From an optimization exercise on the open Yosys and OpenROAD flow, aimed at small area; shortcuts taken in it are not production practice.
Where RTL was checked, it was by simulation tests only, not by an equivalence proof against the original.
Some runs may be left out. An edit can pass the tests and still lose a function that they never use.
No functional check of the RTL was part of runs 3 to 5, 10 and 11.
The clock cells of runs 1 to 7 and 9 come from the design's own scripts or RTL, not from TritonCTS.
No driver is modelled on the clock port, so clock power and skew are understated where the tree is cut down; a real chip needs a root buffer or a tree.
Power figures rest on the tool's default switching activity, not on a simulated workload.

### flow/design.v
module vg75
(
    input               clock,
    input               reset_n,
    output reg          r,
    output              g,
    output              b,
    output              hs,
    output              vs,
    input      [15:0]   cpu_address,
    input      [ 7:0]   cpu_out,
    input               cpu_we,
    input               cpu_rd,
    output     [15:0]   address,
    output reg [10:0]   font_address,
    input       [7:0]   in,
    input       [7:0]   font_in
);
assign g = r;
assign b = r;
reg  [ 2:0] ph;          
reg  [ 7:0] hc;          
reg  [ 3:0] ln;          
reg  [ 5:0] vr;          
reg  [ 4:0] frame;       
reg         flash;
reg  [ 5:0] mask;        
reg         loaded;      
reg         display;
reg         ld;          
reg         ld_row;      
reg  [ 6:0] cursor_x;
reg  [ 5:0] cursor_y;
wire p0 = ~ph[2] & ~ph[0];
wire p1 = ~ph[1] &  ph[0];
wire p5 =  ph[2] & ~ph[1];
wire xmax  = ~hc[7] & hc[6] & hc[5] & hc[4] & p5;        
wire vlast =  vr[5] & ~vr[4] & vr[2];                    
wire ymax  = vlast & ln[1] & ln[0];                      
wire lnmax = ln[3] & ln[0];                              
assign hs = hc[7] | ~(hc[6] & hc[5]) | (hc[4:0] == 5'd0 & ~p0);   
assign vs = vlast & ln[1];                                         
wire text  = ~vr[5] & ~(vr[4] & vr[3] & vr[2] & vr[1]);   
wire hpos  = ~hc[7] & (~hc[6] | ~hc[5] & ~hc[4]);          
wire h80   = hc == 8'd80;
wire hin   = hpos | h80;                                   
wire hm1   = hc[7] & (hc[4:0] == 5'b11111);                
wire ln0   = ln == 4'd0;
wire match = (cursor_x == hc[6:0]) & (cursor_y == vr);
wire       first = hc[7] & ln0;                            
wire [4:0] row   = text & ~(first & vr == 0) ? vr[4:0] : 5'd30;
wire [2:0] colh  = ~text ? 3'd0 : hin ? hc[6:4] : first ? 3'd0 : 3'd5;
wire [3:0] coll  = text & hin ? hc[3:0] : 4'd0;
wire [8:0] ahi   = 9'h06A + row * 5 + colh;
assign address = loaded ? {3'b111, ahi, coll} : 16'h0000;
always @(posedge clock) begin
    ph <= reset_n == 0 || xmax ? 3'b110 : {ph[1:0], ~ph[2]};
    if (reset_n == 0 || xmax)
        hc <= 8'd235;
    else if (p0)
        hc <= hc + 1;
    if (reset_n == 0) begin
        ln <= 5;
        vr <= 6'd55;
    end else if (xmax) begin
        if (ymax) begin
            ln <= 5;
            vr <= 6'd55;
        end else if (lnmax) begin
            ln <= 0;
            vr <= vr + 1;
        end else
            ln <= ln + 1;
    end
    if (reset_n == 0) begin
        frame <= 0;
        flash <= 0;
    end else if (xmax && ymax) begin
        frame <= (frame == 29) ? 0 : frame + 1;
        if (frame == 29) flash <= ~flash;
    end
    if (reset_n == 0)
        loaded <= 0;
    else if (text && hm1 && p0)
        loaded <= 1;
    if (reset_n == 0)
        font_address <= 0;
    else if (text && hin && p1)
        font_address <= {in, ln[2:0]};
    if (text && hpos && p5)
        mask <= ln[3] ? {6{match & flash}} : font_in[5:0];
    else
        mask <= {mask[4:0], 1'b0};
    r <= reset_n & display & mask[5] & ~hc[7];
    if (reset_n == 0) begin
        display  <= 1;
        ld       <= 0;
        cursor_x <= 0;
        cursor_y <= 0;
    end else if (cpu_we) begin
        if (cpu_address == 16'hC001) begin
            if (cpu_out[7:5] == 3'b001) begin
                ld      <= 0;
                display <= |cpu_out[4:0];
            end
            if (cpu_out == 8'h80) begin
                ld     <= 1;
                ld_row <= 0;
            end
        end else if (cpu_address == 16'hC000 && ld) begin
            ld_row <= ~ld_row;
            if (ld_row) cursor_y <= cpu_out[5:0];
            else        cursor_x <= cpu_out[6:0];
        end
    end
end
endmodule
### flow/flow/run.sh
#!/bin/bash
# Layout flow:
#  1. the standard synthesis (standard.sh synth);
#  2. its combinational logic re-mapped for area by Yosys/ABC (flow/reopt.tcl),
#     flip-flops untouched, and the result proven equivalent to the standard
#     netlist (flow/eqv.tcl); if anything fails the standard netlist is kept;
#  3. the standard layout, with buf_1 port buffers and a clock tree of a few
#     clock buffers, each driving a k-means group of flip-flops (flow/cts_hook.tcl).
set -euo pipefail
W=$PWD
RES=$W/orfs/results/$FLOW_PLATFORM/vg75/base
export FLOW_CTS_K=${FLOW_CTS_K:-4}
export FLOW_CTS_BUF=${FLOW_CTS_BUF:-sky130_fd_sc_hd__clkbuf_16}
export REOPT_LIB=$FLOW_HOME/platforms/sky130hd/lib/sky130_fd_sc_hd__tt_025C_1v80.lib
export REOPT_DONT_USE="sky130_fd_sc_hd__probe_p_8 sky130_fd_sc_hd__probec_p_8 sky130_fd_sc_hd__lpflow_bleeder_1 sky130_fd_sc_hd__lpflow_clkbufkapwr_1 sky130_fd_sc_hd__lpflow_clkbufkapwr_16 sky130_fd_sc_hd__lpflow_clkbufkapwr_2 sky130_fd_sc_hd__lpflow_clkbufkapwr_4 sky130_fd_sc_hd__lpflow_clkbufkapwr_8 sky130_fd_sc_hd__lpflow_clkinvkapwr_1 sky130_fd_sc_hd__lpflow_clkinvkapwr_16 sky130_fd_sc_hd__lpflow_clkinvkapwr_2 sky130_fd_sc_hd__lpflow_clkinvkapwr_4 sky130_fd_sc_hd__lpflow_clkinvkapwr_8 sky130_fd_sc_hd__lpflow_decapkapwr_12 sky130_fd_sc_hd__lpflow_decapkapwr_3 sky130_fd_sc_hd__lpflow_decapkapwr_4 sky130_fd_sc_hd__lpflow_decapkapwr_6 sky130_fd_sc_hd__lpflow_decapkapwr_8 sky130_fd_sc_hd__lpflow_inputiso0n_1 sky130_fd_sc_hd__lpflow_inputiso0p_1 sky130_fd_sc_hd__lpflow_inputiso1n_1 sky130_fd_sc_hd__lpflow_inputiso1p_1 sky130_fd_sc_hd__lpflow_inputisolatch_1 sky130_fd_sc_hd__lpflow_isobufsrc_1 sky130_fd_sc_hd__lpflow_isobufsrc_16 sky130_fd_sc_hd__lpflow_isobufsrc_2 sky130_fd_sc_hd__lpflow_isobufsrc_4 sky130_fd_sc_hd__lpflow_isobufsrc_8 sky130_fd_sc_hd__lpflow_isobufsrckapwr_16 sky130_fd_sc_hd__lpflow_lsbuf_lh_hl_isowell_tap_1 sky130_fd_sc_hd__lpflow_lsbuf_lh_hl_isowell_tap_2 sky130_fd_sc_hd__lpflow_lsbuf_lh_hl_isowell_tap_4 sky130_fd_sc_hd__lpflow_lsbuf_lh_isowell_4 sky130_fd_sc_hd__lpflow_lsbuf_lh_isowell_tap_1 sky130_fd_sc_hd__lpflow_lsbuf_lh_isowell_tap_2 sky130_fd_sc_hd__lpflow_lsbuf_lh_isowell_tap_4"

bash standard.sh synth > synth.log 2>&1

mkdir -p reopt
cp $RES/1_2_yosys.v reopt/standard.v
if REOPT_IN=$W/reopt/standard.v REOPT_OUT=$W/reopt/remapped.v REOPT_STAT=$W/reopt/stat.txt \
     REOPT_ABC=$W/flow/abc_area.script yosys -c flow/reopt.tcl > reopt.log 2>&1 \
   && python3 flow/cut.py reopt/standard.v reopt/standard_cut.v \
   && python3 flow/cut.py reopt/remapped.v reopt/remapped_cut.v \
   && EQV_GOLD=$W/reopt/standard_cut.v EQV_GATE=$W/reopt/remapped_cut.v \
        yosys -c flow/eqv.tcl > eqv.log 2>&1; then
  echo "using the re-mapped netlist" > reopt/choice.txt
  cp reopt/remapped.v $RES/1_2_yosys.v
  rm -f $RES/1_synth.odb $RES/1_synth.sdc
else
  echo "re-mapping failed; using the standard netlist" > reopt/choice.txt
fi

bash standard.sh \
  "BUFFER_PORTS_ARGS=-buffer_cell sky130_fd_sc_hd__buf_1" \
  "PRE_CTS_TCL=$W/flow/cts_hook.tcl" \
  finish > layout.log 2>&1
### flow/flow/abc_area.script
strash
&get -n
&st
&deepsyn -T 60
&put
dch -f
amap
### flow/flow/cts_hook.tcl
# Clock tree: the clock port drives a few clock buffers, each placed at the
# centre of a group of flip-flops (k-means on their placed positions), and
# each buffer drives its group's clock pins. This replaces TritonCTS.
proc my_kmeans_cts { k bufcell } {
  set block [ord::get_db_block]
  set dbu [$block getDefUnits]
  set pins {}
  set xs {}
  set ys {}
  foreach pin [get_pins -of_objects [get_nets clock]] {
    if { [get_property $pin direction] != "input" } { continue }
    set it [sta::sta_to_db_pin $pin]
    set loc [[$it getInst] getLocation]
    lappend pins $pin
    lappend xs [expr [lindex $loc 0] / double($dbu)]
    lappend ys [expr [lindex $loc 1] / double($dbu)]
  }
  set n [llength $pins]
  # initial centres: spread along x
  set order [lsort -real -indices $xs]
  set cx {}
  set cy {}
  for { set j 0 } { $j < $k } { incr j } {
    set i [lindex $order [expr int(($j + 0.5) * $n / $k)]]
    lappend cx [lindex $xs $i]
    lappend cy [lindex $ys $i]
  }
  for { set iter 0 } { $iter < 50 } { incr iter } {
    set asg {}
    for { set i 0 } { $i < $n } { incr i } {
      set best 0
      set bd 1e30
      for { set j 0 } { $j < $k } { incr j } {
        set d [expr abs([lindex $xs $i] - [lindex $cx $j]) + abs([lindex $ys $i] - [lindex $cy $j])]
        if { $d < $bd } { set bd $d; set best $j }
      }
      lappend asg $best
    }
    set ncx {}
    set ncy {}
    for { set j 0 } { $j < $k } { incr j } {
      set sx 0.0; set sy 0.0; set c 0
      for { set i 0 } { $i < $n } { incr i } {
        if { [lindex $asg $i] == $j } {
          set sx [expr $sx + [lindex $xs $i]]
          set sy [expr $sy + [lindex $ys $i]]
          incr c
        }
      }
      if { $c > 0 } {
        lappend ncx [expr $sx / $c]
        lappend ncy [expr $sy / $c]
      } else {
        lappend ncx [lindex $cx $j]
        lappend ncy [lindex $cy $j]
      }
    }
    set cx $ncx
    set cy $ncy
  }
  for { set j 0 } { $j < $k } { incr j } {
    set group {}
    for { set i 0 } { $i < $n } { incr i } {
      if { [lindex $asg $i] == $j } { lappend group [lindex $pins $i] }
    }
    if { [llength $group] == 0 } { continue }
    puts "clock group $j: [llength $group] sinks at [lindex $cx $j] [lindex $cy $j]"
    insert_buffer -buffer_cell $bufcell -net clock -load_pins $group \
      -location [list [lindex $cx $j] [lindex $cy $j]] \
      -buffer_name clkbuf_leaf_$j -net_name clknet_leaf_$j
  }
}

my_kmeans_cts $::env(FLOW_CTS_K) $::env(FLOW_CTS_BUF)
rename clock_tree_synthesis my_unused_cts
proc clock_tree_synthesis { args } {
  set_propagated_clock [all_clocks]
}
### flow/flow/cut.py
# cut.py in.v out.v: replace every flip-flop instance by ports (Q -> input, D/DE -> outputs)
import re, sys
s = open(sys.argv[1]).read()
m = re.search(r'module\s+(\S+)\s*\((.*?)\);', s, re.S)
ports = m.group(2)
newports, decls = [], []
def repl(mm):
    cell, name, body = mm.group(1), mm.group(2), mm.group(3)
    if not re.search(r'__(e?dfxtp|dfxbp|dfrtp|dfstp|sdfxtp)_\d', cell):
        return mm.group(0)
    pins = dict(re.findall(r'\.(\w+)\s*\(\s*(.*?)\s*\)\s*(?:,|$)', body, re.S))
    key = re.sub(r'[^A-Za-z0-9_]', '_', name.strip('\\ '))
    out = []
    for p, net in pins.items():
        if p in ('CLK',):
            continue
        if p in ('Q', 'Q_N'):
            pn = f'q_{key}_{p}'
            newports.append(pn); decls.append(f'input {pn};')
            out.append(f'assign {net} = {pn};')
        else:
            pn = f'd_{key}_{p}'
            newports.append(pn); decls.append(f'output {pn};')
            out.append(f'assign {pn} = {net};')
    return '\n'.join(out) + '\n'
s = re.sub(r'(sky130_fd_sc_hd__\w+)\s+(\\?\S+)\s*\((.*?)\);', repl, s, flags=re.S)
s = s.replace(m.group(0), 'module %s (%s, %s);\n%s' % (m.group(1), ports, ', '.join(newports), '\n'.join(decls)), 1)
open(sys.argv[2], 'w').write(s)
### flow/flow/eqv.tcl
# Prove the re-mapped netlist equivalent to the standard one: both have their
# flip-flops cut into ports (flow/cut.py), then a SAT miter over the logic.
yosys -import
read_liberty -ignore_miss_func $::env(REOPT_LIB)
read_verilog $::env(EQV_GOLD)
yosys rename $::env(FLOW_TOP) gold
read_verilog $::env(EQV_GATE)
yosys rename $::env(FLOW_TOP) gate
hierarchy -check
flatten
opt_clean
miter -equiv -flatten -make_assert gold gate miter
hierarchy -top miter
sat -verify -prove-asserts miter
### flow/flow/reopt.tcl
# Re-map the combinational logic of the standard synthesis for area.
# Flip-flops are kept as they are (same instances, names and cell types):
# they are black boxes here, so only the logic between them is rebuilt.
yosys -import
set lib $::env(REOPT_LIB)
read_liberty -ignore_miss_func $lib
read_verilog $::env(REOPT_IN)
hierarchy -top $::env(FLOW_TOP)
foreach m [list sky130_fd_sc_hd__dfxtp_1 sky130_fd_sc_hd__dfxtp_2 sky130_fd_sc_hd__dfxtp_4 \
             sky130_fd_sc_hd__edfxtp_1 sky130_fd_sc_hd__dfrtp_1 sky130_fd_sc_hd__dfstp_1 \
             sky130_fd_sc_hd__dfxbp_1 sky130_fd_sc_hd__sdfxtp_1] {
  blackbox $m
}
flatten
opt_clean
set dont_use {}
foreach c $::env(REOPT_DONT_USE) { lappend dont_use -dont_use $c }
abc -script $::env(REOPT_ABC) -liberty $lib {*}$dont_use
opt_clean -purge
hilomap -singleton -hicell sky130_fd_sc_hd__conb_1 HI -locell sky130_fd_sc_hd__conb_1 LO
insbuf -buf sky130_fd_sc_hd__buf_1 A X
splitnets
opt_clean -purge
tee -o $::env(REOPT_STAT) stat -liberty $lib $::env(FLOW_TOP)
select $::env(FLOW_TOP)
write_verilog -noattr -noexpr -nohex -nodec -selected $::env(REOPT_OUT)
### flow/standard.sh
#!/bin/bash
# synth_recipe.tcl (not shown) runs the flow's synth.tcl, then flattens the netlist and writes it again
# the make line also repeats each setting of config.mk as NAME=value (left out here)
make -C /OpenROAD-flow-scripts/flow DESIGN_CONFIG=/design/flow/config.mk WORK_HOME=/design/flow/orfs CLKGATE_MAP_FILE= SYNTH_SCRIPT=/design/flow/synth_recipe.tcl "${@:-finish}"
### flow/config.mk
export PLATFORM = sky130hd
export DESIGN_NAME = vg75
export DESIGN_NICKNAME = vg75
export VERILOG_FILES = /design/flow/design.v
export SDC_FILE = /design/flow/constraint.sdc
export NUM_CORES = 4
export LEC_CHECK = 0
export CAP_MARGIN = 20
export CORE_MARGIN = 2
export CORE_UTILIZATION = 40
export SLEW_MARGIN = 20
### flow/constraint.sdc
create_clock -name core_clock -period 10.0 [get_ports {clock}]
set_input_delay 2.0000 -clock core_clock [delete_from_list [all_inputs] [get_ports {clock}]]
set_output_delay 2.0000 -clock core_clock [all_outputs]
set_load 0.01 [all_outputs]
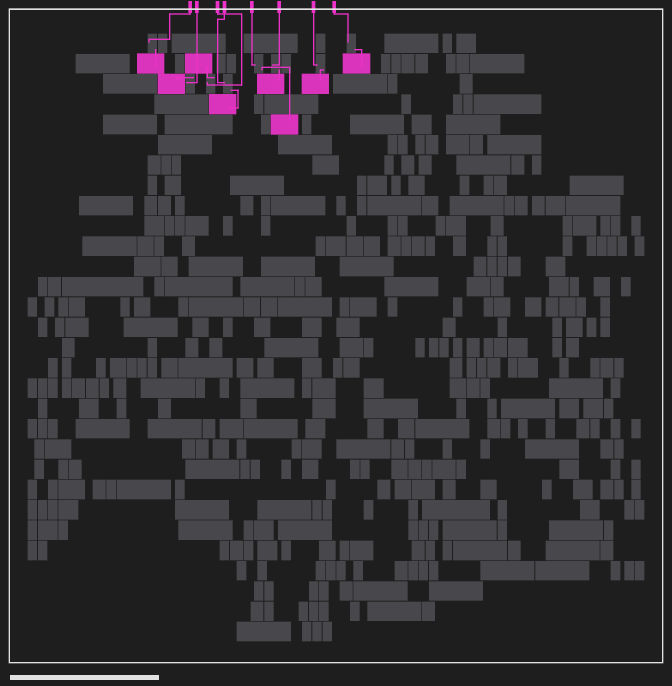
Fig. 1. Port wiring (run 1).
Bar = 20 um.
in -> magenta  # direction input, edge north, end cells 8, buffers 8, wire 109 um

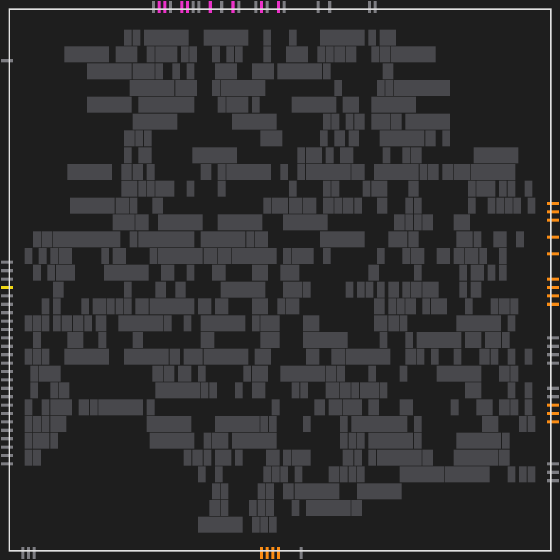
Fig. 2. Pin map (run 1).
Pins as bars across the die edge, other pins in gray.
in -> magenta  # pins 8, direction input, edge north
address -> orange  # pins 16, direction output, edge 12 east, 4 south
cpu_we -> yellow  # pins 1, direction input, edge west

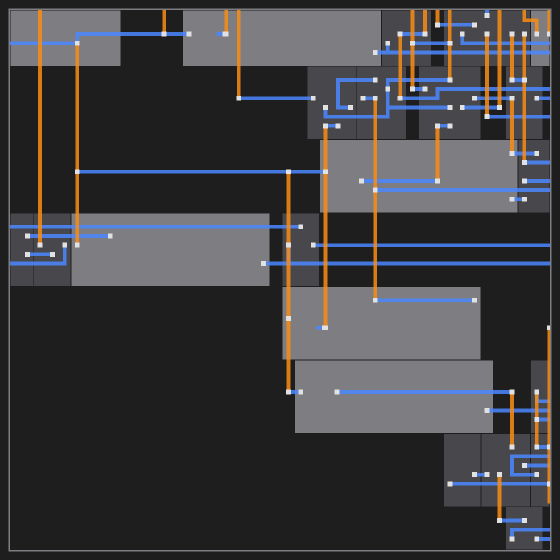
Fig. 3. Zoomed window (run 1).
Window x 12 to 32, y 12 to 32 um. Cells in gray, sequential cells in the stronger gray; small squares are vias.
metal 2 -> orange
metal 1 -> blue
sequential cells in the window = 6
most frequent = dfxtp_1 (6), nor2_1 (4)
netlist names of flops here include = cursor_x (3)
cells with their middle in the window = 20

==> results.py, run 1 <==
metrics = {
    "worst_setup_path": {
        "crit_family": "compound AO/OA/AOI/OAI gates",
        "path_buf_inv": 3,
        "startpoint": "hc[5]$_SDFFE_PP1P_",
        "cp_cell_sequence": "clkinv_1, nor2_1, nor3_1, nor3_1, nor2_1, clkinv_1, nand2_1, o21ai_0, o211ai_1, or3_1, o21ai_0, a31oi_1, nand2_1, o21a_1, a221oi_1, nor2_1, buf_1",
        "critPathKind": "flip-flop to output pin",
        "cp_slowest_cell": "nor3_1",
        "regToRegSetupSlack_ns": 7.12,
        "end_kind": "output pin",
        "reg2reg_depth": 12,
        "worst-path-max-fanout": 5,
        "crit_path_max_incr_delay_ns": 0.35,
        "r2r_end": "vr[3]$_SDFFE_PN0P_",
        "r2r_start": "hc[5]$_SDFFE_PP1P_",
        "arrival_ns": 3.27,
        "path_depth": 17,
        "cp-start-kind": "flip-flop",
        "crit_path_end": "address[9]",
        "required_ns": 8.00,
        "cp_common_cell": "nor2_1",
    },
    "power": {
        "clock_power_mw": 0.135,
        "power_density_mw_per_mm2": 126,
        "power-top-group": "sequential cells",
        "comb-power_mw": 0.0176,
        "swShare_pct": 18.8,
        "p_seq_mw": 0.251,
        "power.internal_mw": 0.328,
        "seqPwrFrac_pct": 62.2,
        "clkPwrFrac_pct": 33.5,
        "p_switching_mw": 0.0756,
        "p_leak_nw": 1.07,
        "combPwrFrac_pct": 4.4,
        "ir_drop_mv": 0.0865,
    },
    "final_layout": {
        "n_antenna_cell": 0,
        "largest_reg_flops": 11,
        "layout-drive-gt1-share_pct": 1.41,
        "reg.largest.list": "font_address (11), hc (8), cursor_x (7)",
        "fill_cells": 701,
        "finalNetCount": 472,
        "final_cells": 506,
        "utilization_pct": 47.5,
        "largest-register": "font_address",
        "syn2layout_area_growth_pct": 15.3,
    },
    "grt": {
        "antenna_found_initial": 0,
        "met2_usage_pct": 27.6,
        "grt_first_pass_wirelength_mm": 10.7,
        "grt_overflow_total": 0,
        "grt_pass1_vias": 2282,
        "gr-max-usage-layer": "met2",
        "grt_use_total_pct": 16.9,
        "grt_use_met3_pct": 1.42,
        "grt_max_degree": 27,
        "grt_util_met1_pct": 24.8,
    },
    "drt": {
        "wire_per_inst_um": 13.1,
        "vias_per_cell": 5.28,
        "wl_met1_mm": 3.39,
        "routed_wl_mm": 6.64,
        "drcViolationCount": 0,
        "drt_iter0_drc": 109,
        "wl_met3_um": 282,
        "top_layer_used": "met4",
        "vias": 2673,
        "met2_length_mm": 2.90,
        "ant_nets": 0,
        "drt_pass1_iterations": 4,
    },
    "flow_run": {
        "cap_violations": 0,
    },
    "placed_design": {
        "place_congestion": 0.863,
        "hpwl_mm": 5.22,
        "dp_cells": 502,
        "io_buffer_count": 72,
    },
    "min_path": {
        "worstHoldEndpoint": "r$_DFF_P_",
        "hold_path_class": "flip-flop to flip-flop",
        "hold_start": "mask[5]$_DFF_P_",
        "min_path_cells": 2,
    },
    "timing": {
        "setup_tns_ns": 0,
        "period_needed_ns": 5.27,
        "worst_slew_pin_slew_ns": 0.748,
        "rsz0062_at_grt": "false",
        "slew_headroom_pct": 48.8,
        "hold_slack_ns": 0.430,
        "period_share_pct": 52.7,
        "setup_viol": 0,
        "skew_ns": 0.0172,
        "clock.fmax_mhz": 190,
        "drv_slew": 0,
        "hold_violations": 0,
    },
    "cts": {
        "hold_buffers": 0,
        "ctsResizeCount": 0,
        "clock_latency_ns": 0.14,
        "cts_setup_buffers": 0,
        "clk_pin_slew_ns": 0.08,
    },
    "floorplanning": {
        "ioPinCount": 76,
        "initial_utilization_pct": 41.2,
        "dieArea_mm2": 0.00764,
        "placementRows": 30,
        "die_w_um": 87.4,
        "fp.dieH_um": 87.4,
        "core_mm2": 0.00676,
    },
    "synth": {
        "synthesis.area_mm2": 0.00278,
        "yosys_warnings": 1,
        "synth_nets": 408,
        "avgSynthCellArea_um2": 7.65,
        "synthCells": 364,
    },
    "status": {
        "status": "complete, no violations",
    },
}
-- run 1: through the flow --
stage | total power [mW] | cell area (um2) | setup slack, ns
floorplan | 0.264 | 2780 | 5.43
global placement | 0.274 | 3110 | 5.00
detailed placement | 0.274 | 3110 | 4.95
global route | 0.417 | 3210 | 4.31
finish | 0.403 | 3210 | 4.73
CTS | 0.406 | 3210 | 4.75
-- run 1: area by class of cell, clock buffers not listed --
class / count / area (um2) / area share (%)
Tap cell: 80 / 100 / 3.12
Inverter: 57 / 214 / 6.67
Timing Repair Buffer: 74 / 285 / 8.89
Sequential cell: 62 / 1250 / 39.0
Multi-Input combinational cell: 229 / 1260 / 39.2
-- run 1: layout by cell type (no fill, tap or decap), types with 3 or more instances in the layout --
cell / count
o21a_1: 8
a211oi_1: 7
clkinv_1: 57
o221ai_1: 3
and3_1: 3
clkbuf_16: 4
o21ai_0: 25
a31oi_1: 3
dfxtp_1: 61
nand2_1: 26
nor3_1: 15
nor4_1: 3
buf_1: 72
o211ai_1: 4
a32o_1: 10
nand3_1: 9
a21oi_1: 13
nor2_1: 57
o22ai_1: 13
or3_1: 6
-- run 1: worst min-delay path, stage by stage (launching register included) --
cell and delay [ns]:
dfxtp_1 0.30, nand2_1 0.05, nor3_1 0.04
Fig. 4: run 1, placement by cell class
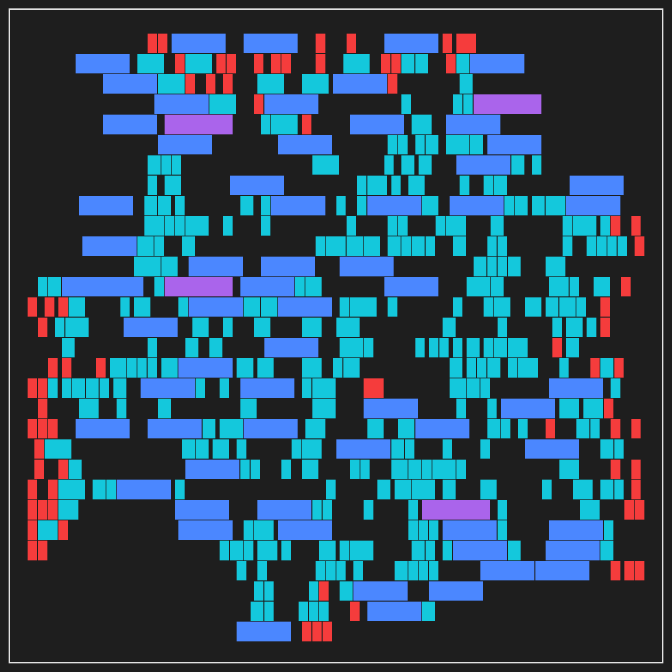

## Run 2: what changed since run 1
--- a/flow/flow/eqv.tcl
+++ b/flow/flow/eqv.tcl
@@ -5,5 +5,5 @@
 read_verilog $::env(EQV_GOLD)
-yosys rename $::env(FLOW_TOP) gold
+rename $::env(FLOW_TOP) gold
 read_verilog $::env(EQV_GATE)
-yosys rename $::env(FLOW_TOP) gate
+rename $::env(FLOW_TOP) gate
 hierarchy -check
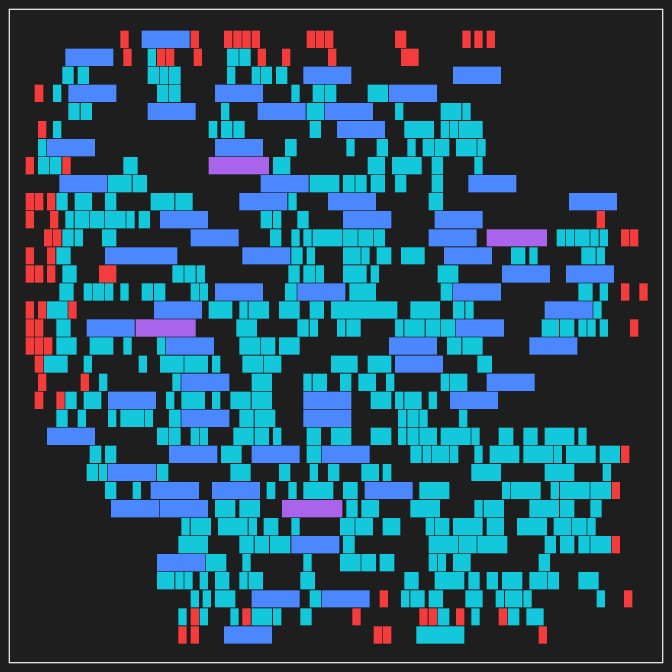
Fig. 5. Placement by cell class (run 2).
clock drivers -> purple  # cells 4, share of their area 2.6%
remaining buffers and delay cells -> red  # cells 74, share of their area 7.5%
combinational and other logic -> cyan  # cells 350, share of their area 57%
sequential cells -> blue  # cells 62, share of their area 33%

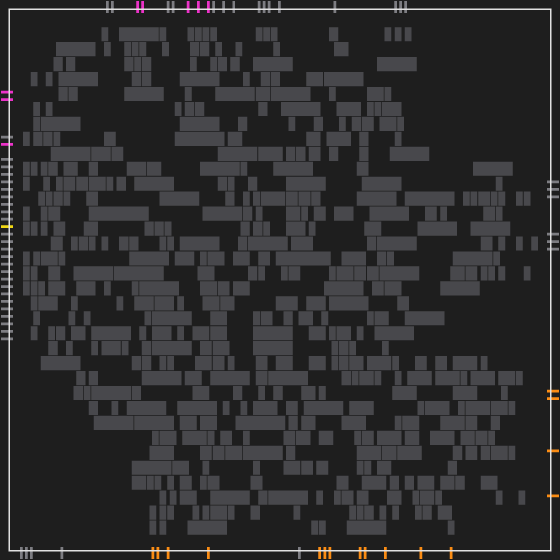
Fig. 6. Pin map (run 2).
Pins as bars across the die edge, other pins in gray.
in -> magenta  # pins 8, direction input, edge 5 north, 3 west
address -> orange  # pins 16, direction output, edge 12 south, 4 east
cpu_we -> yellow  # pins 1, direction input, edge west
all pins by edge = 29 west, 20 north, 17 south, 10 east

==> results.py, run 2 <==
metrics = {
    "power": {
        "comb-power_mw": 0.0232,
        "seqPwrFrac_pct": 61.3,
        "combPwrFrac_pct": 5.6,
        "p_switching_mw": 0.0803,
        "power_density_mw_per_mm2": 104,
        "p_leak_nw": 1.47,
        "ir_drop_mv": 0.0807,
        "power.internal_mw": 0.331,
        "total_power_mw": 0.411,
        "swShare_pct": 19.5,
        "p_seq_mw": 0.252,
        "power-top-group": "sequential cells",
    },
    "drt": {
        "vias": 3098,
        "wl_met1_mm": 3.66,
        "vias_per_cell": 5.18,
        "drt_iter0_drc": 81,
        "top_layer_used": "met4",
        "drcViolationCount": 0,
        "wl_met3_um": 286,
        "wire_per_inst_um": 12.5,
        "met2_length_mm": 3.46,
        "routed_wl_mm": 7.47,
    },
    "synth": {
        "synthCells": 436,
        "synthesis.area_mm2": 0.00355,
        "yosys_warnings": 1,
        "synth_nets": 506,
        "avgSynthCellArea_um2": 8.15,
    },
    "timing": {
        "hold_violations": 0,
        "setup_viol": 0,
        "setup_tns_ns": 0,
        "worst_slew_pin_slew_ns": 0.826,
        "rsz0062_at_grt": "false",
        "period_share_pct": 62.9,
        "skew_ns": 0.0252,
        "drv_slew": 0,
        "period_needed_ns": 6.29,
        "slew_headroom_pct": 44.7,
        "fin_ws_ns": 3.71,
    },
    "grt": {
        "grt_first_pass_wirelength_mm": 12.8,
        "grt_pass1_vias": 2800,
        "grt_max_degree": 58,
        "gr-max-usage-layer": "met2",
        "grt_util_met1_pct": 21.2,
        "antenna_found_initial": 0,
        "grt_overflow_total": 0,
    },
    "placed_design": {
        "dp_slack_ns": 3.86,
        "dp_cells": 594,
        "place_congestion": 0.796,
        "io_buffer_count": 72,
    },
    "worst_setup_path": {
        "cp_common_cell": "ha_1",
        "critPathKind": "flip-flop to output pin",
        "path_buf_inv": 2,
        "end_kind": "output pin",
        "cp_cell_sequence": "inv_1, ha_1, nor4bb_1, nand3_1, o21ai_0, or2_2, ha_1, ha_1, ha_1, nor2b_1, o31a_1, or3_1, a221oi_1, buf_1",
        "crit_family": "simple AND/OR/NAND/NOR gates",
        "crit_path_max_incr_delay_ns": 0.47,
        "regToRegSetupSlack_ns": 7.43,
        "cp_slowest_cell": "nor4bb_1",
        "arrival_ns": 4.29,
        "worst-path-max-fanout": 6,
    },
    "final_layout": {
        "mostFrequentLayoutCell": "buf_1",
        "final_cell_mix": "71 x buf_1, 61 x dfxtp_1, 59 x nand2_1, 36 x nor2_1, 31 x o21ai_0",
        "layout-drive-gt1-share_pct": 4.08,
        "largest_reg_flops": 11,
        "syn2layout_area_growth_pct": 11.5,
        "n_antenna_cell": 0,
        "final_cells": 598,
        "reg.largest.list": "font_address (11), hc (8), cursor_x (7)",
        "finalNetCount": 562,
    },
    "floorplanning": {
        "fp.dieH_um": 98.3,
        "placementRows": 34,
        "core_mm2": 0.00868,
    },
    "min_path": {
        "hold_path_class": "flip-flop to flip-flop",
    },
    "cts": {
        "clk_pin_slew_ns": 0.08,
        "clock_latency_ns": 0.15,
    },
    "flow_run": {
        "cap_violations": 0,
    },
    "status": {
        "status": "complete, no violations",
    },
}
## run 2: cell families after synthesis
logic type | count (synthesis)
buffers and inverters | 44
XOR/XNOR | 28
flip-flops | 62
adder cells (fa/ha/maj) | 26
multiplexers | 6
AO/OA/AOI/OAI | 78
AND/OR/NAND/NOR | 192
## run 2: final cells by class, clock buffers not listed
type / instances / area (um2)
fill: 907 / 4720
inverter: 20 / 75.1
multi-input combinational: 330 / 2110
sequential: 62 / 1250
tap: 108 / 135
timing repair buffer: 74 / 287
## run 2: final timing paths
| path | depth (start not counted) | startpoint | end |
|---|---|---|---|
| max | 14 | ln[0]$_SDFFE_PN1P_ | address[10] |
| min | 1 | ph[2]$_SDFF_PP1_ | ph[0]$_SDFF_PP0_ |
| max reg2reg | 6 | hc[1]$_SDFFE_PP1P_ | font_address[1]$_SDFFE_PN0P_ |
| min reg2reg | 1 | ph[2]$_SDFF_PP1_ | ph[0]$_SDFF_PP0_ |
## run 2: metrics by stage
stage | utilization (%) | area [um2]
5_1_grt | 45.6 | 3960
6_report | 45.6 | 3960
4_1_cts | 45.6 | 3960
2_1_floorplan | - | 3550
3_5_place_dp | 44.4 | 3860
3_3_place_gp | 44.4 | 3860
## Run 3: what changed since run 2
--- a/flow/design.v
+++ b/flow/design.v
@@ -32,3 +32,3 @@
 reg  [ 6:0] cursor_x;
-reg  [ 5:0] cursor_y;
+reg  [ 4:0] cursor_y;    
 wire p0 = ~ph[2] & ~ph[0];
@@ -48,3 +48,3 @@
 wire ln0   = ln == 4'd0;
-wire match = (cursor_x == hc[6:0]) & (cursor_y == vr);
+wire match = (cursor_x == hc[6:0]) & (cursor_y == vr[4:0]);
 wire       first = hc[7] & ln0;                            
@@ -75,7 +75,7 @@
     if (reset_n == 0) begin
-        frame <= 0;
+        frame <= 5'b00010;
         flash <= 0;
     end else if (xmax && ymax) begin
-        frame <= (frame == 29) ? 0 : frame + 1;
-        if (frame == 29) flash <= ~flash;
+        frame <= (frame == 5'b10000) ? 5'b00010 : {frame[3:0], frame[4] ^ frame[2]};
+        if (frame == 5'b10000) flash <= ~flash;
     end
@@ -111,3 +111,3 @@
             ld_row <= ~ld_row;
-            if (ld_row) cursor_y <= cpu_out[5:0];
+            if (ld_row) cursor_y <= cpu_out[4:0] | {5{cpu_out[5]}};
             else        cursor_x <= cpu_out[6:0];
--- a/flow/flow/run.sh
+++ b/flow/flow/run.sh
@@ -20,10 +20,22 @@
 cp $RES/1_2_yosys.v reopt/standard.v
-if REOPT_IN=$W/reopt/standard.v REOPT_OUT=$W/reopt/remapped.v REOPT_STAT=$W/reopt/stat.txt \
-     REOPT_ABC=$W/flow/abc_area.script yosys -c flow/reopt.tcl > reopt.log 2>&1 \
-   && python3 flow/cut.py reopt/standard.v reopt/standard_cut.v \
-   && python3 flow/cut.py reopt/remapped.v reopt/remapped_cut.v \
-   && EQV_GOLD=$W/reopt/standard_cut.v EQV_GATE=$W/reopt/remapped_cut.v \
-        yosys -c flow/eqv.tcl > eqv.log 2>&1; then
-  echo "using the re-mapped netlist" > reopt/choice.txt
-  cp reopt/remapped.v $RES/1_2_yosys.v
+python3 flow/cut.py reopt/standard.v reopt/standard_cut.v
+# Several ABC runs with different random seeds, in parallel; the smallest
+# netlist that is proven equivalent to the standard one is used.
+remap() {
+  local s=$1
+  sed "s/SEED/$s/" flow/abc_area.script.in > reopt/abc_$s.script
+  REOPT_IN=$W/reopt/standard.v REOPT_OUT=$W/reopt/remapped_$s.v REOPT_STAT=$W/reopt/stat_$s.txt \
+    REOPT_ABC=$W/reopt/abc_$s.script yosys -c flow/reopt.tcl > reopt_$s.log 2>&1 \
+  && python3 flow/cut.py reopt/remapped_$s.v reopt/remapped_${s}_cut.v \
+  && EQV_GOLD=$W/reopt/standard_cut.v EQV_GATE=$W/reopt/remapped_${s}_cut.v \
+       yosys -c flow/eqv.tcl > eqv_$s.log 2>&1 \
+  && echo "$(awk '/Chip area/ {print $NF}' reopt/stat_$s.txt) $s" >> reopt/proven.txt
+}
+: > reopt/proven.txt
+for s in 0 1 2 3; do remap $s & done
+wait
+if [[ -s reopt/proven.txt ]]; then
+  best=$(sort -g reopt/proven.txt | head -1 | awk '{print $2}')
+  echo "using the re-mapped netlist of seed $best" > reopt/choice.txt
+  cp reopt/remapped_$best.v $RES/1_2_yosys.v
   rm -f $RES/1_synth.odb $RES/1_synth.sdc
==> flow/flow/abc_area.script.in (new file) <==
strash
&get -n
&st
&deepsyn -T 60 -S SEED
&put
dch -f
amap
--- a/flow/flow/cts_hook.tcl
+++ b/flow/flow/cts_hook.tcl
@@ -74,2 +74,17 @@
 my_kmeans_cts $::env(FLOW_CTS_K) $::env(FLOW_CTS_BUF)
+# Optional root driver between the clock port and the leaf drivers (needed
+# when the leaves are inverters, or when there are more than 4 of them).
+if { [info exists ::env(FLOW_CTS_ROOT)] && $::env(FLOW_CTS_ROOT) != "" } {
+  set leaves [get_pins -of_objects [get_nets clock] -filter "direction == input"]
+  set sx 0.0; set sy 0.0; set c 0
+  set dbu [[ord::get_db_block] getDefUnits]
+  foreach pin $leaves {
+    set loc [[[sta::sta_to_db_pin $pin] getInst] getLocation]
+    set sx [expr $sx + [lindex $loc 0] / double($dbu)]
+    set sy [expr $sy + [lindex $loc 1] / double($dbu)]
+    incr c
+  }
+  insert_buffer -buffer_cell $::env(FLOW_CTS_ROOT) -net clock -load_pins $leaves \
+    -location [list [expr $sx / $c] [expr $sy / $c]] -buffer_name clkbuf_root -net_name clknet_root
+}
 rename clock_tree_synthesis my_unused_cts
--- a/flow/flow/eqv.tcl
+++ b/flow/flow/eqv.tcl
@@ -5,5 +5,5 @@
 read_verilog $::env(EQV_GOLD)
-rename $::env(FLOW_TOP) gold
+yosys rename $::env(FLOW_TOP) gold
 read_verilog $::env(EQV_GATE)
-rename $::env(FLOW_TOP) gate
+yosys rename $::env(FLOW_TOP) gate
 hierarchy -check
removed: flow/flow/abc_area.script
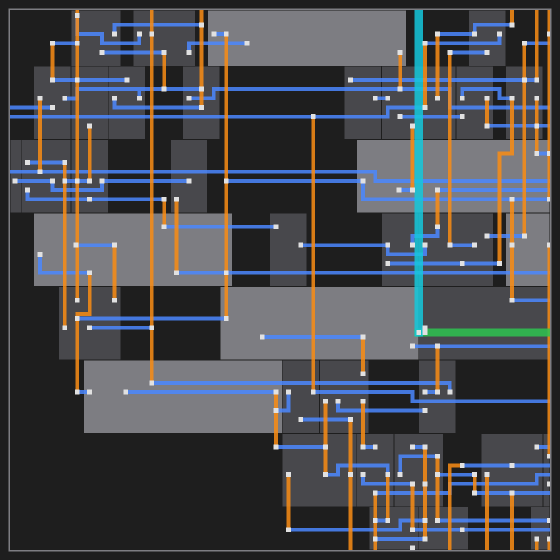
Fig. 7. Zoomed window (run 3).
Window x 12 to 32, y 12 to 32 um. Cells in gray, sequential cells in the stronger gray; small squares are vias.

==> results.py, run 3 <==
metrics = {
    "status": {
        "status": "complete, no violations",
    },
    "grt": {
        "grt_pass1_vias": 2497,
        "grt_max_degree": 28,
        "grt_first_pass_wirelength_mm": 11.6,
        "grt_overflow_total": 0,
        "antenna_found_initial": 0,
        "grt_use_total_pct": 18.1,
    },
    "power": {
        "power-top-group": "sequential cells",
        "clkPwrFrac_pct": 33.2,
        "comb-power_mw": 0.0173,
        "power_density_mw_per_mm2": 123,
        "p_switching_mw": 0.0715,
        "power.internal_mw": 0.324,
        "seqPwrFrac_pct": 62.5,
        "clock_power_mw": 0.131,
        "ir_drop_mv": 0.142,
        "p_leak_nw": 1.07,
        "swShare_pct": 18.1,
        "total_power_mw": 0.395,
        "combPwrFrac_pct": 4.4,
        "p_seq_mw": 0.247,
    },
    "timing": {
        "drv_slew": 0,
        "slew_headroom_pct": 41.4,
        "worst_slew_pin_slew_ns": 0.872,
        "hold_slack_ns": 0.430,
        "period_share_pct": 51.2,
        "rsz0062_at_grt": "false",
        "hold_violations": 0,
        "setup_tns_ns": 0,
        "setup_viol": 0,
        "period_needed_ns": 5.12,
        "clock.fmax_mhz": 195,
        "skew_ns": 0.0271,
        "fin_ws_ns": 4.88,
    },
    "worst_setup_path": {
        "r2r_start": "hc[5]$_SDFFE_PP1P_",
        "r2r_end": "vr[4]$_SDFFE_PN1P_",
        "regToRegSetupSlack_ns": 6.72,
        "end_kind": "output pin",
        "required_ns": 8.00,
        "startpoint": "vr[2]$_SDFFE_PN1P_",
        "reg2reg_depth": 13,
        "cp-start-kind": "flip-flop",
        "critPathKind": "flip-flop to output pin",
        "worst-path-max-fanout": 8,
        "crit_path_end": "address[9]",
        "arrival_ns": 3.12,
    },
    "final_layout": {
        "final_cells": 504,
        "reg.largest.list": "font_address (11), hc (8), cursor_x (7)",
        "largest_reg_flops": 11,
        "final_cell_area_mm2": 0.00321,
        "layout-drive-gt1-share_pct": 1.42,
        "largest-register": "font_address",
        "syn2layout_area_growth_pct": 15.3,
        "n_antenna_cell": 0,
        "finalNetCount": 470,
        "mostFrequentLayoutCell": "buf_1",
        "final_cell_mix": "72 x buf_1, 60 x dfxtp_1, 58 x nor2_1, 56 x clkinv_1, 27 x o21ai_0",
        "utilization_pct": 47.5,
    },
    "placed_design": {
        "hpwl_mm": 5.22,
        "dp_cells": 500,
        "dp_slack_ns": 5.09,
        "place_congestion": 0.840,
        "placed_cell_area_mm2": 0.00311,
    },
    "min_path": {
        "hold_path_class": "flip-flop to flip-flop",
        "worstHoldEndpoint": "r$_DFF_P_",
        "min_path_cells": 2,
        "hold_start": "mask[5]$_DFF_P_",
    },
    "cts": {
        "cts_setup_buffers": 0,
        "clock_latency_ns": 0.14,
        "hold_buffers": 0,
        "ctsResizeCount": 0,
        "clk_pin_slew_ns": 0.08,
    },
    "drt": {
        "drt_iter0_drc": 132,
        "drt_pass1_iterations": 4,
        "wire_per_inst_um": 13.2,
        "drcViolationCount": 0,
        "vias_per_cell": 5.26,
        "ant_nets": 0,
        "vias": 2651,
        "routed_wl_mm": 6.68,
    },
    "floorplanning": {
        "initial_utilization_pct": 41.2,
        "core_mm2": 0.00676,
        "dieArea_mm2": 0.00765,
        "placementRows": 30,
        "ioPinCount": 76,
    },
    "synth": {
        "synthCells": 362,
        "synthesis.area_mm2": 0.00279,
        "synth_nets": 406,
        "yosys_warnings": 1,
        "avgSynthCellArea_um2": 7.70,
    },
    "flow_run": {
        "cap_violations": 0,
    },
}
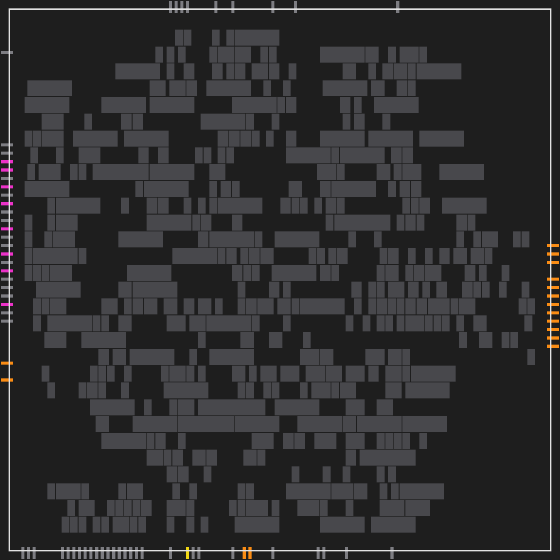
Fig. 8. Pin map (run 3).
Pins as bars across the die edge, other pins in gray.
address -> orange  # pins 16, direction output, edge 12 east, 2 west, 2 south
cpu_we -> yellow  # pins 1, direction input, edge south
in -> magenta  # pins 8, direction input, edge west
all pins by edge = 30 south, 25 west, 12 east, 9 north
I/O Buffers: 72
die width: 87.5 um
Die H: 87.5 um

-- run 3: cell count changes in the layout (fill, tap and decap cells not counted), sizes merged, moves of 8 or more --
cell | before | now
clkinv | 1 | 56
nand2 | 59 | 21
ha | 25 | 0
nand3 | 30 | 7
nor2 | 36 | 58
xnor2 | 22 | 0
inv | 19 | 0
a32o | 0 | 13
nand4 | 12 | 0
a21oi | 9 | 17
-- run 3: layout make-up, clock buffers not listed --
cell class,count,area [um2]
fill,700,3540
multi-input combinational,229,1280
sequential,61,1230
timing repair buffer,74,285
inverter,56,210
tap,80,100
-- run 3: layer usage --
layer  global-route usage [%]  part of all wire, %
met5                        0                    0
met4                     1.82                 0.90
met1                     26.8                   50
met3                     1.90                  4.3
met2                     29.5                   44
-- run 3: critical path: stages (launching register included) --
cell and delay (ns):
dfxtp_1 0.51, clkinv_1 0.22, nor2_1 0.25, nand2_1 0.10, o21ai_0 0.43, a31oi_1 0.14
o211ai_1 0.17, o21ai_0 0.20, nand2_1 0.14, clkinv_1 0.12, or3_1 0.35, a31oi_1 0.16
buf_1 0.17
## Run 4: what changed since run 3
--- a/flow/config.mk
+++ b/flow/config.mk
@@ -9,3 +9,3 @@
 export CORE_MARGIN = 2
-export CORE_UTILIZATION = 40
+export CORE_UTILIZATION = 65
 export SLEW_MARGIN = 20
==> results.py, run 4 <==
metrics = {
    "drt": {
        "routed_wl_mm": 6.44,
        "ant_nets": 0,
        "drt_pass1_iterations": 4,
        "drt_iter0_drc": 173,
        "drcViolationCount": 0,
        "vias_per_cell": 5.90,
    },
    "floorplanning": {
        "fp.dieH_um": 69.5,
        "die_w_um": 69.5,
        "initial_utilization_pct": 68.7,
        "ioPinCount": 76,
        "placementRows": 23,
        "tap_cells": 50,
        "dieArea_mm2": 0.00483,
        "core_mm2": 0.00406,
    },
    "cts": {
        "hold_buffers": 0,
        "clk_pin_slew_ns": 0.07,
        "cts_setup_buffers": 0,
        "clock_latency_ns": 0.14,
        "ctsResizeCount": 0,
    },
    "worst_setup_path": {
        "regToRegSetupSlack_ns": 6.65,
        "worst-path-max-fanout": 8,
        "critPathKind": "flip-flop to output pin",
        "cp-start-kind": "flip-flop",
        "required_ns": 8.00,
        "arrival_ns": 3.17,
        "reg2reg_depth": 13,
        "r2r_start": "hc[5]$_SDFFE_PP1P_",
    },
    "power": {
        "seqPwrFrac_pct": 62.5,
        "p_leak_nw": 1.06,
        "swShare_pct": 18.0,
        "power.internal_mw": 0.324,
        "power-top-group": "sequential cells",
        "p_switching_mw": 0.0709,
        "p_seq_mw": 0.247,
        "clkPwrFrac_pct": 33.1,
        "comb-power_mw": 0.0172,
        "power_density_mw_per_mm2": 125,
        "total_power_mw": 0.395,
        "ir_drop_mv": 0.167,
    },
    "final_layout": {
        "fill_cells": 338,
        "n_antenna_cell": 0,
        "finalNetCount": 469,
        "multi_input_area_share_pct": 40.6,
        "final_cell_mix": "72 x buf_1, 60 x dfxtp_1, 58 x nor2_1, 56 x clkinv_1, 27 x o21ai_0",
        "multi_input_cells": 229,
        "seq_area_mm2": 0.00123,
        "mostFrequentLayoutCell": "buf_1",
        "nonClockInverterCount": 56,
        "largest-register": "font_address",
        "syn2layout_area_growth_pct": 13.7,
        "final_cells": 473,
        "largest_reg_flops": 11,
        "seq_share_pct": 38.9,
        "dominant_cells": "multi-input gates",
        "multi_input_area_mm2": 0.00128,
    },
    "grt": {
        "grt_pass1_vias": 2491,
        "grt_max_degree": 28,
        "grt_first_pass_wirelength_mm": 11.2,
        "grt_overflow_total": 0,
        "grt_use_total_pct": 26.7,
        "antenna_found_initial": 0,
    },
    "timing": {
        "skew_ns": 0.0150,
        "period_share_pct": 51.7,
        "setup_viol": 0,
        "period_needed_ns": 5.17,
        "hold_violations": 0,
        "fin_ws_ns": 4.83,
        "rsz0062_at_grt": "false",
        "setup_tns_ns": 0,
        "slew_headroom_pct": 37.9,
        "drv_slew": 0,
        "hold_slack_ns": 0.432,
        "clock.fmax_mhz": 193,
    },
    "placed_design": {
        "dp_slack_ns": 5.00,
        "io_buffer_count": 72,
        "place_congestion": 0.936,
        "placed_cell_area_mm2": 0.00307,
    },
    "synth": {
        "yosys_warnings": 1,
        "synth_nets": 406,
        "synthesis.area_mm2": 0.00279,
        "synthCells": 362,
    },
    "min_path": {
        "worstHoldEndpoint": "r$_DFF_P_",
        "hold_start": "mask[5]$_DFF_P_",
        "hold_path_class": "flip-flop to flip-flop",
        "min_path_cells": 2,
    },
    "status": {
        "status": "complete, no violations",
    },
    "flow_run": {
        "cap_violations": 0,
    },
}
-- run 4: worst max path at each step --
stage,startpoint,to,slack (ns)
floorplan,vr[2]$_SDFFE_PN1P_,address[9],5.66
global route,vr[2]$_SDFFE_PN1P_,address[9],4.53
global placement,vr[2]$_SDFFE_PN1P_,address[9],5.09
detailed placement,vr[2]$_SDFFE_PN1P_,address[9],5.00
CTS,vr[2]$_SDFFE_PN1P_,address[9],4.83
finish,vr[2]$_SDFFE_PN1P_,address[9],4.83
-- run 4: routing by layer --
| metal | vias to the layer above | wire length [um] | global-route usage (%) |
|---|---|---|---|
| met5 | - | 0 | 0 |
| met4 | 0 | 87 | 5.01 |
| met2 | 98 | 3120 | 47.4 |
| met3 | 11 | 356 | 1.60 |
| met1 | 1282 | 2880 | 36.1 |
| li1 | 1400 | - | - |
-- run 4: worst max-delay path: stages (launching register included) --
cell	delay [ns]
dfxtp_1	0.50
clkinv_1	0.22
nor2_1	0.29
nand2_1	0.12
o21ai_0	0.45
a31oi_1	0.14
o211ai_1	0.17
o21ai_0	0.21
nand2_1	0.14
clkinv_1	0.11
or3_1	0.35
a31oi_1	0.16
buf_1	0.16
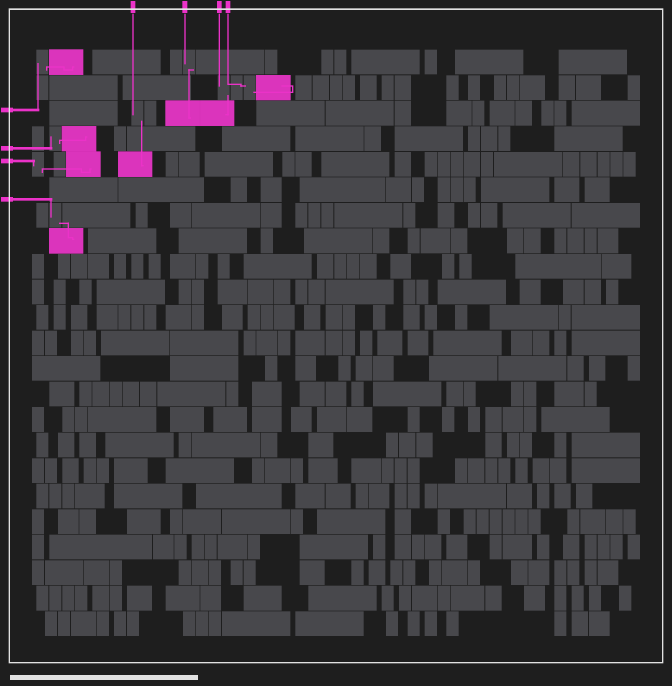
Fig. 9. Port wiring (run 4).
Bar = 20 um.
in -> magenta  # direction input, edge 4 west, 4 north, end cells 8, buffers 8, wire 89.8 um

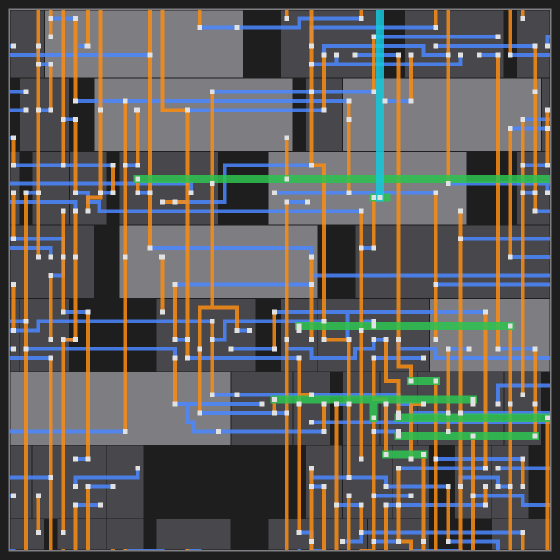
Fig. 10. Zoomed window (run 4).
Window x 7 to 27, y 7 to 27 um. Cells in gray, sequential cells in the stronger gray; small squares are vias.
metal 2 -> orange
metal 1 -> blue
metal 3 -> green
metal 4 -> cyan
netlist names of flops here include = cursor_x (5)
cells with their middle in the window = 35
most frequent = dfxtp_1 (6)
sequential cells in the window = 7

Fig. 11: run 4, pin map
Pins as bars across the die edge, other pins in gray.
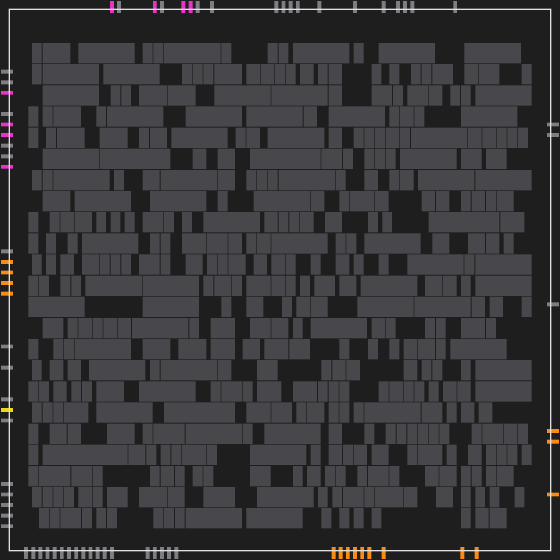

## Run 5: what changed since run 4
--- a/flow/flow/run.sh
+++ b/flow/flow/run.sh
@@ -7,3 +7,4 @@
 #  3. the standard layout, with buf_1 port buffers and a clock tree of a few
-#     clock buffers, each driving a k-means group of flip-flops (flow/cts_hook.tcl).
+#     buffers, each driving a k-means group of flip-flops (flow/cts_hook.tcl),
+#     sized by trying a few on the placed design (flow/cts_pick.tcl).
 set -euo pipefail
@@ -11,4 +12,2 @@
 RES=$W/orfs/results/$FLOW_PLATFORM/vg75/base
-export FLOW_CTS_K=${FLOW_CTS_K:-4}
-export FLOW_CTS_BUF=${FLOW_CTS_BUF:-sky130_fd_sc_hd__clkbuf_16}
 export REOPT_LIB=$FLOW_HOME/platforms/sky130hd/lib/sky130_fd_sc_hd__tt_025C_1v80.lib
@@ -45,5 +44,25 @@
 
-bash standard.sh \
-  "BUFFER_PORTS_ARGS=-buffer_cell sky130_fd_sc_hd__buf_1" \
-  "PRE_CTS_TCL=$W/flow/cts_hook.tcl" \
-  finish > layout.log 2>&1
+MAKEARGS=("BUFFER_PORTS_ARGS=-buffer_cell sky130_fd_sc_hd__buf_1" "PRE_CTS_TCL=$W/flow/cts_hook.tcl")
+bash standard.sh "${MAKEARGS[@]}" place > place.log 2>&1
+
+# Clock tree: the smallest of these (leaf count, leaf buffer, root buffer)
+# whose estimated clock-pin slew after placement is under 100 ps.
+: > cts_pick.log
+picked=""
+for cfg in "4 buf_8 -" "4 buf_12 -" "4 clkbuf_16 -" "6 buf_12 buf_4" "8 clkbuf_16 buf_8"; do
+  set -- $cfg
+  root=""; [[ $3 != - ]] && root=sky130_fd_sc_hd__$3
+  slew=$(FLOW_CTS_K=$1 FLOW_CTS_BUF=sky130_fd_sc_hd__$2 FLOW_CTS_ROOT=$root PICK_RES=$RES PICK_FLOW=$W/flow \
+         openroad -no_init -exit flow/cts_pick.tcl 2>&1 | tee -a cts_pick.log | awk '/^PICK_SLEW/ {print $2}' || true)
+  echo "config $cfg: slew $slew" >> cts_pick.log
+  if [[ -n $slew ]] && awk -v s=$slew 'BEGIN {exit !(s < 0.100)}'; then
+    picked=$cfg; break
+  fi
+done
+[[ -z $picked ]] && picked="8 clkbuf_16 buf_8"
+echo "picked $picked" >> cts_pick.log
+set -- $picked
+export FLOW_CTS_K=$1 FLOW_CTS_BUF=sky130_fd_sc_hd__$2
+export FLOW_CTS_ROOT=""; [[ $3 != - ]] && FLOW_CTS_ROOT=sky130_fd_sc_hd__$3
+
+bash standard.sh "${MAKEARGS[@]}" finish > layout.log 2>&1
==> flow/flow/abc_area.script.in (replaced) <==
strash
&get -n
&st
&deepsyn -J 1000 -T 240 -S SEED
&put
dch -f
amap
==> flow/flow/cts_pick.tcl (new file) <==
# Try one clock tree (flow/cts_hook.tcl with the FLOW_CTS_* settings) on the
# placed design and print the largest flip-flop clock-pin slew it gives.
set p $::env(FLOW_HOME)/platforms/sky130hd
read_lef $p/lef/sky130_fd_sc_hd.tlef
read_lef $p/lef/sky130_fd_sc_hd_merged.lef
read_liberty $p/lib/sky130_fd_sc_hd__tt_025C_1v80.lib
read_db $::env(PICK_RES)/3_place.odb
read_sdc $::env(PICK_RES)/3_place.sdc
source $p/setRC.tcl
source $::env(PICK_FLOW)/cts_hook.tcl
clock_tree_synthesis
detailed_placement
estimate_parasitics -placement
set mx 0
foreach pin [get_pins -hierarchical */CLK] {
  foreach k {slew_max_rise slew_max_fall} {
    set v [get_property $pin $k]
    if { $v > $mx } { set mx $v }
  }
}
puts "PICK_SLEW $mx"
--- a/flow/config.mk
+++ b/flow/config.mk
@@ -9,3 +9,3 @@
 export CORE_MARGIN = 2
-export CORE_UTILIZATION = 65
+export CORE_UTILIZATION = 70
 export SLEW_MARGIN = 20
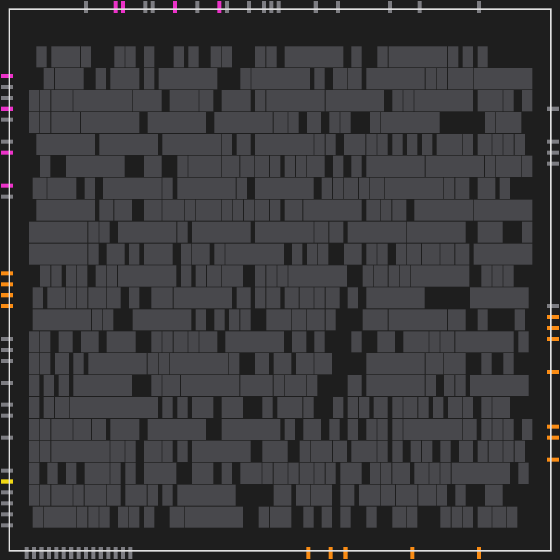
Fig. 12. Pin map (run 5).
Pins as bars across the die edge, other pins in gray.
cpu_we -> yellow  # pins 1, direction input, edge west
in -> magenta  # pins 8, direction input, edge 4 west, 4 north
address -> orange  # pins 16, direction output, edge 7 east, 5 south, 4 west
all pins by edge = 26 west, 20 south, 18 north, 12 east
die width: 67.0 um
Die H: 67.0 um

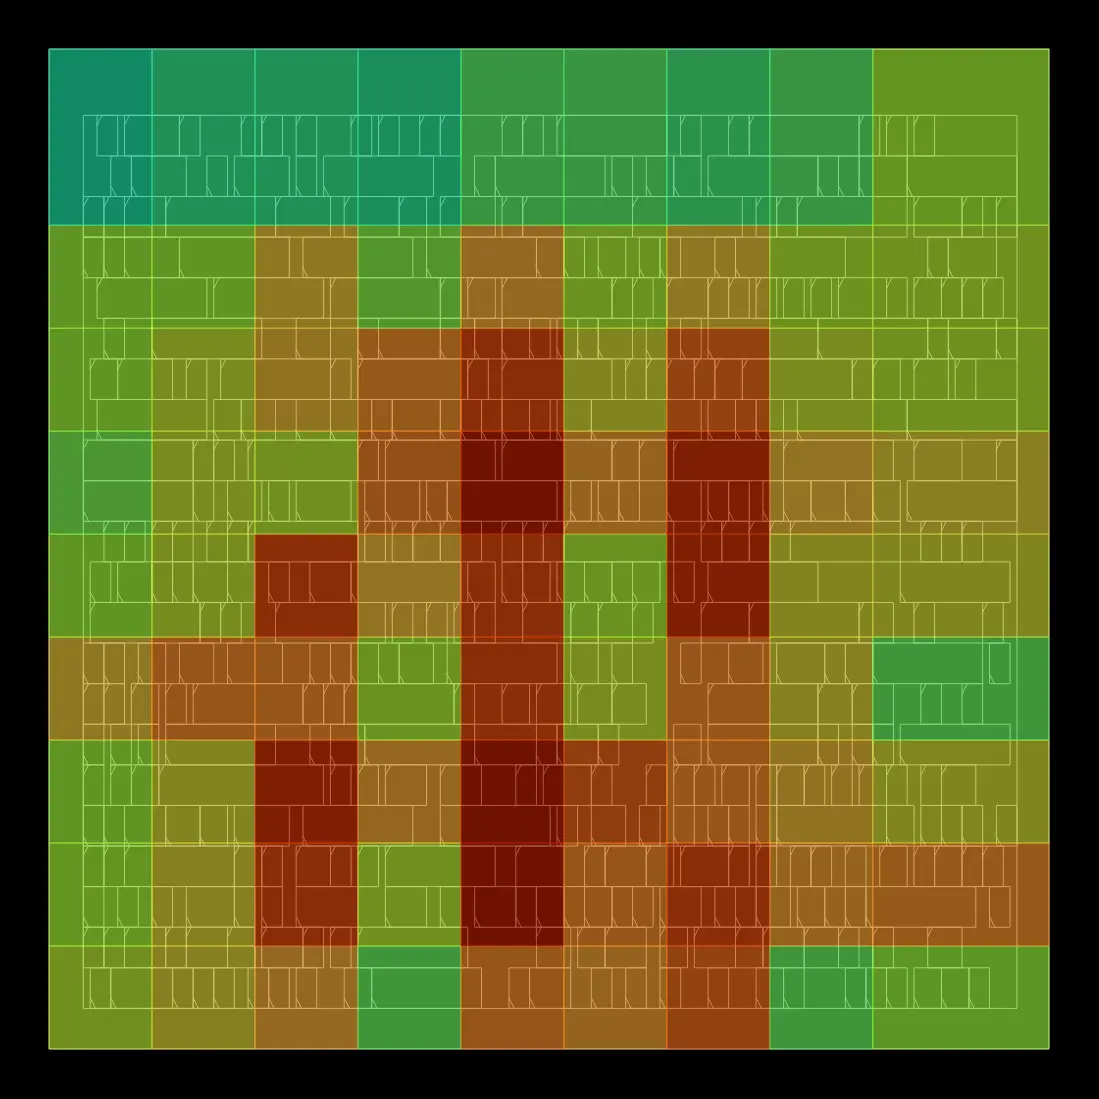
Fig. 13. Track usage over the die (run 5).
Wirelength per Cell: 14.5 um
GRT Max-Usage Layer: met2
met3 Resource Use GR: 2.36%

==> results.py, run 5 <==
metrics = {
    "cts": {
        "ctsResizeCount": 0,
        "hold_buffers": 0,
        "cts_setup_buffers": 0,
        "clk_pin_slew_ns": 0.09,
        "clock_latency_ns": 0.13,
    },
    "worst_setup_path": {
        "r2r_start": "hc[6]$_SDFFE_PP1P_",
        "cp-start-kind": "flip-flop",
        "reg2reg_depth": 13,
        "regToRegSetupSlack_ns": 6.73,
        "critPathKind": "flip-flop to output pin",
        "path_buf_inv": 3,
        "arrival_ns": 3.99,
        "crit_path_max_incr_delay_ns": 0.43,
        "crit_family": "simple AND/OR/NAND/NOR gates",
        "end_kind": "output pin",
        "startpoint": "hc[5]$_SDFFE_PP1P_",
        "r2r_end": "vr[5]$_SDFFE_PN1P_",
        "required_ns": 8.00,
        "cp_slowest_cell": "dfxtp_1",
        "path_depth": 20,
        "crit_path_end": "address[9]",
        "cp_common_cell": "o21ai_0",
        "worst-path-max-fanout": 5,
        "cp_cell_sequence": "clkinv_1, o21ai_0, o21ai_0, nor2_1, clkinv_1, nor2_1, a21oi_1, and2_0, o21ai_0, o31ai_1, nor3_1, nand3b_1, o21ai_0, and2_0, o21a_1, or2_0, nand2_1, o21ai_0, nor3_1, buf_1",
    },
    "power": {
        "power_density_mw_per_mm2": 124,
        "ir_drop_mv": 0.139,
        "p_leak_nw": 1.04,
        "seqPwrFrac_pct": 63.4,
        "clkPwrFrac_pct": 31.6,
        "swShare_pct": 18.7,
        "combPwrFrac_pct": 5.0,
        "p_seq_mw": 0.247,
        "clock_power_mw": 0.123,
        "power-top-group": "sequential cells",
        "comb-power_mw": 0.0193,
        "power.internal_mw": 0.317,
        "p_switching_mw": 0.0728,
    },
    "grt": {
        "antenna_found_initial": 0,
        "grt_first_pass_wirelength_mm": 11.4,
        "grt_use_total_pct": 32.0,
        "grt_pass1_vias": 2674,
        "grt_max_degree": 23,
        "grt_overflow_total": 0,
    },
    "placed_design": {
        "io_buffer_count": 72,
        "place_congestion": 0.888,
        "dp_slack_ns": 4.24,
        "hpwl_mm": 5.46,
    },
    "timing": {
        "rsz0062_at_grt": "false",
        "setup_tns_ns": 0,
        "period_needed_ns": 5.99,
        "slew_headroom_pct": 51.8,
        "drv_slew": 0,
        "hold_violations": 0,
        "worst_slew_pin_slew_ns": 0.718,
        "fin_ws_ns": 4.01,
        "period_share_pct": 59.9,
        "skew_ns": 0.0362,
        "clock.fmax_mhz": 167,
        "setup_viol": 0,
    },
    "synth": {
        "synthCells": 368,
        "synth_nets": 412,
        "avgSynthCellArea_um2": 7.55,
        "yosys_warnings": 1,
        "synthesis.area_mm2": 0.00278,
    },
    "final_layout": {
        "finalNetCount": 475,
        "seq_area_mm2": 0.00123,
        "reg.largest.list": "font_address (11), hc (8), cursor_x (7)",
        "multi_input_area_mm2": 0.00127,
        "n_antenna_cell": 0,
        "largest_reg_flops": 11,
        "mostFrequentLayoutCell": "buf_1",
        "syn2layout_area_growth_pct": 12.9,
        "layout-drive-gt1-share_pct": 1.17,
        "largest-register": "font_address",
        "fill_cells": 253,
        "final_cell_mix": "72 x buf_1, 63 x nor2_1, 60 x dfxtp_1, 58 x clkinv_1, 31 x nand2_1",
    },
    "floorplanning": {
        "ioPinCount": 76,
        "initial_utilization_pct": 74.2,
        "dieArea_mm2": 0.00449,
        "placementRows": 22,
        "core_mm2": 0.00374,
    },
    "status": {
        "status": "complete, no violations",
    },
    "drt": {
        "ant_nets": 0,
        "drt_pass1_iterations": 5,
        "drcViolationCount": 0,
        "vias_per_cell": 5.94,
        "routed_wl_mm": 6.92,
        "drt_iter0_drc": 273,
        "vias": 2832,
    },
    "flow_run": {
        "cap_violations": 0,
    },
    "min_path": {
        "hold_start": "display$_SDFFE_PN1P_",
        "hold_path_class": "flip-flop to flip-flop",
        "min_path_cells": 2,
        "worstHoldEndpoint": "r$_DFF_P_",
    },
}
run 5: per-stage QoR:
| stage | cell area [um2] | utilization, % | hold WS (ns) | power (mW) | std cells |
|---|---|---|---|---|---|
| 6_report | 3140 | 83.8 | 0.445 | 0.389 | 477 |
| 3_5_place_dp | 3060 | 81.7 | 0.440 | 0.271 | 473 |
| 3_3_place_gp | 3060 | 81.7 | 0.427 | 0.270 | 473 |
| 5_1_grt | 3140 | 83.8 | 0.479 | 0.400 | 477 |
| 4_1_cts | 3140 | 83.8 | 0.450 | 0.388 | 477 |
| 2_1_floorplan | 2780 | - | 0.406 | 0.260 | 368 |
run 5: layout make-up, clock buffers not listed:
type | instances | share of cell area [%]
multi-input combinational | 233 | 40.5
sequential | 61 | 39.3
timing repair buffer | 73 | 8.86
inverter | 58 | 6.94
tap | 48 | 1.91
run 5: per-layer routing:
layer | up-vias | global-route usage [%] | wire length, um
met3 | 15 | 2.36 | 484
met5 | - | 0 | 0
met2 | 131 | 60.9 | 3560
li1 | 1399 | - | -
met4 | 0 | 6.89 | 137
met1 | 1287 | 38.7 | 2730
## Run 6: what changed since run 5
--- a/flow/design.v
+++ b/flow/design.v
@@ -14,3 +14,3 @@
     output     [15:0]   address,
-    output reg [10:0]   font_address,
+    output     [10:0]   font_address,
     input       [7:0]   in,
@@ -27,2 +27,3 @@
 reg  [ 5:0] mask;        
+reg  [ 7:0] glyph;       
 reg         loaded;      
@@ -54,3 +55,10 @@
 wire [8:0] ahi   = 9'h06A + row * 5 + colh;
-assign address = loaded ? {3'b111, ahi, coll} : 16'h0000;
+wire h0    = hc == 8'd0;
+wire fetch1 = text & h0 & p1;                              
+wire vr0   = vr == 6'd0;
+assign address = loaded | fetch1 & vr0 & ln0 ? {3'b111, ahi, coll} : 16'h0000;
+wire       fetched = ~hc[7] & ~(h0 & p1);                  
+wire [2:0] lnm1    = ln[2:0] - 1;
+wire [2:0] fline   = ~loaded ? 3'd0 : text & fetched ? ln[2:0] : text & ~ln0 ? lnm1 : 3'd1;
+assign font_address = {glyph, fline};
 always @(posedge clock) begin
@@ -83,8 +91,8 @@
         loaded <= 0;
-    else if (text && hm1 && p0)
+    else if (fetch1)
         loaded <= 1;
     if (reset_n == 0)
-        font_address <= 0;
+        glyph <= 0;
     else if (text && hin && p1)
-        font_address <= {in, ln[2:0]};
+        glyph <= in;
     if (text && hpos && p5)
--- a/flow/flow/run.sh
+++ b/flow/flow/run.sh
@@ -20,20 +20,28 @@
 python3 flow/cut.py reopt/standard.v reopt/standard_cut.v
-# Several ABC runs with different random seeds, in parallel; the smallest
-# netlist that is proven equivalent to the standard one is used.
+# Rounds of ABC runs with different random seeds, in parallel; each round
+# starts from the best netlist so far. Only netlists proven equivalent to the
+# standard one are kept.
 remap() {
-  local s=$1
-  sed "s/SEED/$s/" flow/abc_area.script.in > reopt/abc_$s.script
-  REOPT_IN=$W/reopt/standard.v REOPT_OUT=$W/reopt/remapped_$s.v REOPT_STAT=$W/reopt/stat_$s.txt \
-    REOPT_ABC=$W/reopt/abc_$s.script yosys -c flow/reopt.tcl > reopt_$s.log 2>&1 \
-  && python3 flow/cut.py reopt/remapped_$s.v reopt/remapped_${s}_cut.v \
-  && EQV_GOLD=$W/reopt/standard_cut.v EQV_GATE=$W/reopt/remapped_${s}_cut.v \
-       yosys -c flow/eqv.tcl > eqv_$s.log 2>&1 \
-  && echo "$(awk '/Chip area/ {print $NF}' reopt/stat_$s.txt) $s" >> reopt/proven.txt
+  local r=$1 s=$2 in=$3
+  local n=r${r}_s$s
+  sed "s/SEED/$((s + 4 * r))/" flow/abc_area.script.in > reopt/abc_$n.script
+  REOPT_IN=$in REOPT_OUT=$W/reopt/remapped_$n.v REOPT_STAT=$W/reopt/stat_$n.txt \
+    REOPT_ABC=$W/reopt/abc_$n.script yosys -c flow/reopt.tcl > reopt_$n.log 2>&1 \
+  && python3 flow/cut.py reopt/remapped_$n.v reopt/remapped_${n}_cut.v \
+  && EQV_GOLD=$W/reopt/standard_cut.v EQV_GATE=$W/reopt/remapped_${n}_cut.v \
+       yosys -c flow/eqv.tcl > eqv_$n.log 2>&1 \
+  && echo "$(awk '/Chip area/ {print $NF}' reopt/stat_$n.txt) $n" >> reopt/proven.txt
 }
 : > reopt/proven.txt
-for s in 0 1 2 3; do remap $s & done
-wait
+best_in=$W/reopt/standard.v
+for r in 0 1 2; do
+  for s in 0 1 2 3; do remap $r $s $best_in & done
+  wait
+  if [[ -s reopt/proven.txt ]]; then
+    best=$(sort -g reopt/proven.txt | head -1 | awk '{print $2}')
+    best_in=$W/reopt/remapped_$best.v
+  fi
+done
 if [[ -s reopt/proven.txt ]]; then
-  best=$(sort -g reopt/proven.txt | head -1 | awk '{print $2}')
-  echo "using the re-mapped netlist of seed $best" > reopt/choice.txt
+  echo "using the re-mapped netlist $best" > reopt/choice.txt
   cp reopt/remapped_$best.v $RES/1_2_yosys.v
==> flow/flow/abc_area.script.in (replaced) <==
strash
&get -n
&st
&deepsyn -T 60 -S SEED
&put
dch -f
amap
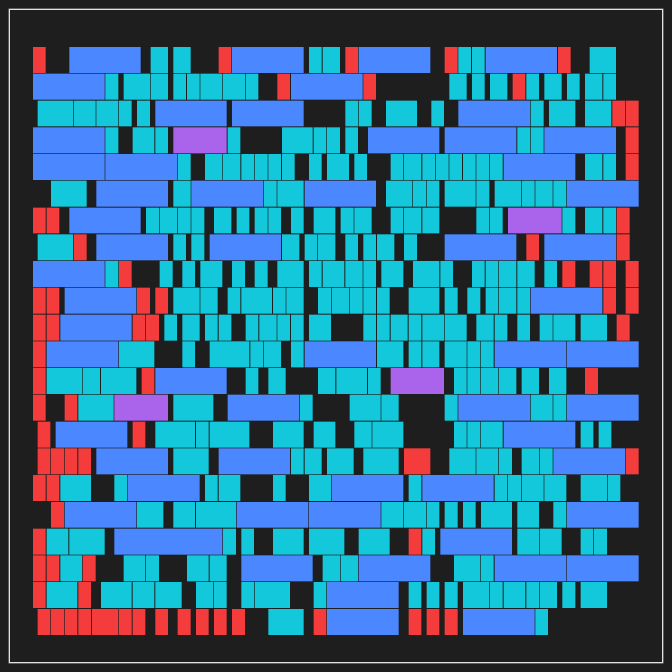
Fig. 14. Placement by cell class (run 6).
combinational and other logic -> cyan  # cells 287, share of their area 50%
clock drivers -> purple  # cells 4, share of their area 2.0%
sequential cells -> blue  # cells 58, share of their area 39%
remaining buffers and delay cells -> red  # cells 74, share of their area 9.5%
sequential share of cell area: 38.1%
core box area: 0.00369 mm2

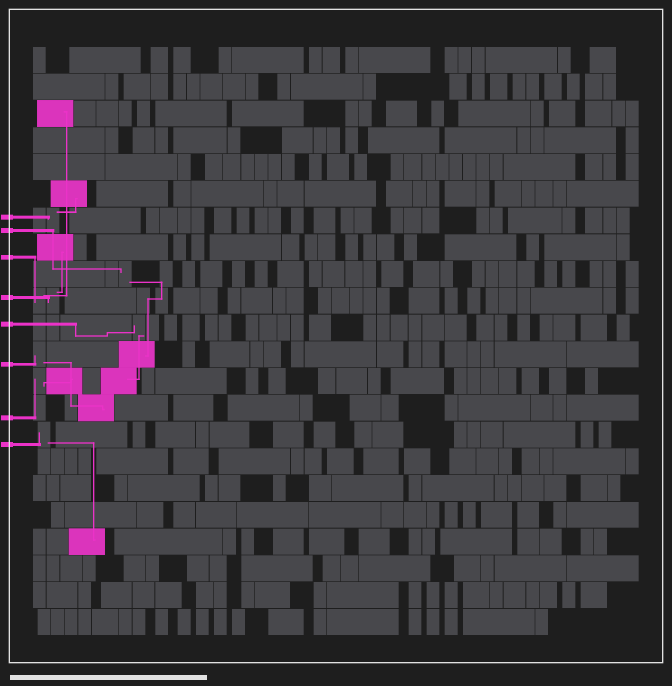
Fig. 15. Port wiring (run 6).
Bar = 20 um.
I/O Pins: 76

==> results.py, run 6 <==
metrics = {
    "status": {
        "status": "complete, no violations",
    },
    "timing": {
        "clock.fmax_mhz": 168,
        "hold_slack_ns": 0.442,
        "rsz0062_at_grt": "false",
        "hold_violations": 0,
        "worst_slew_pin_slew_ns": 0.753,
        "period_needed_ns": 5.95,
        "period_share_pct": 59.5,
        "slew_headroom_pct": 49.4,
        "skew_ns": 0.00938,
    },
    "cts": {
        "clock_latency_ns": 0.12,
        "hold_buffers": 0,
        "ctsResizeCount": 0,
        "cts_setup_buffers": 0,
        "clk_pin_slew_ns": 0.08,
    },
    "worst_setup_path": {
        "cp-start-kind": "flip-flop",
        "required_ns": 8.00,
        "path_depth": 21,
        "cp_cell_sequence": "clkinv_1, nor3_1, clkinv_1, nand2_1, nor2_1, nor2_1, a21oi_1, nor2_1, clkinv_1, nand2_1, o21ai_0, and2_0, o32ai_1, o21a_1, o21ai_0, o21ai_0, nor2_1, a21oi_1, clkinv_1, nor2_1, buf_1",
        "startpoint": "hc[6]$_SDFFE_PP1P_",
        "worst-path-max-fanout": 7,
        "reg2reg_depth": 11,
        "crit_path_max_incr_delay_ns": 0.41,
        "r2r_start": "hc[6]$_SDFFE_PP1P_",
        "end_kind": "output pin",
        "cp_slowest_cell": "nor3_1",
        "arrival_ns": 3.95,
        "r2r_end": "frame[0]$_SDFFE_PN0P_",
        "path_buf_inv": 5,
        "critPathKind": "flip-flop to output pin",
        "regToRegSetupSlack_ns": 6.80,
        "crit_family": "simple AND/OR/NAND/NOR gates",
        "cp_common_cell": "nor2_1",
        "crit_path_end": "address[10]",
    },
    "drt": {
        "wl_met3_um": 582,
        "drcViolationCount": 0,
        "wire_per_inst_um": 14.2,
        "top_layer_used": "met4",
        "vias": 2834,
        "routed_wl_mm": 6.69,
        "met2_length_mm": 3.23,
        "wl_met1_mm": 2.75,
        "ant_nets": 0,
        "vias_per_cell": 6.02,
        "drt_pass1_iterations": 8,
    },
    "power": {
        "seqPwrFrac_pct": 65.6,
        "ir_drop_mv": 0.113,
        "power.internal_mw": 0.287,
        "p_switching_mw": 0.0714,
        "power_density_mw_per_mm2": 116,
        "combPwrFrac_pct": 5.4,
        "total_power_mw": 0.358,
        "p_leak_nw": 1.05,
        "clkPwrFrac_pct": 29.0,
        "swShare_pct": 19.9,
    },
    "placed_design": {
        "dp_slack_ns": 4.27,
        "dp_cells": 467,
        "hpwl_mm": 5.28,
        "placed_cell_area_mm2": 0.00302,
        "place_congestion": 0.900,
        "io_buffer_count": 72,
    },
    "final_layout": {
        "layout-drive-gt1-share_pct": 1.42,
        "n_antenna_cell": 0,
        "syn2layout_area_growth_pct": 13.3,
        "fill_cells": 242,
        "mostFrequentLayoutCell": "nor2_1",
        "utilization_pct": 83.4,
        "multi_input_area_mm2": 0.00131,
        "seq_area_mm2": 0.00117,
        "reg.largest.list": "glyph (8), hc (8), cursor_x (7)",
        "finalNetCount": 469,
        "final_cell_mix": "73 x nor2_1, 72 x buf_1, 57 x dfxtp_1, 51 x clkinv_1, 23 x nand2_1",
    },
    "grt": {
        "grt_pass1_vias": 2515,
        "grt_use_total_pct": 31.5,
        "antenna_found_initial": 0,
        "grt_overflow_total": 0,
    },
    "synth": {
        "avgSynthCellArea_um2": 7.61,
        "yosys_warnings": 1,
        "synth_nets": 401,
        "synthCells": 357,
    },
    "floorplanning": {
        "initial_utilization_pct": 73.6,
        "placementRows": 22,
        "dieArea_mm2": 0.00439,
        "fp.dieH_um": 66.3,
        "die_w_um": 66.3,
    },
    "min_path": {
        "hold_start": "ph[2]$_SDFF_PP1_",
        "min_path_cells": 1,
        "hold_path_class": "flip-flop to flip-flop",
    },
    "flow_run": {
        "cap_violations": 0,
    },
}
-- run 6: cell count changes in the layout (fill, tap and decap cells not counted), moves of 4 or more --
cell	change
buf_12	-4
nor2_1	+10
nand2_1	-8
o221a_1	+4
clkinv_1	-7
or4_1	-4
o21a_1	+4
nand3_1	-4
buf_8	+4
-- run 6: layer usage --
layer	vias up	track usage, %
met4	0	6.89
met5	-	0
met1	1284	41.2
li1	1391	-
met2	144	55.4
met3	15	4.09
-- run 6: power by group through the flow --
| stage | registers [mW] | clock network, mW | logic [mW] |
|---|---|---|---|
| floorplan | 0.240 | 0 | 0.00849 |
| global route | 0.235 | 0.113 | 0.0216 |
| global placement | 0.240 | 0 | 0.0182 |
| detailed placement | 0.240 | 0 | 0.0190 |
| CTS | 0.235 | 0.102 | 0.0192 |
| finish | 0.235 | 0.104 | 0.0194 |
-- run 6: worst reg2reg max path, delay by kind of cell, from the launching register on --
family          cells  cell delay [ns]
buf+inv             4             0.77
flops               1             0.38
compound gates      1             0.08
simple gates        6             1.86
-- run 6: cell type report, clock buffers not listed --
cell class	instances	area share (%)
inverters	51	6.22
repair buffers	74	9.28
flip-flops and latches	58	38.1
multi-input cells	236	42.5
well taps	48	1.95
## Run 7: what changed since run 6
--- a/flow/design.v
+++ b/flow/design.v
@@ -45,5 +45,4 @@
 wire hpos  = ~hc[7] & (~hc[6] | ~hc[5] & ~hc[4]);          
-wire h80   = hc == 8'd80;
+wire h80   = hc[6] & ~hc[5] & hc[4] & (hc[3:0] == 4'd0);     
 wire hin   = hpos | h80;                                   
-wire hm1   = hc[7] & (hc[4:0] == 5'b11111);                
 wire ln0   = ln == 4'd0;
@@ -55,3 +54,3 @@
 wire [8:0] ahi   = 9'h06A + row * 5 + colh;
-wire h0    = hc == 8'd0;
+wire h0    = hc[6:0] == 7'd0;                             
 wire fetch1 = text & h0 & p1;                              
--- a/flow/flow/run.sh
+++ b/flow/flow/run.sh
@@ -36,3 +36,3 @@
 best_in=$W/reopt/standard.v
-for r in 0 1 2; do
+for r in 0 1 2 3 4; do
   for s in 0 1 2 3; do remap $r $s $best_in & done
@@ -59,3 +59,3 @@
 picked=""
-for cfg in "4 buf_8 -" "4 buf_12 -" "4 clkbuf_16 -" "6 buf_12 buf_4" "8 clkbuf_16 buf_8"; do
+for cfg in "4 buf_6 -" "4 clkbuf_8 -" "4 buf_8 -" "6 buf_6 buf_2" "4 buf_12 -" "4 clkbuf_16 -" "6 buf_12 buf_4" "8 clkbuf_16 buf_8"; do
   set -- $cfg
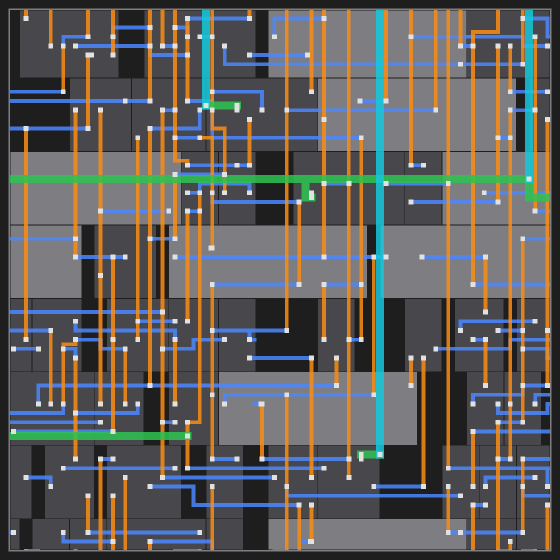
Fig. 16. Zoomed window (run 7).
Window x 7 to 27, y 7 to 27 um. Cells in gray, sequential cells in the stronger gray; small squares are vias.
metal 1 -> blue
metal 2 -> orange
metal 3 -> green
metal 4 -> cyan
most frequent = dfxtp_1 (6), nor2_1 (5)
sequential cells in the window = 7
netlist names of flops here include = cursor_x (2), hc (2)
cells with their middle in the window = 40

==> results.py, run 7 <==
metrics = {
    "timing": {
        "fin_ws_ns": 3.98,
        "slew_headroom_pct": 32.0,
        "worst_slew_pin_slew_ns": 1.01,
        "period_share_pct": 60.2,
        "skew_ns": 0.0383,
        "rsz0062_at_grt": "false",
        "setup_viol": 0,
        "period_needed_ns": 6.02,
        "hold_slack_ns": 0.431,
        "drv_slew": 0,
        "hold_violations": 0,
    },
    "power": {
        "p_leak_nw": 1.03,
        "ir_drop_mv": 0.116,
    },
    "cts": {
        "cts_setup_buffers": 0,
        "hold_buffers": 0,
        "clk_pin_slew_ns": 0.08,
        "ctsResizeCount": 0,
    },
    "placed_design": {
        "io_buffer_count": 72,
        "placed_cell_area_mm2": 0.00300,
    },
    "final_layout": {
        "syn2layout_area_growth_pct": 13.5,
        "final_cells": 469,
        "n_antenna_cell": 0,
        "final_cell_mix": "72 x buf_1, 61 x nor2_1, 57 x dfxtp_1, 49 x clkinv_1",
        "finalNetCount": 467,
        "layout-drive-gt1-share_pct": 1.90,
    },
    "flow_run": {
        "cap_violations": 0,
    },
    "grt": {
        "grt_max_degree": 25,
        "grt_first_pass_wirelength_mm": 10.3,
        "grt_use_total_pct": 29.0,
        "grt_pass1_vias": 2430,
        "grt_overflow_total": 0,
    },
    "worst_setup_path": {
        "path_buf_inv": 2,
        "r2r_start": "hc[5]$_SDFFE_PP1P_",
        "crit_path_max_incr_delay_ns": 0.43,
        "end_kind": "output pin",
        "reg2reg_depth": 11,
        "required_ns": 8.00,
        "crit_family": "simple AND/OR/NAND/NOR gates",
        "critPathKind": "flip-flop to output pin",
        "cp-start-kind": "flip-flop",
        "cp_cell_sequence": "nor4_1, nor2_1, nor3_1, clkinv_1, nand2_1, o21ai_0, nand2_1, nand2_1, nand2_1, o21ai_0, and2_0, o21a_1, nor3_1, nor2_1, o21ai_0, o211ai_1, o21ai_0, nor2_1, a311oi_1, buf_1",
        "cp_slowest_cell": "dfxtp_1",
        "worst-path-max-fanout": 11,
        "arrival_ns": 4.02,
        "regToRegSetupSlack_ns": 6.97,
    },
    "status": {
        "status": "complete, no violations",
    },
    "floorplanning": {
        "dieArea_mm2": 0.00439,
        "core_mm2": 0.00369,
        "die_w_um": 66.2,
    },
    "min_path": {
        "hold_start": "mask[5]$_DFF_P_",
        "worstHoldEndpoint": "r$_DFF_P_",
    },
    "drt": {
        "vias_per_cell": 5.94,
        "wire_per_inst_um": 13.2,
        "routed_wl_mm": 6.21,
        "drcViolationCount": 0,
        "drt_iter0_drc": 156,
        "vias": 2785,
        "drt_pass1_iterations": 5,
    },
    "synth": {
        "synth_nets": 397,
        "avgSynthCellArea_um2": 7.68,
        "yosys_warnings": 1,
        "synthCells": 353,
        "synthesis.area_mm2": 0.00271,
    },
}
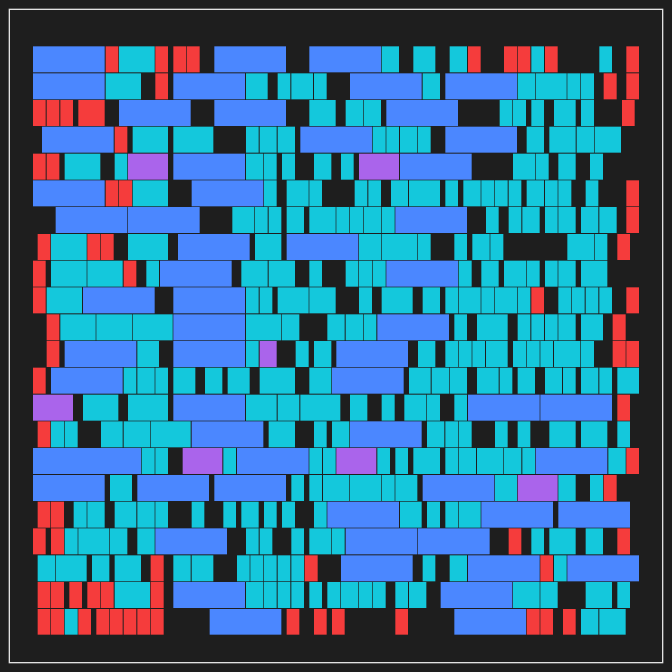
Fig. 17. Placement by cell class (run 7).
num rows: 22
final core occ: 83.4%
Post-Layout Inst Area: 0.00308 mm2

## run 7: routing by layer
metal	part of all wire [%]	GRT usage [%]	vias to the layer above
li1	-	-	1396
met5	0	0	-
met1	42	36.2	1247
met2	48	52.4	123
met3	7.5	3.24	19
met4	2.5	8.42	0
## run 7: cell type report, clock buffers not listed
cell class                      instances  area [um2]
Fill cell                             249         613
Inverter                               49         184
Multi-Input combinational cell        234        1310
Sequential cell                        58        1170
Tap cell                               48        60.1
Timing Repair Buffer                   73         278
## run 7: how the worst max path moves through the flow
stage / to / start / cells after the start
after floorplan: address[10] / ln[3]$_SDFFE_PN0P_ / 19
after global placement: address[10] / ln[3]$_SDFFE_PN0P_ / 20
after detailed placement: address[10] / ln[3]$_SDFFE_PN0P_ / 20
after CTS: address[10] / ln[3]$_SDFFE_PN0P_ / 20
after global routing: address[10] / ln[3]$_SDFFE_PN0P_ / 20
final: address[10] / ln[3]$_SDFFE_PN0P_ / 20
## run 7: power by group
part	total (mW)	switching (mW)	internal [mW]
combinational	0.0182	0.0111	0.00714
clock	0.116	0.0680	0.0479
sequential	0.235	0.00120	0.234
## Run 8: what changed since run 7
--- a/flow/config.mk
+++ b/flow/config.mk
@@ -9,3 +9,3 @@
 export CORE_MARGIN = 2
-export CORE_UTILIZATION = 70
+export CORE_UTILIZATION = 80
 export SLEW_MARGIN = 20
==> results.py, run 8 <==
metrics = {
    "placed_design": {
        "io_buffer_count": 72,
    },
    "floorplanning": {
        "die_w_um": 62.2,
        "placementRows": 21,
        "initial_utilization_pct": 82.5,
        "ioPinCount": 76,
        "fp.dieH_um": 62.2,
    },
    "synth": {
        "avgSynthCellArea_um2": 7.68,
        "yosys_warnings": 1,
        "synthesis.area_mm2": 0.00271,
        "synthCells": 353,
        "synth_nets": 397,
    },
    "status": {
        "error": "[ERROR GPL-0301] Utilization 102.469 % exceeds 100%.",
        "lastStage": "3_3_place_gp",
        "status": "stopped before the end",
    },
}
## Run 9: what changed since run 8
--- a/flow/flow/run.sh
+++ b/flow/flow/run.sh
@@ -59,3 +59,3 @@
 picked=""
-for cfg in "4 buf_6 -" "4 clkbuf_8 -" "4 buf_8 -" "6 buf_6 buf_2" "4 buf_12 -" "4 clkbuf_16 -" "6 buf_12 buf_4" "8 clkbuf_16 buf_8"; do
+for cfg in "4 buf_6 -" "4 clkbuf_8 -" "4 buf_8 -" "5 buf_6 buf_2" "5 buf_6 buf_4" "8 buf_4 buf_2" "6 buf_6 buf_2" "4 buf_12 -" "4 clkbuf_16 -" "6 buf_12 buf_4" "8 clkbuf_16 buf_8"; do
   set -- $cfg
--- a/flow/config.mk
+++ b/flow/config.mk
@@ -9,3 +9,3 @@
 export CORE_MARGIN = 2
-export CORE_UTILIZATION = 80
+export CORE_UTILIZATION = 70
 export SLEW_MARGIN = 20
==> results.py, run 9 <==
metrics = {
    "timing": {
        "clock.fmax_mhz": 167,
        "period_needed_ns": 6.00,
        "hold_violations": 0,
        "fin_ws_ns": 4.00,
        "setup_viol": 0,
        "setup_tns_ns": 0,
        "hold_slack_ns": 0.431,
        "rsz0062_at_grt": "false",
        "drv_slew": 0,
        "period_share_pct": 60.0,
        "skew_ns": 0.0220,
        "worst_slew_pin_slew_ns": 1.05,
        "slew_headroom_pct": 29.1,
    },
    "grt": {
        "grt_use_total_pct": 29.0,
        "grt_pass1_vias": 2421,
        "grt_first_pass_wirelength_mm": 10.3,
        "antenna_found_initial": 0,
        "grt_overflow_total": 0,
        "grt_max_degree": 25,
    },
    "synth": {
        "avgSynthCellArea_um2": 7.68,
        "yosys_warnings": 1,
        "synthesis.area_mm2": 0.00271,
        "synth_nets": 397,
        "synthCells": 353,
    },
    "placed_design": {
        "dp_slack_ns": 4.47,
        "place_congestion": 0.836,
        "dp_cells": 462,
        "hpwl_mm": 4.80,
        "io_buffer_count": 72,
        "placed_cell_area_mm2": 0.00300,
    },
    "cts": {
        "clock_latency_ns": 0.40,
        "cts_setup_buffers": 0,
        "ctsResizeCount": 0,
        "hold_buffers": 0,
        "clk_pin_slew_ns": 0.09,
    },
    "drt": {
        "drcViolationCount": 0,
        "top_layer_used": "met4",
        "vias": 2763,
        "drt_iter0_drc": 184,
        "vias_per_cell": 5.90,
        "wl_met1_mm": 2.72,
        "wl_met3_um": 440,
        "routed_wl_mm": 6.24,
        "met2_length_mm": 2.97,
        "drt_pass1_iterations": 5,
        "ant_nets": 0,
    },
    "final_layout": {
        "utilization_pct": 83.1,
        "mostFrequentLayoutCell": "buf_1",
        "fill_cells": 249,
        "finalNetCount": 466,
        "multi_input_area_mm2": 0.00131,
        "layout-drive-gt1-share_pct": 1.67,
        "n_antenna_cell": 0,
        "final_cells": 468,
        "final_cell_mix": "72 x buf_1, 61 x nor2_1, 57 x dfxtp_1, 49 x clkinv_1",
        "final_cell_area_mm2": 0.00306,
        "seq_area_mm2": 0.00117,
        "syn2layout_area_growth_pct": 13.1,
        "reg.largest.list": "glyph (8), hc (8), cursor_x (7)",
    },
    "min_path": {
        "hold_path_class": "flip-flop to flip-flop",
    },
    "floorplanning": {
        "ioPinCount": 76,
        "placementRows": 22,
        "core_mm2": 0.00369,
        "die_w_um": 66.2,
        "dieArea_mm2": 0.00439,
        "fp.dieH_um": 66.2,
        "initial_utilization_pct": 73.5,
    },
    "power": {
        "total_power_mw": 0.364,
        "combPwrFrac_pct": 5.0,
        "ir_drop_mv": 0.105,
        "seqPwrFrac_pct": 64.4,
        "clkPwrFrac_pct": 30.6,
        "p_leak_nw": 1.02,
        "swShare_pct": 22.7,
        "p_switching_mw": 0.0829,
        "power.internal_mw": 0.281,
        "power_density_mw_per_mm2": 119,
    },
    "worst_setup_path": {
        "cp_slowest_cell": "dfxtp_1",
        "crit_family": "simple AND/OR/NAND/NOR gates",
        "path_buf_inv": 2,
        "arrival_ns": 4.00,
        "cp_cell_sequence": "nor4_1, nor2_1, nor3_1, clkinv_1, nand2_1, o21ai_0, nand2_1, nand2_1, nand2_1, o21ai_0, and2_0, o21a_1, nor3_1, nor2_1, o21ai_0, o211ai_1, o21ai_0, nor2_1, a311oi_1, buf_1",
        "cp-start-kind": "flip-flop",
        "worst-path-max-fanout": 11,
        "end_kind": "output pin",
        "required_ns": 8.00,
        "crit_path_max_incr_delay_ns": 0.43,
        "critPathKind": "flip-flop to output pin",
    },
    "flow_run": {
        "cap_violations": 0,
    },
    "status": {
        "status": "complete, no violations",
    },
}
## run 9: area by class of cell, clock buffers not listed
type,instances,area share (%)
multi-input combinational,234,42.8
sequential,58,38.2
timing repair buffer,73,9.06
inverter,49,6.00
tap,48,1.96
## run 9: final timing paths
check / startpoint / endpoint / slack [ns] / cells past startpoint
max: ln[3]$_SDFFE_PN0P_ / address[10] / 4.00 / 20
min: display$_SDFFE_PN1P_ / r$_DFF_P_ / 0.43 / 2
max reg2reg: hc[5]$_SDFFE_PP1P_ / vr[4]$_SDFFE_PN1P_ / 6.94 / 11
min reg2reg: display$_SDFFE_PN1P_ / r$_DFF_P_ / 0.43 / 2
## run 9: power groups by stage
stage	logic, mW	clock network [mW]	registers (mW)
floorplan	0.00810	0	0.239
finish	0.0183	0.111	0.235
CTS	0.0181	0.111	0.235
detailed placement	0.0179	0	0.240
global placement	0.0172	0	0.240
global route	0.0209	0.118	0.235
## run 9: metal layers
layer  GRT usage [%]  vias to the layer above
met4            7.65                        0
met2            52.1                      125
met5               0                        -
met3            2.56                       15
li1                -                     1394
met1            37.0                     1229
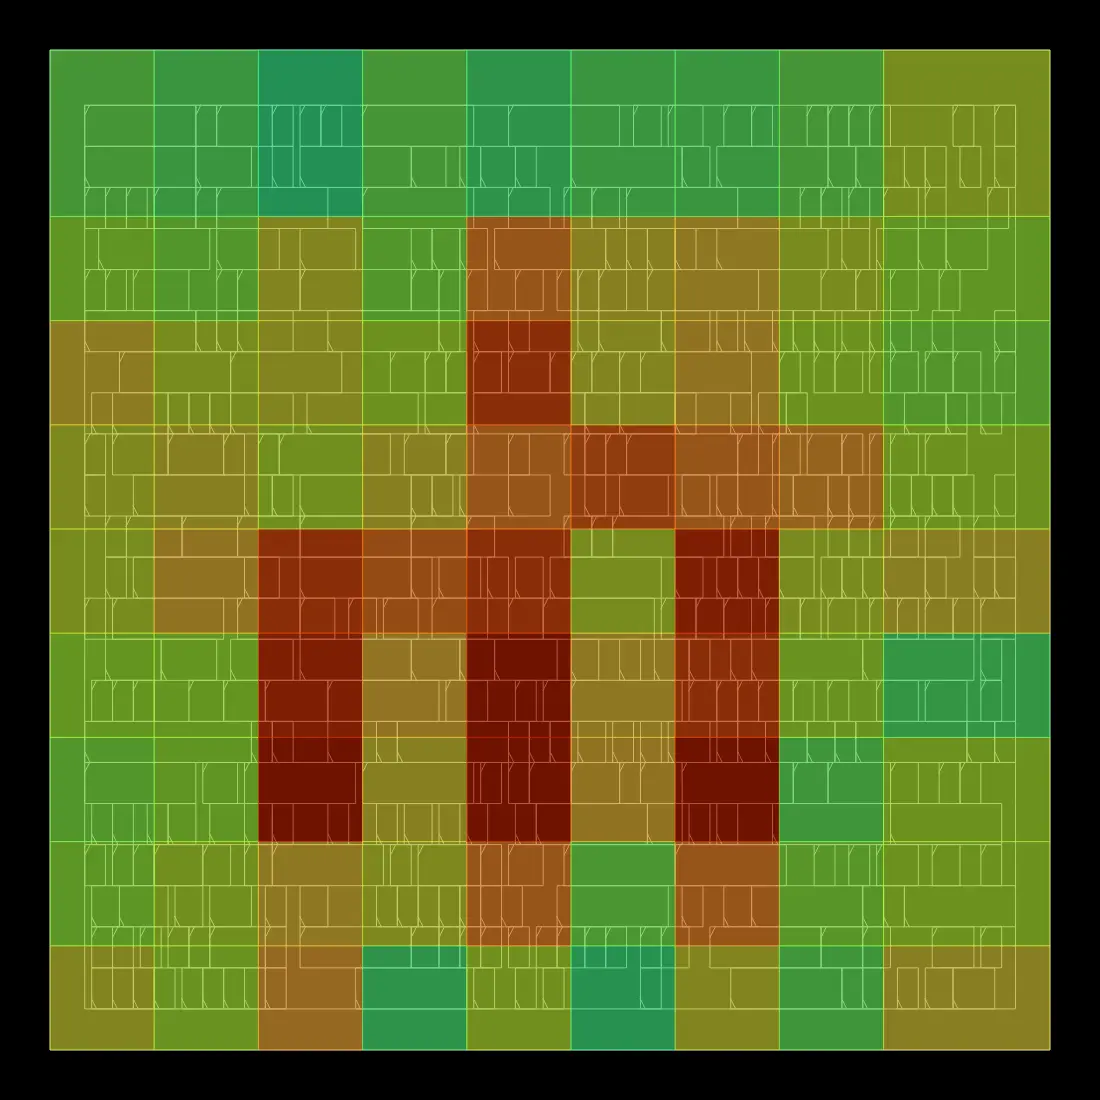
Fig. 18. Track usage over the die (run 9).
Wirelength per Cell: 13.3 um
Global Route met2 Usage: 52.1%

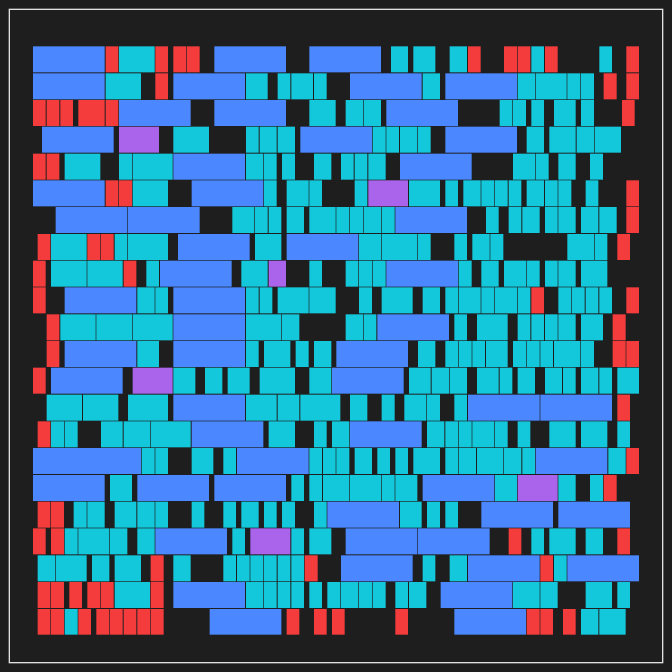
Fig. 19. Placement by cell class (run 9).
sequential cells -> blue  # cells 58, share of their area 39%
remaining buffers and delay cells -> red  # cells 73, share of their area 9.2%
clock drivers -> purple  # cells 6, share of their area 2.0%
combinational and other logic -> cyan  # cells 283, share of their area 50%

## Run 10: what changed since run 9
--- a/flow/design.v
+++ b/flow/design.v
@@ -14,3 +14,3 @@
     output     [15:0]   address,
-    output     [10:0]   font_address,
+    output reg [10:0]   font_address,
     input       [7:0]   in,
@@ -27,3 +27,3 @@
 reg  [ 5:0] mask;        
-reg  [ 7:0] glyph;       
+reg  [12:0] addr;        
 reg         loaded;      
@@ -33,3 +33,3 @@
 reg  [ 6:0] cursor_x;
-reg  [ 4:0] cursor_y;    
+reg  [ 5:0] cursor_y;
 wire p0 = ~ph[2] & ~ph[0];
@@ -41,23 +41,10 @@
 wire lnmax = ln[3] & ln[0];                              
-assign hs = hc[7] | ~(hc[6] & hc[5]) | (hc[4:0] == 5'd0 & ~p0);   
-assign vs = vlast & ln[1];                                         
+assign hs = hc[7] | ~(hc[6] & hc[5]) | (hc[4:0] == 5'd0);   
+assign vs = vlast & ln[1];                                 
 wire text  = ~vr[5] & ~(vr[4] & vr[3] & vr[2] & vr[1]);   
 wire hpos  = ~hc[7] & (~hc[6] | ~hc[5] & ~hc[4]);          
-wire h80   = hc[6] & ~hc[5] & hc[4] & (hc[3:0] == 4'd0);     
-wire hin   = hpos | h80;                                   
-wire ln0   = ln == 4'd0;
-wire match = (cursor_x == hc[6:0]) & (cursor_y == vr[4:0]);
-wire       first = hc[7] & ln0;                            
-wire [4:0] row   = text & ~(first & vr == 0) ? vr[4:0] : 5'd30;
-wire [2:0] colh  = ~text ? 3'd0 : hin ? hc[6:4] : first ? 3'd0 : 3'd5;
-wire [3:0] coll  = text & hin ? hc[3:0] : 4'd0;
-wire [8:0] ahi   = 9'h06A + row * 5 + colh;
-wire h0    = hc[6:0] == 7'd0;                             
-wire fetch1 = text & h0 & p1;                              
-wire vr0   = vr == 6'd0;
-assign address = loaded | fetch1 & vr0 & ln0 ? {3'b111, ahi, coll} : 16'h0000;
-wire       fetched = ~hc[7] & ~(h0 & p1);                  
-wire [2:0] lnm1    = ln[2:0] - 1;
-wire [2:0] fline   = ~loaded ? 3'd0 : text & fetched ? ln[2:0] : text & ~ln0 ? lnm1 : 3'd1;
-assign font_address = {glyph, fline};
+wire h80   = hc == 8'd80;
+wire fetch = text & (hpos | h80);                          
+wire match = (cursor_x == hc[6:0]) & (cursor_y == vr);
+assign address = {{3{loaded}}, addr};
 always @(posedge clock) begin
@@ -66,3 +53,3 @@
         hc <= 8'd235;
-    else if (p0)
+    else if (p5)
         hc <= hc + 1;
@@ -82,16 +69,25 @@
     if (reset_n == 0) begin
-        frame <= 5'b00010;
+        frame <= 0;
         flash <= 0;
     end else if (xmax && ymax) begin
-        frame <= (frame == 5'b10000) ? 5'b00010 : {frame[3:0], frame[4] ^ frame[2]};
-        if (frame == 5'b10000) flash <= ~flash;
+        frame <= (frame == 29) ? 0 : frame + 1;
+        if (frame == 29) flash <= ~flash;
+    end
+    if (reset_n == 0) begin
+        addr   <= 0;
+        loaded <= 0;
+    end else if (fetch && p0) begin
+        loaded <= 1;
+        if (hc == 0) begin
+            if (ln == 0) begin
+                if (vr == 0) addr <= 13'h06A0;
+            end else
+                addr[12:4] <= addr[12:4] - 5;
+        end else
+            addr <= addr + 1;
     end
     if (reset_n == 0)
-        loaded <= 0;
-    else if (fetch1)
-        loaded <= 1;
-    if (reset_n == 0)
-        glyph <= 0;
-    else if (text && hin && p1)
-        glyph <= in;
+        font_address <= 0;
+    else if (fetch && p1)
+        font_address <= {in, ln[2:0]};
     if (text && hpos && p5)
@@ -118,3 +114,3 @@
             ld_row <= ~ld_row;
-            if (ld_row) cursor_y <= cpu_out[4:0] | {5{cpu_out[5]}};
+            if (ld_row) cursor_y <= cpu_out[5:0];
             else        cursor_x <= cpu_out[6:0];
==> flow/run.sh (new file) <==
#!/bin/bash
# synth_recipe.tcl (not shown) runs the flow's synth.tcl, then flattens the netlist and writes it again
# the make line also repeats each setting of config.mk as NAME=value (left out here)
make -C /OpenROAD-flow-scripts/flow DESIGN_CONFIG=/design/flow/config.mk WORK_HOME=/design/flow/orfs CLKGATE_MAP_FILE= SYNTH_SCRIPT=/design/flow/synth_recipe.tcl finish
--- a/flow/config.mk
+++ b/flow/config.mk
@@ -9,3 +9,3 @@
 export CORE_MARGIN = 2
-export CORE_UTILIZATION = 70
+export CORE_UTILIZATION = 40
 export SLEW_MARGIN = 20
removed: flow/flow/run.sh
removed: flow/flow/abc_area.script.in
removed: flow/flow/cts_hook.tcl
removed: flow/flow/cts_pick.tcl
removed: flow/flow/cut.py
removed: flow/flow/eqv.tcl
removed: flow/flow/reopt.tcl
removed: flow/standard.sh
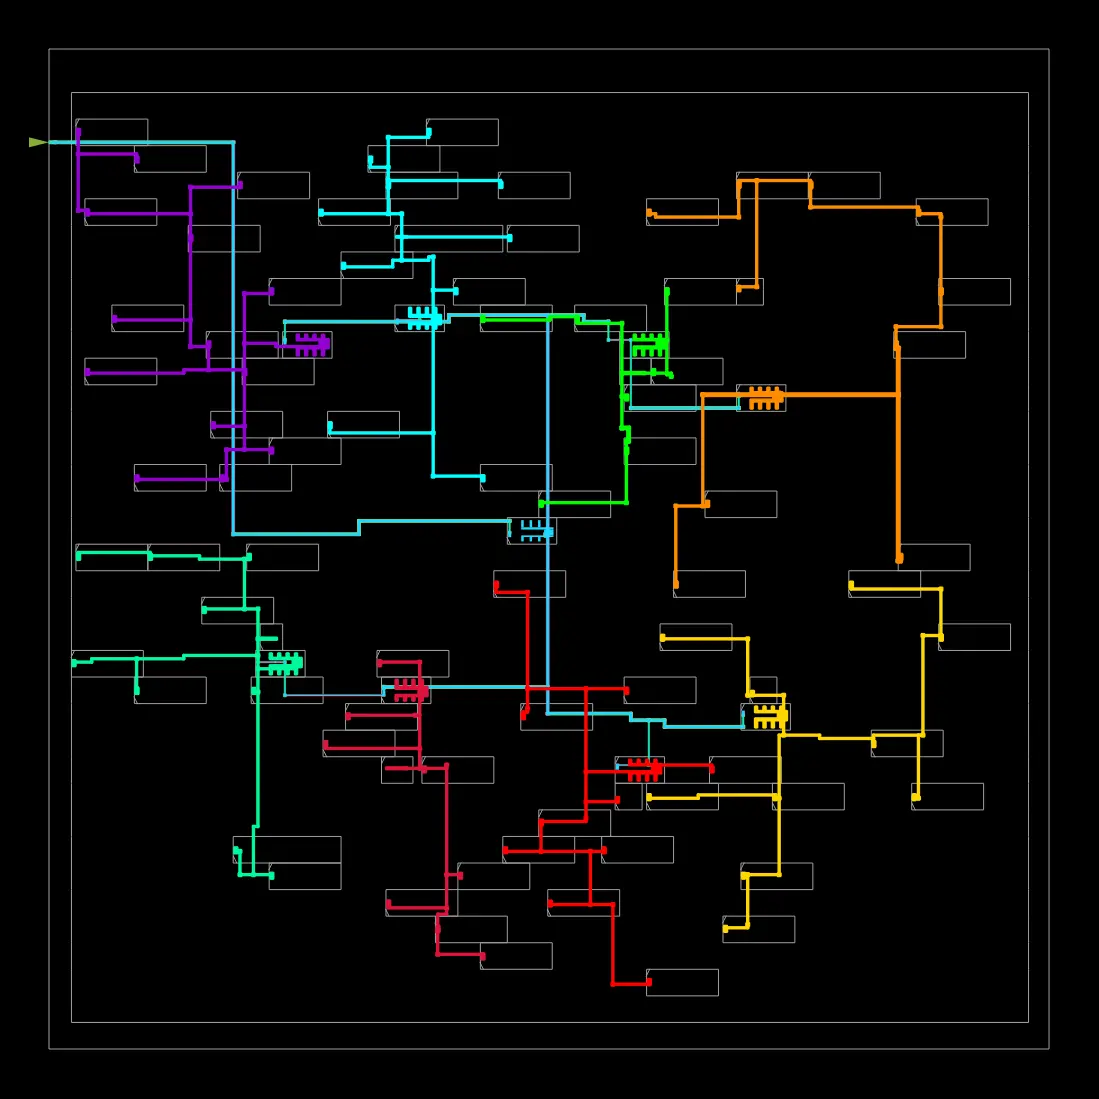
Fig. 20. CTS result over the die (run 10).
Root Buffer: clkbuf_8
FFs & Latches: 75

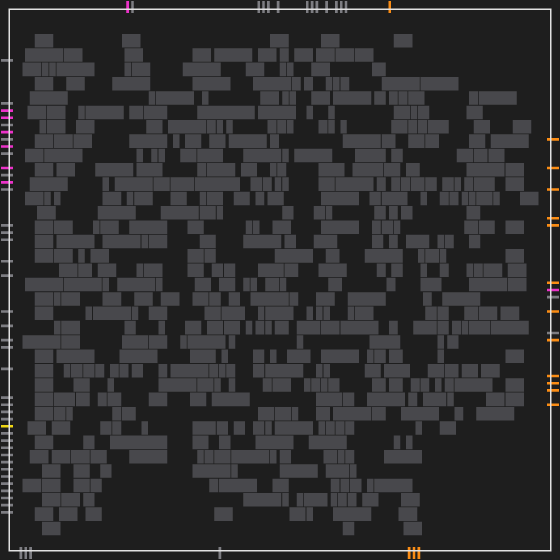
Fig. 21. Pin map (run 10).
Pins as bars across the die edge, other pins in gray.
in -> magenta  # pins 8, direction input, edge 6 west, 1 north, 1 east
cpu_we -> yellow  # pins 1, direction input, edge west
address -> orange  # pins 16, direction output, edge 12 east, 3 south, 1 north
die width: 102 um
Die H: 102 um

==> results.py, run 10 <==
metrics = {
    "cts": {
        "clk_pin_slew_ns": 0.10,
        "cts_buffers": 9,
        "cts_htree_levels": 3,
        "ctsResizeCount": 0,
        "clock-sinks": 75,
        "clock_latency_ns": 0.36,
        "hold_buffers": 0,
        "tritoncts": "yes",
        "cts_setup_buffers": 0,
        "clk_path_buf_depth": 2,
    },
    "worst_setup_path": {
        "required_ns": 8.00,
        "crit_family": "buffers and inverters",
        "end_kind": "output pin",
        "crit_path_max_incr_delay_ns": 0.54,
        "worst-path-max-fanout": 6,
        "critPathKind": "flip-flop to output pin",
        "cp_slowest_cell": "clkdlybuf4s50_1",
        "cp-start-kind": "flip-flop",
        "arrival_ns": 2.04,
        "cp_cell_sequence": "inv_1, ha_1, nor4b_4, nand2b_1, clkdlybuf4s50_1",
        "path_buf_inv": 2,
    },
    "power": {
        "p_seq_mw": 0.306,
        "seqPwrFrac_pct": 52.5,
        "power.internal_mw": 0.439,
        "total_power_mw": 0.583,
        "power-top-group": "sequential cells",
        "power_density_mw_per_mm2": 120,
        "p_switching_mw": 0.144,
        "clkPwrFrac_pct": 41.4,
        "ir_drop_mv": 0.0910,
        "clock_power_mw": 0.242,
        "combPwrFrac_pct": 6.1,
        "p_leak_nw": 1.76,
        "comb-power_mw": 0.0353,
        "swShare_pct": 24.7,
    },
    "floorplanning": {
        "ioPinCount": 76,
        "initial_utilization_pct": 41.5,
        "dieArea_mm2": 0.0105,
        "core_mm2": 0.00933,
        "placementRows": 35,
    },
    "synth": {
        "synth-seq-cells": 75,
        "avgSynthCellArea_um2": 8.72,
        "ys_seq_area_share_pct": 39.0,
        "netlist.area_leader.share_pct": 38.3,
        "synthesis.area_mm2": 0.00387,
        "synthXorXnorAreaFrac_pct": 6.56,
        "synth_top_family_by_area": "simple AND/OR/NAND/NOR gates",
        "yosysUniqueCellTypes": 60,
        "synthTopCellsByArea": "dfxtp_1 38%, mux2i_1 6.7%, nor2_1 5.2%",
        "synth_top_flop_cell": "dfxtp_1",
        "async_flop_share_pct": 0,
        "synthMuxAreaShare_pct": 6.72,
        "synth_nets": 499,
        "synth.top_cells.by_count": "74 x dfxtp_1, 54 x nor2_1, 38 x nand2_1, 26 x mux2i_1, 20 x a21oi_1",
        "synth_compound_area_share_pct": 12.9,
        "synth_fa_ha_area_share_pct": 3.56,
        "synth_area_leader_cell": "dfxtp_1",
        "synth_edf_count": 1,
        "yosys.area_share.simple_pct": 26.1,
        "yosys_warnings": 1,
        "synthCells": 444,
        "synth_most_common_cell": "dfxtp_1",
    },
    "grt": {
        "grt_use_total_pct": 19.0,
        "grt_max_degree": 34,
        "grt_first_pass_wirelength_mm": 15.8,
        "antenna_found_initial": 0,
        "grt_overflow_total": 0,
        "grt_pass1_vias": 3363,
    },
    "timing": {
        "skew_ns": 0.0190,
        "drv_slew": 0,
        "clock.fmax_mhz": 248,
        "fin_ws_ns": 5.96,
        "period_share_pct": 40.4,
        "setup_tns_ns": 0,
        "period_needed_ns": 4.04,
        "slew_headroom_pct": 39.1,
        "rsz0062_at_grt": "false",
        "setup_viol": 0,
        "hold_slack_ns": 0.472,
        "hold_violations": 0,
        "worst_slew_pin_slew_ns": 0.912,
    },
    "status": {
        "status": "complete, no violations",
    },
    "placed_design": {
        "hpwl_mm": 6.92,
        "dp_slack_ns": 6.01,
        "io_buffer_count": 72,
        "placed_cell_area_mm2": 0.00464,
        "dp_cells": 621,
        "place_congestion": 0.791,
    },
    "final_layout": {
        "layout-drive-gt1-share_pct": 6.69,
        "n_antenna_cell": 0,
        "final_cell_mix": "74 x dfxtp_1, 72 x clkdlybuf4s50_1, 54 x nor2_1, 38 x nand2_1, 26 x mux2i_1",
        "finalNetCount": 558,
        "final_cell_area_mm2": 0.00484,
        "syn2layout_area_growth_pct": 25.1,
        "largest_reg_flops": 13,
        "reg.largest.list": "addr (13), font_address (11), hc (8)",
        "utilization_pct": 51.9,
        "final_cells": 637,
        "mostFrequentLayoutCell": "dfxtp_1",
        "fill_cells": 902,
        "largest-register": "addr",
    },
    "drt": {
        "ant_nets": 0,
        "drt_iter0_drc": 133,
        "drt_pass1_iterations": 5,
        "routed_wl_mm": 9.49,
        "drcViolationCount": 0,
        "wire_per_inst_um": 14.9,
        "vias": 3442,
        "vias_per_cell": 5.40,
    },
    "flow_run": {
        "cap_violations": 0,
    },
    "min_path": {
        "hold_path_class": "flip-flop to flip-flop",
    },
}
-- run 10: cell type report --
class                   instances  area, um2  share of cell area (%)
multi-input cells             326       2170                    44.7
flip-flops and latches         75       1510                    31.2
repair buffers                 75        743                    15.3
well taps                     129        161                    3.33
clock buffers                   9        124                    2.56
clock inverters                 7       76.3                    1.58
inverters                      16       60.1                    1.24
-- run 10: layer usage --
metal	GRT usage, %	vias to the layer above	part of all wire (%)
li1	-	1712	-
met1	24.3	1597	46
met2	31.2	122	48
met3	5.06	11	5.5
met4	6.05	0	1.2
met5	0	-	0
-- run 10: path summary, 6_finish.rpt --
check                     start               endpoint  slack (ns)  cells past startpoint
min reg2reg     mask[3]$_DFF_P_        mask[4]$_DFF_P_        0.47                      2
min             mask[3]$_DFF_P_        mask[4]$_DFF_P_        0.47                      2
max          hc[0]$_SDFFE_PP1N_                     hs        5.96                      5
max reg2reg  hc[0]$_SDFFE_PP1N_  addr[12]$_SDFFE_PN0P_        7.60                      7
-- run 10: tightest hold or removal path: cells and delay by family (launching register included) --
family             cells  cell delay (ns)
AOI/OAI and AO/OA      1             0.04
DFF                    1             0.31
and+or+nand+nor        1             0.10
## Run 11: what changed since run 10
--- a/flow/config.mk
+++ b/flow/config.mk
@@ -7,2 +7,3 @@
 export LEC_CHECK = 0
+export ABC_AREA = 1
 export CAP_MARGIN = 20
==> results.py, run 11 <==
metrics = {
    "power": {
        "swShare_pct": 21.8,
        "ir_drop_mv": 0.0765,
        "combPwrFrac_pct": 6.3,
        "comb-power_mw": 0.0380,
        "p_seq_mw": 0.305,
        "p_leak_nw": 2.28,
        "total_power_mw": 0.607,
        "power.internal_mw": 0.475,
        "clkPwrFrac_pct": 43.6,
        "clock_power_mw": 0.265,
        "power-top-group": "sequential cells",
    },
    "synth": {
        "async_flop_share_pct": 0,
        "synthTopCellsByArea": "dfxtp_1 35%, nand2_1 14%, nand3_1 8.8%",
        "avgSynthCellArea_um2": 6.53,
        "synth_compound_area_share_pct": 8.75,
        "yosysUniqueCellTypes": 38,
        "synth_top_flop_cell": "dfxtp_1",
        "yosys.area_share.simple_pct": 40.1,
        "synth_area_leader_cell": "dfxtp_1",
        "synthXorXnorAreaFrac_pct": 2.66,
        "synth.top_cells.by_count": "159 x nand2_1, 95 x nor2_1, 75 x nand3_1, 74 x dfxtp_1, 73 x inv_1",
        "netlist.area_leader.share_pct": 34.5,
        "synth_fa_ha_area_share_pct": 3.21,
        "synthCells": 657,
        "synth-seq-cells": 75,
        "synth_most_common_cell": "nand2_1",
        "synthMuxAreaShare_pct": 0,
        "ys_seq_area_share_pct": 35.2,
        "synth_top_family_by_area": "simple AND/OR/NAND/NOR gates",
        "synth_nets": 712,
        "yosys_warnings": 1,
        "synth_edf_count": 1,
    },
    "grt": {
        "grt_overflow_total": 0,
        "antenna_found_initial": 0,
        "grt_pass1_vias": 4082,
        "grt_util_met1_pct": 24.6,
        "grt_use_met3_pct": 3.15,
        "met2_usage_pct": 32.9,
        "grt_max_degree": 27,
        "grt_use_total_pct": 19.2,
        "grt_first_pass_wirelength_mm": 18.2,
        "gr-max-usage-layer": "met2",
    },
    "flow_run": {
        "cap_violations": 0,
    },
    "cts": {
        "clock_latency_ns": 0.34,
        "clockRootBuffer": "clkbuf_8",
        "cts_setup_buffers": 0,
        "clk_path_buf_depth": 2,
        "clk_pin_slew_ns": 0.08,
        "hold_buffers": 0,
        "tritoncts": "yes",
        "ctsResizeCount": 0,
    },
    "status": {
        "status": "complete, no violations",
    },
    "drt": {
        "drt_pass1_iterations": 4,
        "met2_length_mm": 4.86,
        "drt_iter0_drc": 176,
        "ant_nets": 0,
        "wl_met1_mm": 5.05,
        "vias": 4216,
        "top_layer_used": "met4",
        "wl_met3_um": 312,
        "routed_wl_mm": 10.3,
        "drcViolationCount": 0,
        "wire_per_inst_um": 12.0,
        "vias_per_cell": 4.91,
    },
    "floorplanning": {
        "ioPinCount": 76,
        "dieArea_mm2": 0.0116,
        "die_w_um": 108,
        "initial_utilization_pct": 41.3,
        "fp.dieH_um": 108,
    },
    "timing": {
        "clock.fmax_mhz": 246,
        "hold_violations": 0,
        "fin_ws_ns": 5.94,
        "period_needed_ns": 4.06,
        "drv_slew": 0,
        "hold_slack_ns": 0.451,
        "skew_ns": 0.0117,
        "worst_slew_pin_slew_ns": 0.691,
        "setup_viol": 0,
        "period_share_pct": 40.6,
        "setup_tns_ns": 0,
        "rsz0062_at_grt": "false",
        "slew_headroom_pct": 53.7,
    },
    "placed_design": {
        "placed_cell_area_mm2": 0.00506,
        "hpwl_mm": 7.71,
        "io_buffer_count": 72,
        "place_congestion": 0.867,
        "dp_slack_ns": 6.01,
    },
    "final_layout": {
        "finalNetCount": 774,
        "mostFrequentLayoutCell": "nand2_1",
        "n_antenna_cell": 0,
        "fill_cells": 1073,
        "largest-register": "addr",
        "final_cells": 859,
        "reg.largest.list": "addr (13), font_address (11), hc (8)",
        "largest_reg_flops": 13,
        "syn2layout_area_growth_pct": 23.4,
        "layout-drive-gt1-share_pct": 4.84,
        "final_cell_mix": "159 x nand2_1, 95 x nor2_1, 75 x nand3_1, 74 x dfxtp_1, 73 x inv_1",
    },
    "min_path": {
        "hold_start": "display$_SDFFE_PN1P_",
    },
    "worst_setup_path": {
        "cp-start-kind": "flip-flop",
        "arrival_ns": 2.06,
        "startpoint": "hc[0]$_SDFFE_PP1N_",
        "end_kind": "output pin",
        "critPathKind": "flip-flop to output pin",
        "crit_path_max_incr_delay_ns": 0.58,
        "required_ns": 8.00,
        "crit_family": "buffers and inverters",
        "path_buf_inv": 2,
        "cp_slowest_cell": "clkdlybuf4s50_1",
        "cp_cell_sequence": "inv_1, ha_1, nand3_1, o211ai_1, clkdlybuf4s50_1",
        "worst-path-max-fanout": 4,
    },
}
run 11: cell count changes in the layout (fill, tap and decap cells not counted), sizes merged, moves of 14 or more:
| cell | before | now |
|---|---|---|
| nand4 | 10 | 24 |
| mux2i | 26 | 0 |
| nor2 | 54 | 103 |
| inv | 18 | 78 |
| nand3 | 12 | 77 |
| nand2 | 39 | 160 |
run 11: area by class of cell:
class	count	area, um2	share of cell area, %
inverters	80	300	5.68
repair buffers	74	736	13.9
clock inverters	4	72.6	1.37
clock buffers	11	153	2.89
well taps	136	170	3.22
flip-flops and latches	75	1510	28.6
multi-input cells	479	2350	44.4
run 11: cell families after synthesis:
| logic type | Yosys count |
|---|---|
| AO/OA/AOI/OAI | 69 |
| adder cells (fa/ha/maj) | 11 |
| flip-flops | 75 |
| buffers and inverters | 103 |
| XOR/XNOR | 13 |
| AND/OR/NAND/NOR | 386 |
run 11: final timing paths:
path / cells after the start / to / slack (ns)
worst min register to register: 2 / r$_DFF_P_ / 0.45
worst min-delay path: 2 / r$_DFF_P_ / 0.45
worst max-delay path: 5 / hs / 5.94
worst max register to register: 11 / addr[5]$_SDFFE_PN0P_ / 7.66
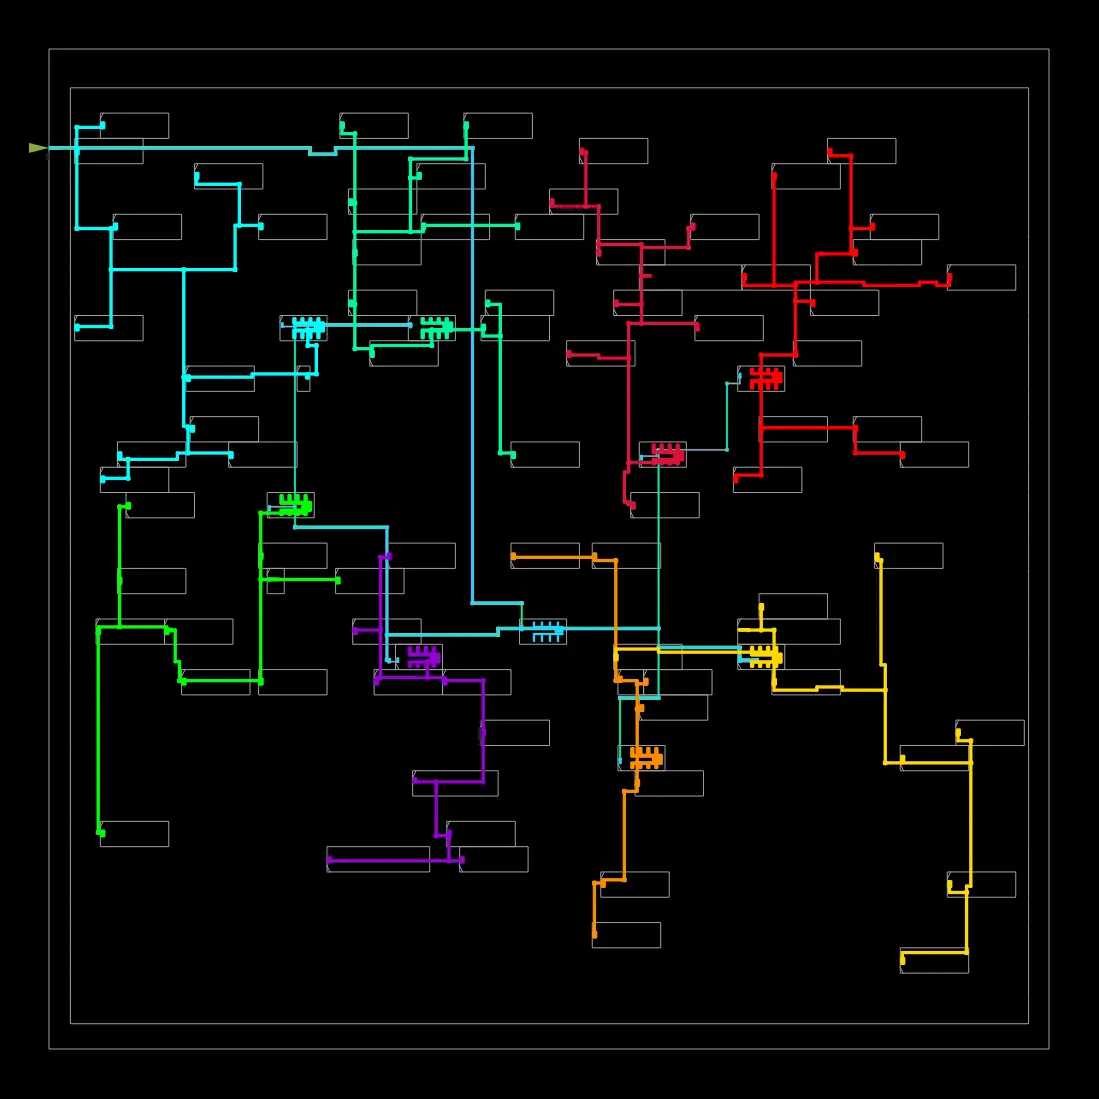
Fig. 22. CTS result over the die (run 11).
Clock Sinks: 75
htree depth: 3
TritonCTS Buffers: 9

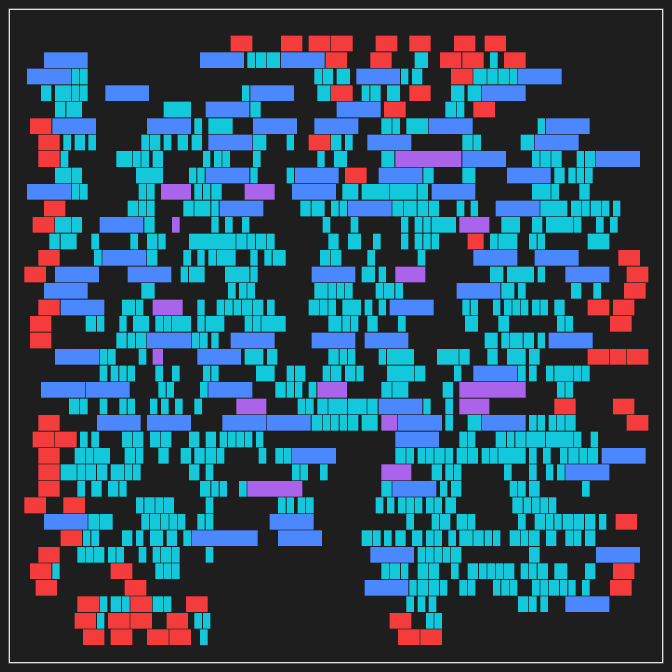
Fig. 23. Placement by cell class (run 11).
combinational and other logic -> cyan  # cells 559, share of their area 52%
remaining buffers and delay cells -> red  # cells 74, share of their area 14%
clock drivers and dummy loads -> purple  # cells 15, share of their area 4.4%
sequential cells -> blue  # cells 75, share of their area 30%
final core occ: 51.0%
Post-Layout Inst Area: 0.00529 mm2
core box area: 0.0104 mm2
sequential share of cell area: 28.6%
num rows: 37


==> gallery <==
Port wiring.
Bar = 20 um.
shot_01.png
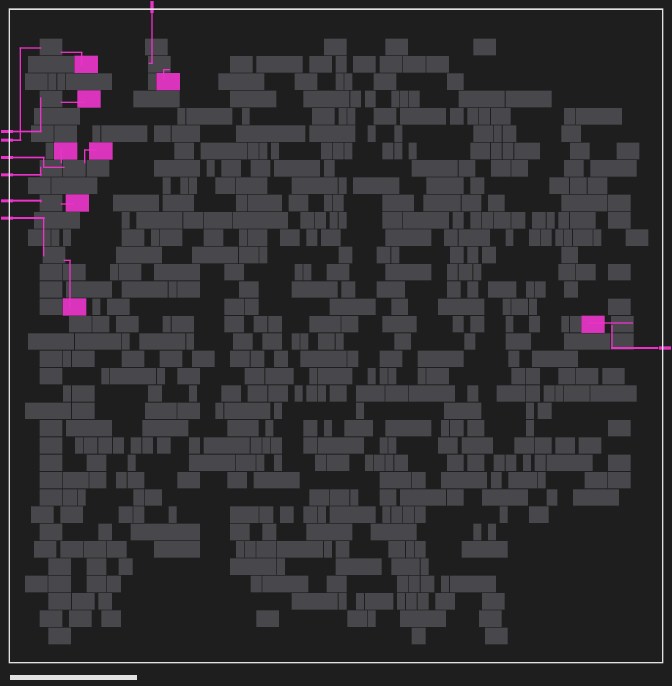
shot_02.png
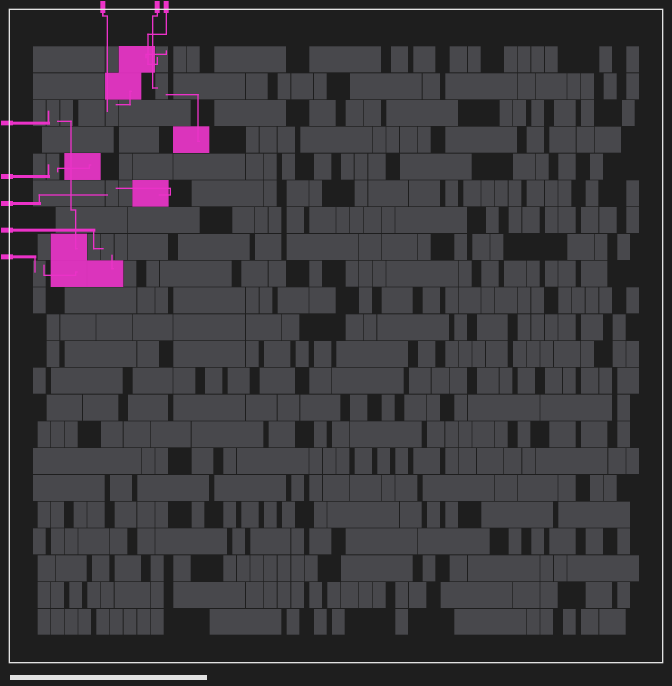
shot_03.png
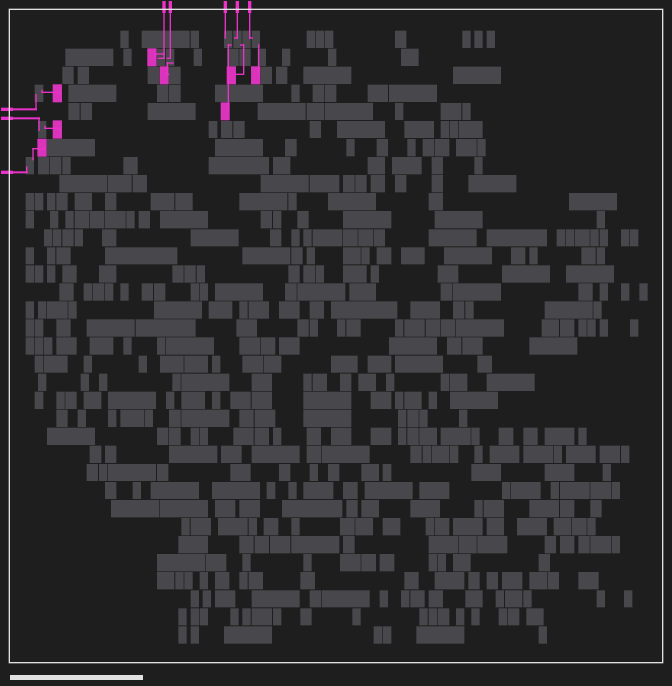
shot_04.png
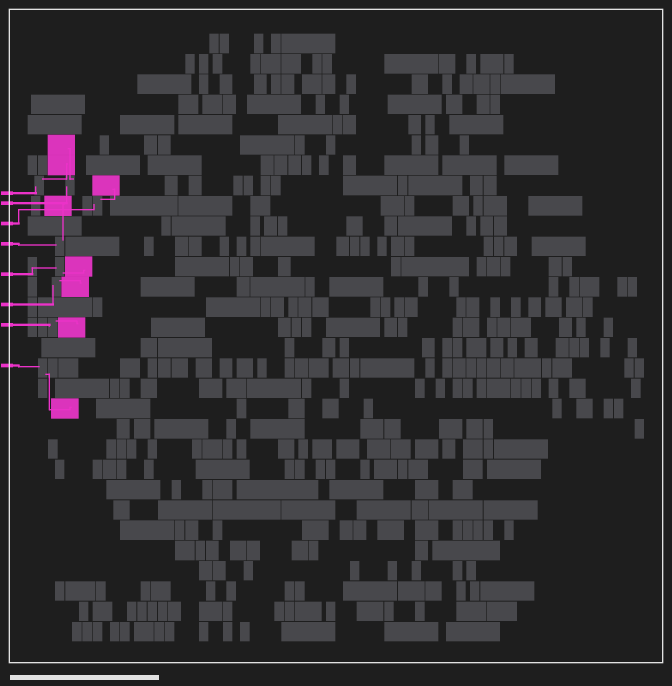
shot_05.png
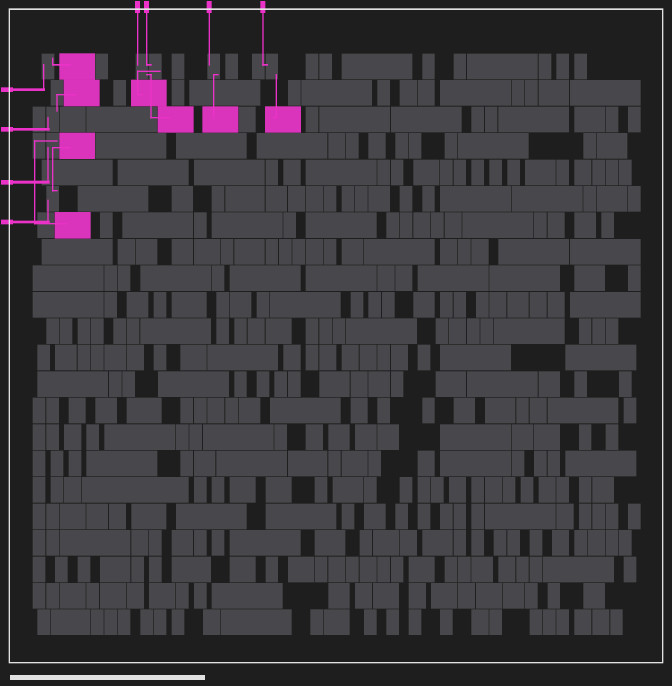
shot_06.png
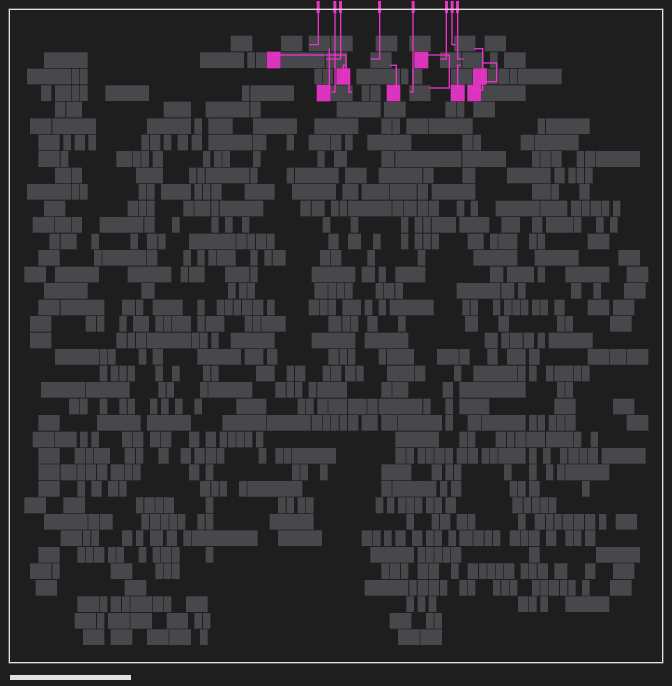
run 5 -> shot_05.png
run 3 -> shot_04.png
run 9 -> shot_02.png
run 11 -> shot_06.png
run 10 -> shot_01.png
run 2 -> shot_03.png

Key to shot_01.png:
in -> magenta  # direction input, edge 6 west, 1 north, 1 east, end cells 8, buffers 8, wire 113 um


==> layout pictures side by side <==
Zoomed window.
(a)
Window x 15 to 35, y 15 to 35 um. Cells in gray, sequential cells in the stronger gray; small squares are vias.
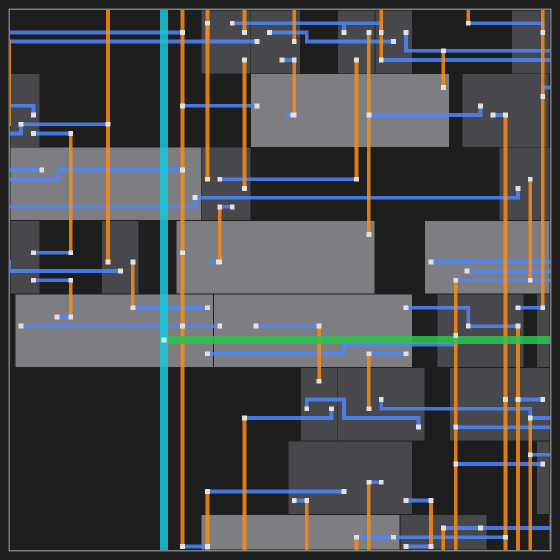
(b)
Window x 16 to 36, y 16 to 36 um. Cells in gray, sequential cells in the stronger gray; small squares are vias.
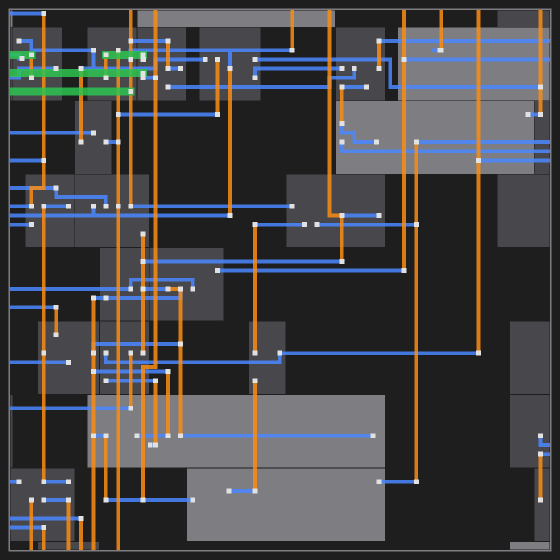
| from | picture |
|---|---|
| run 10 | (b) |
| run 2 | (a) |

Key to (a):
metal 2 -> orange
metal 3 -> green
metal 1 -> blue
metal 4 -> cyan
netlist names of flops here include = cursor_x (4), hc (2)
cells with their middle in the window = 21
sequential cells in the window = 6
most frequent = dfxtp_1 (6), xnor2_1 (4), nand2_1 (4)

Check on run 11: ideal ports give 5.941 ns setup slack; a clkbuf_16 on the clock port and buf_2 on the inputs give 5.907 ns; moving port delays by the midpoint clock arrival (0.371 ns) as well gives 6.034 ns.
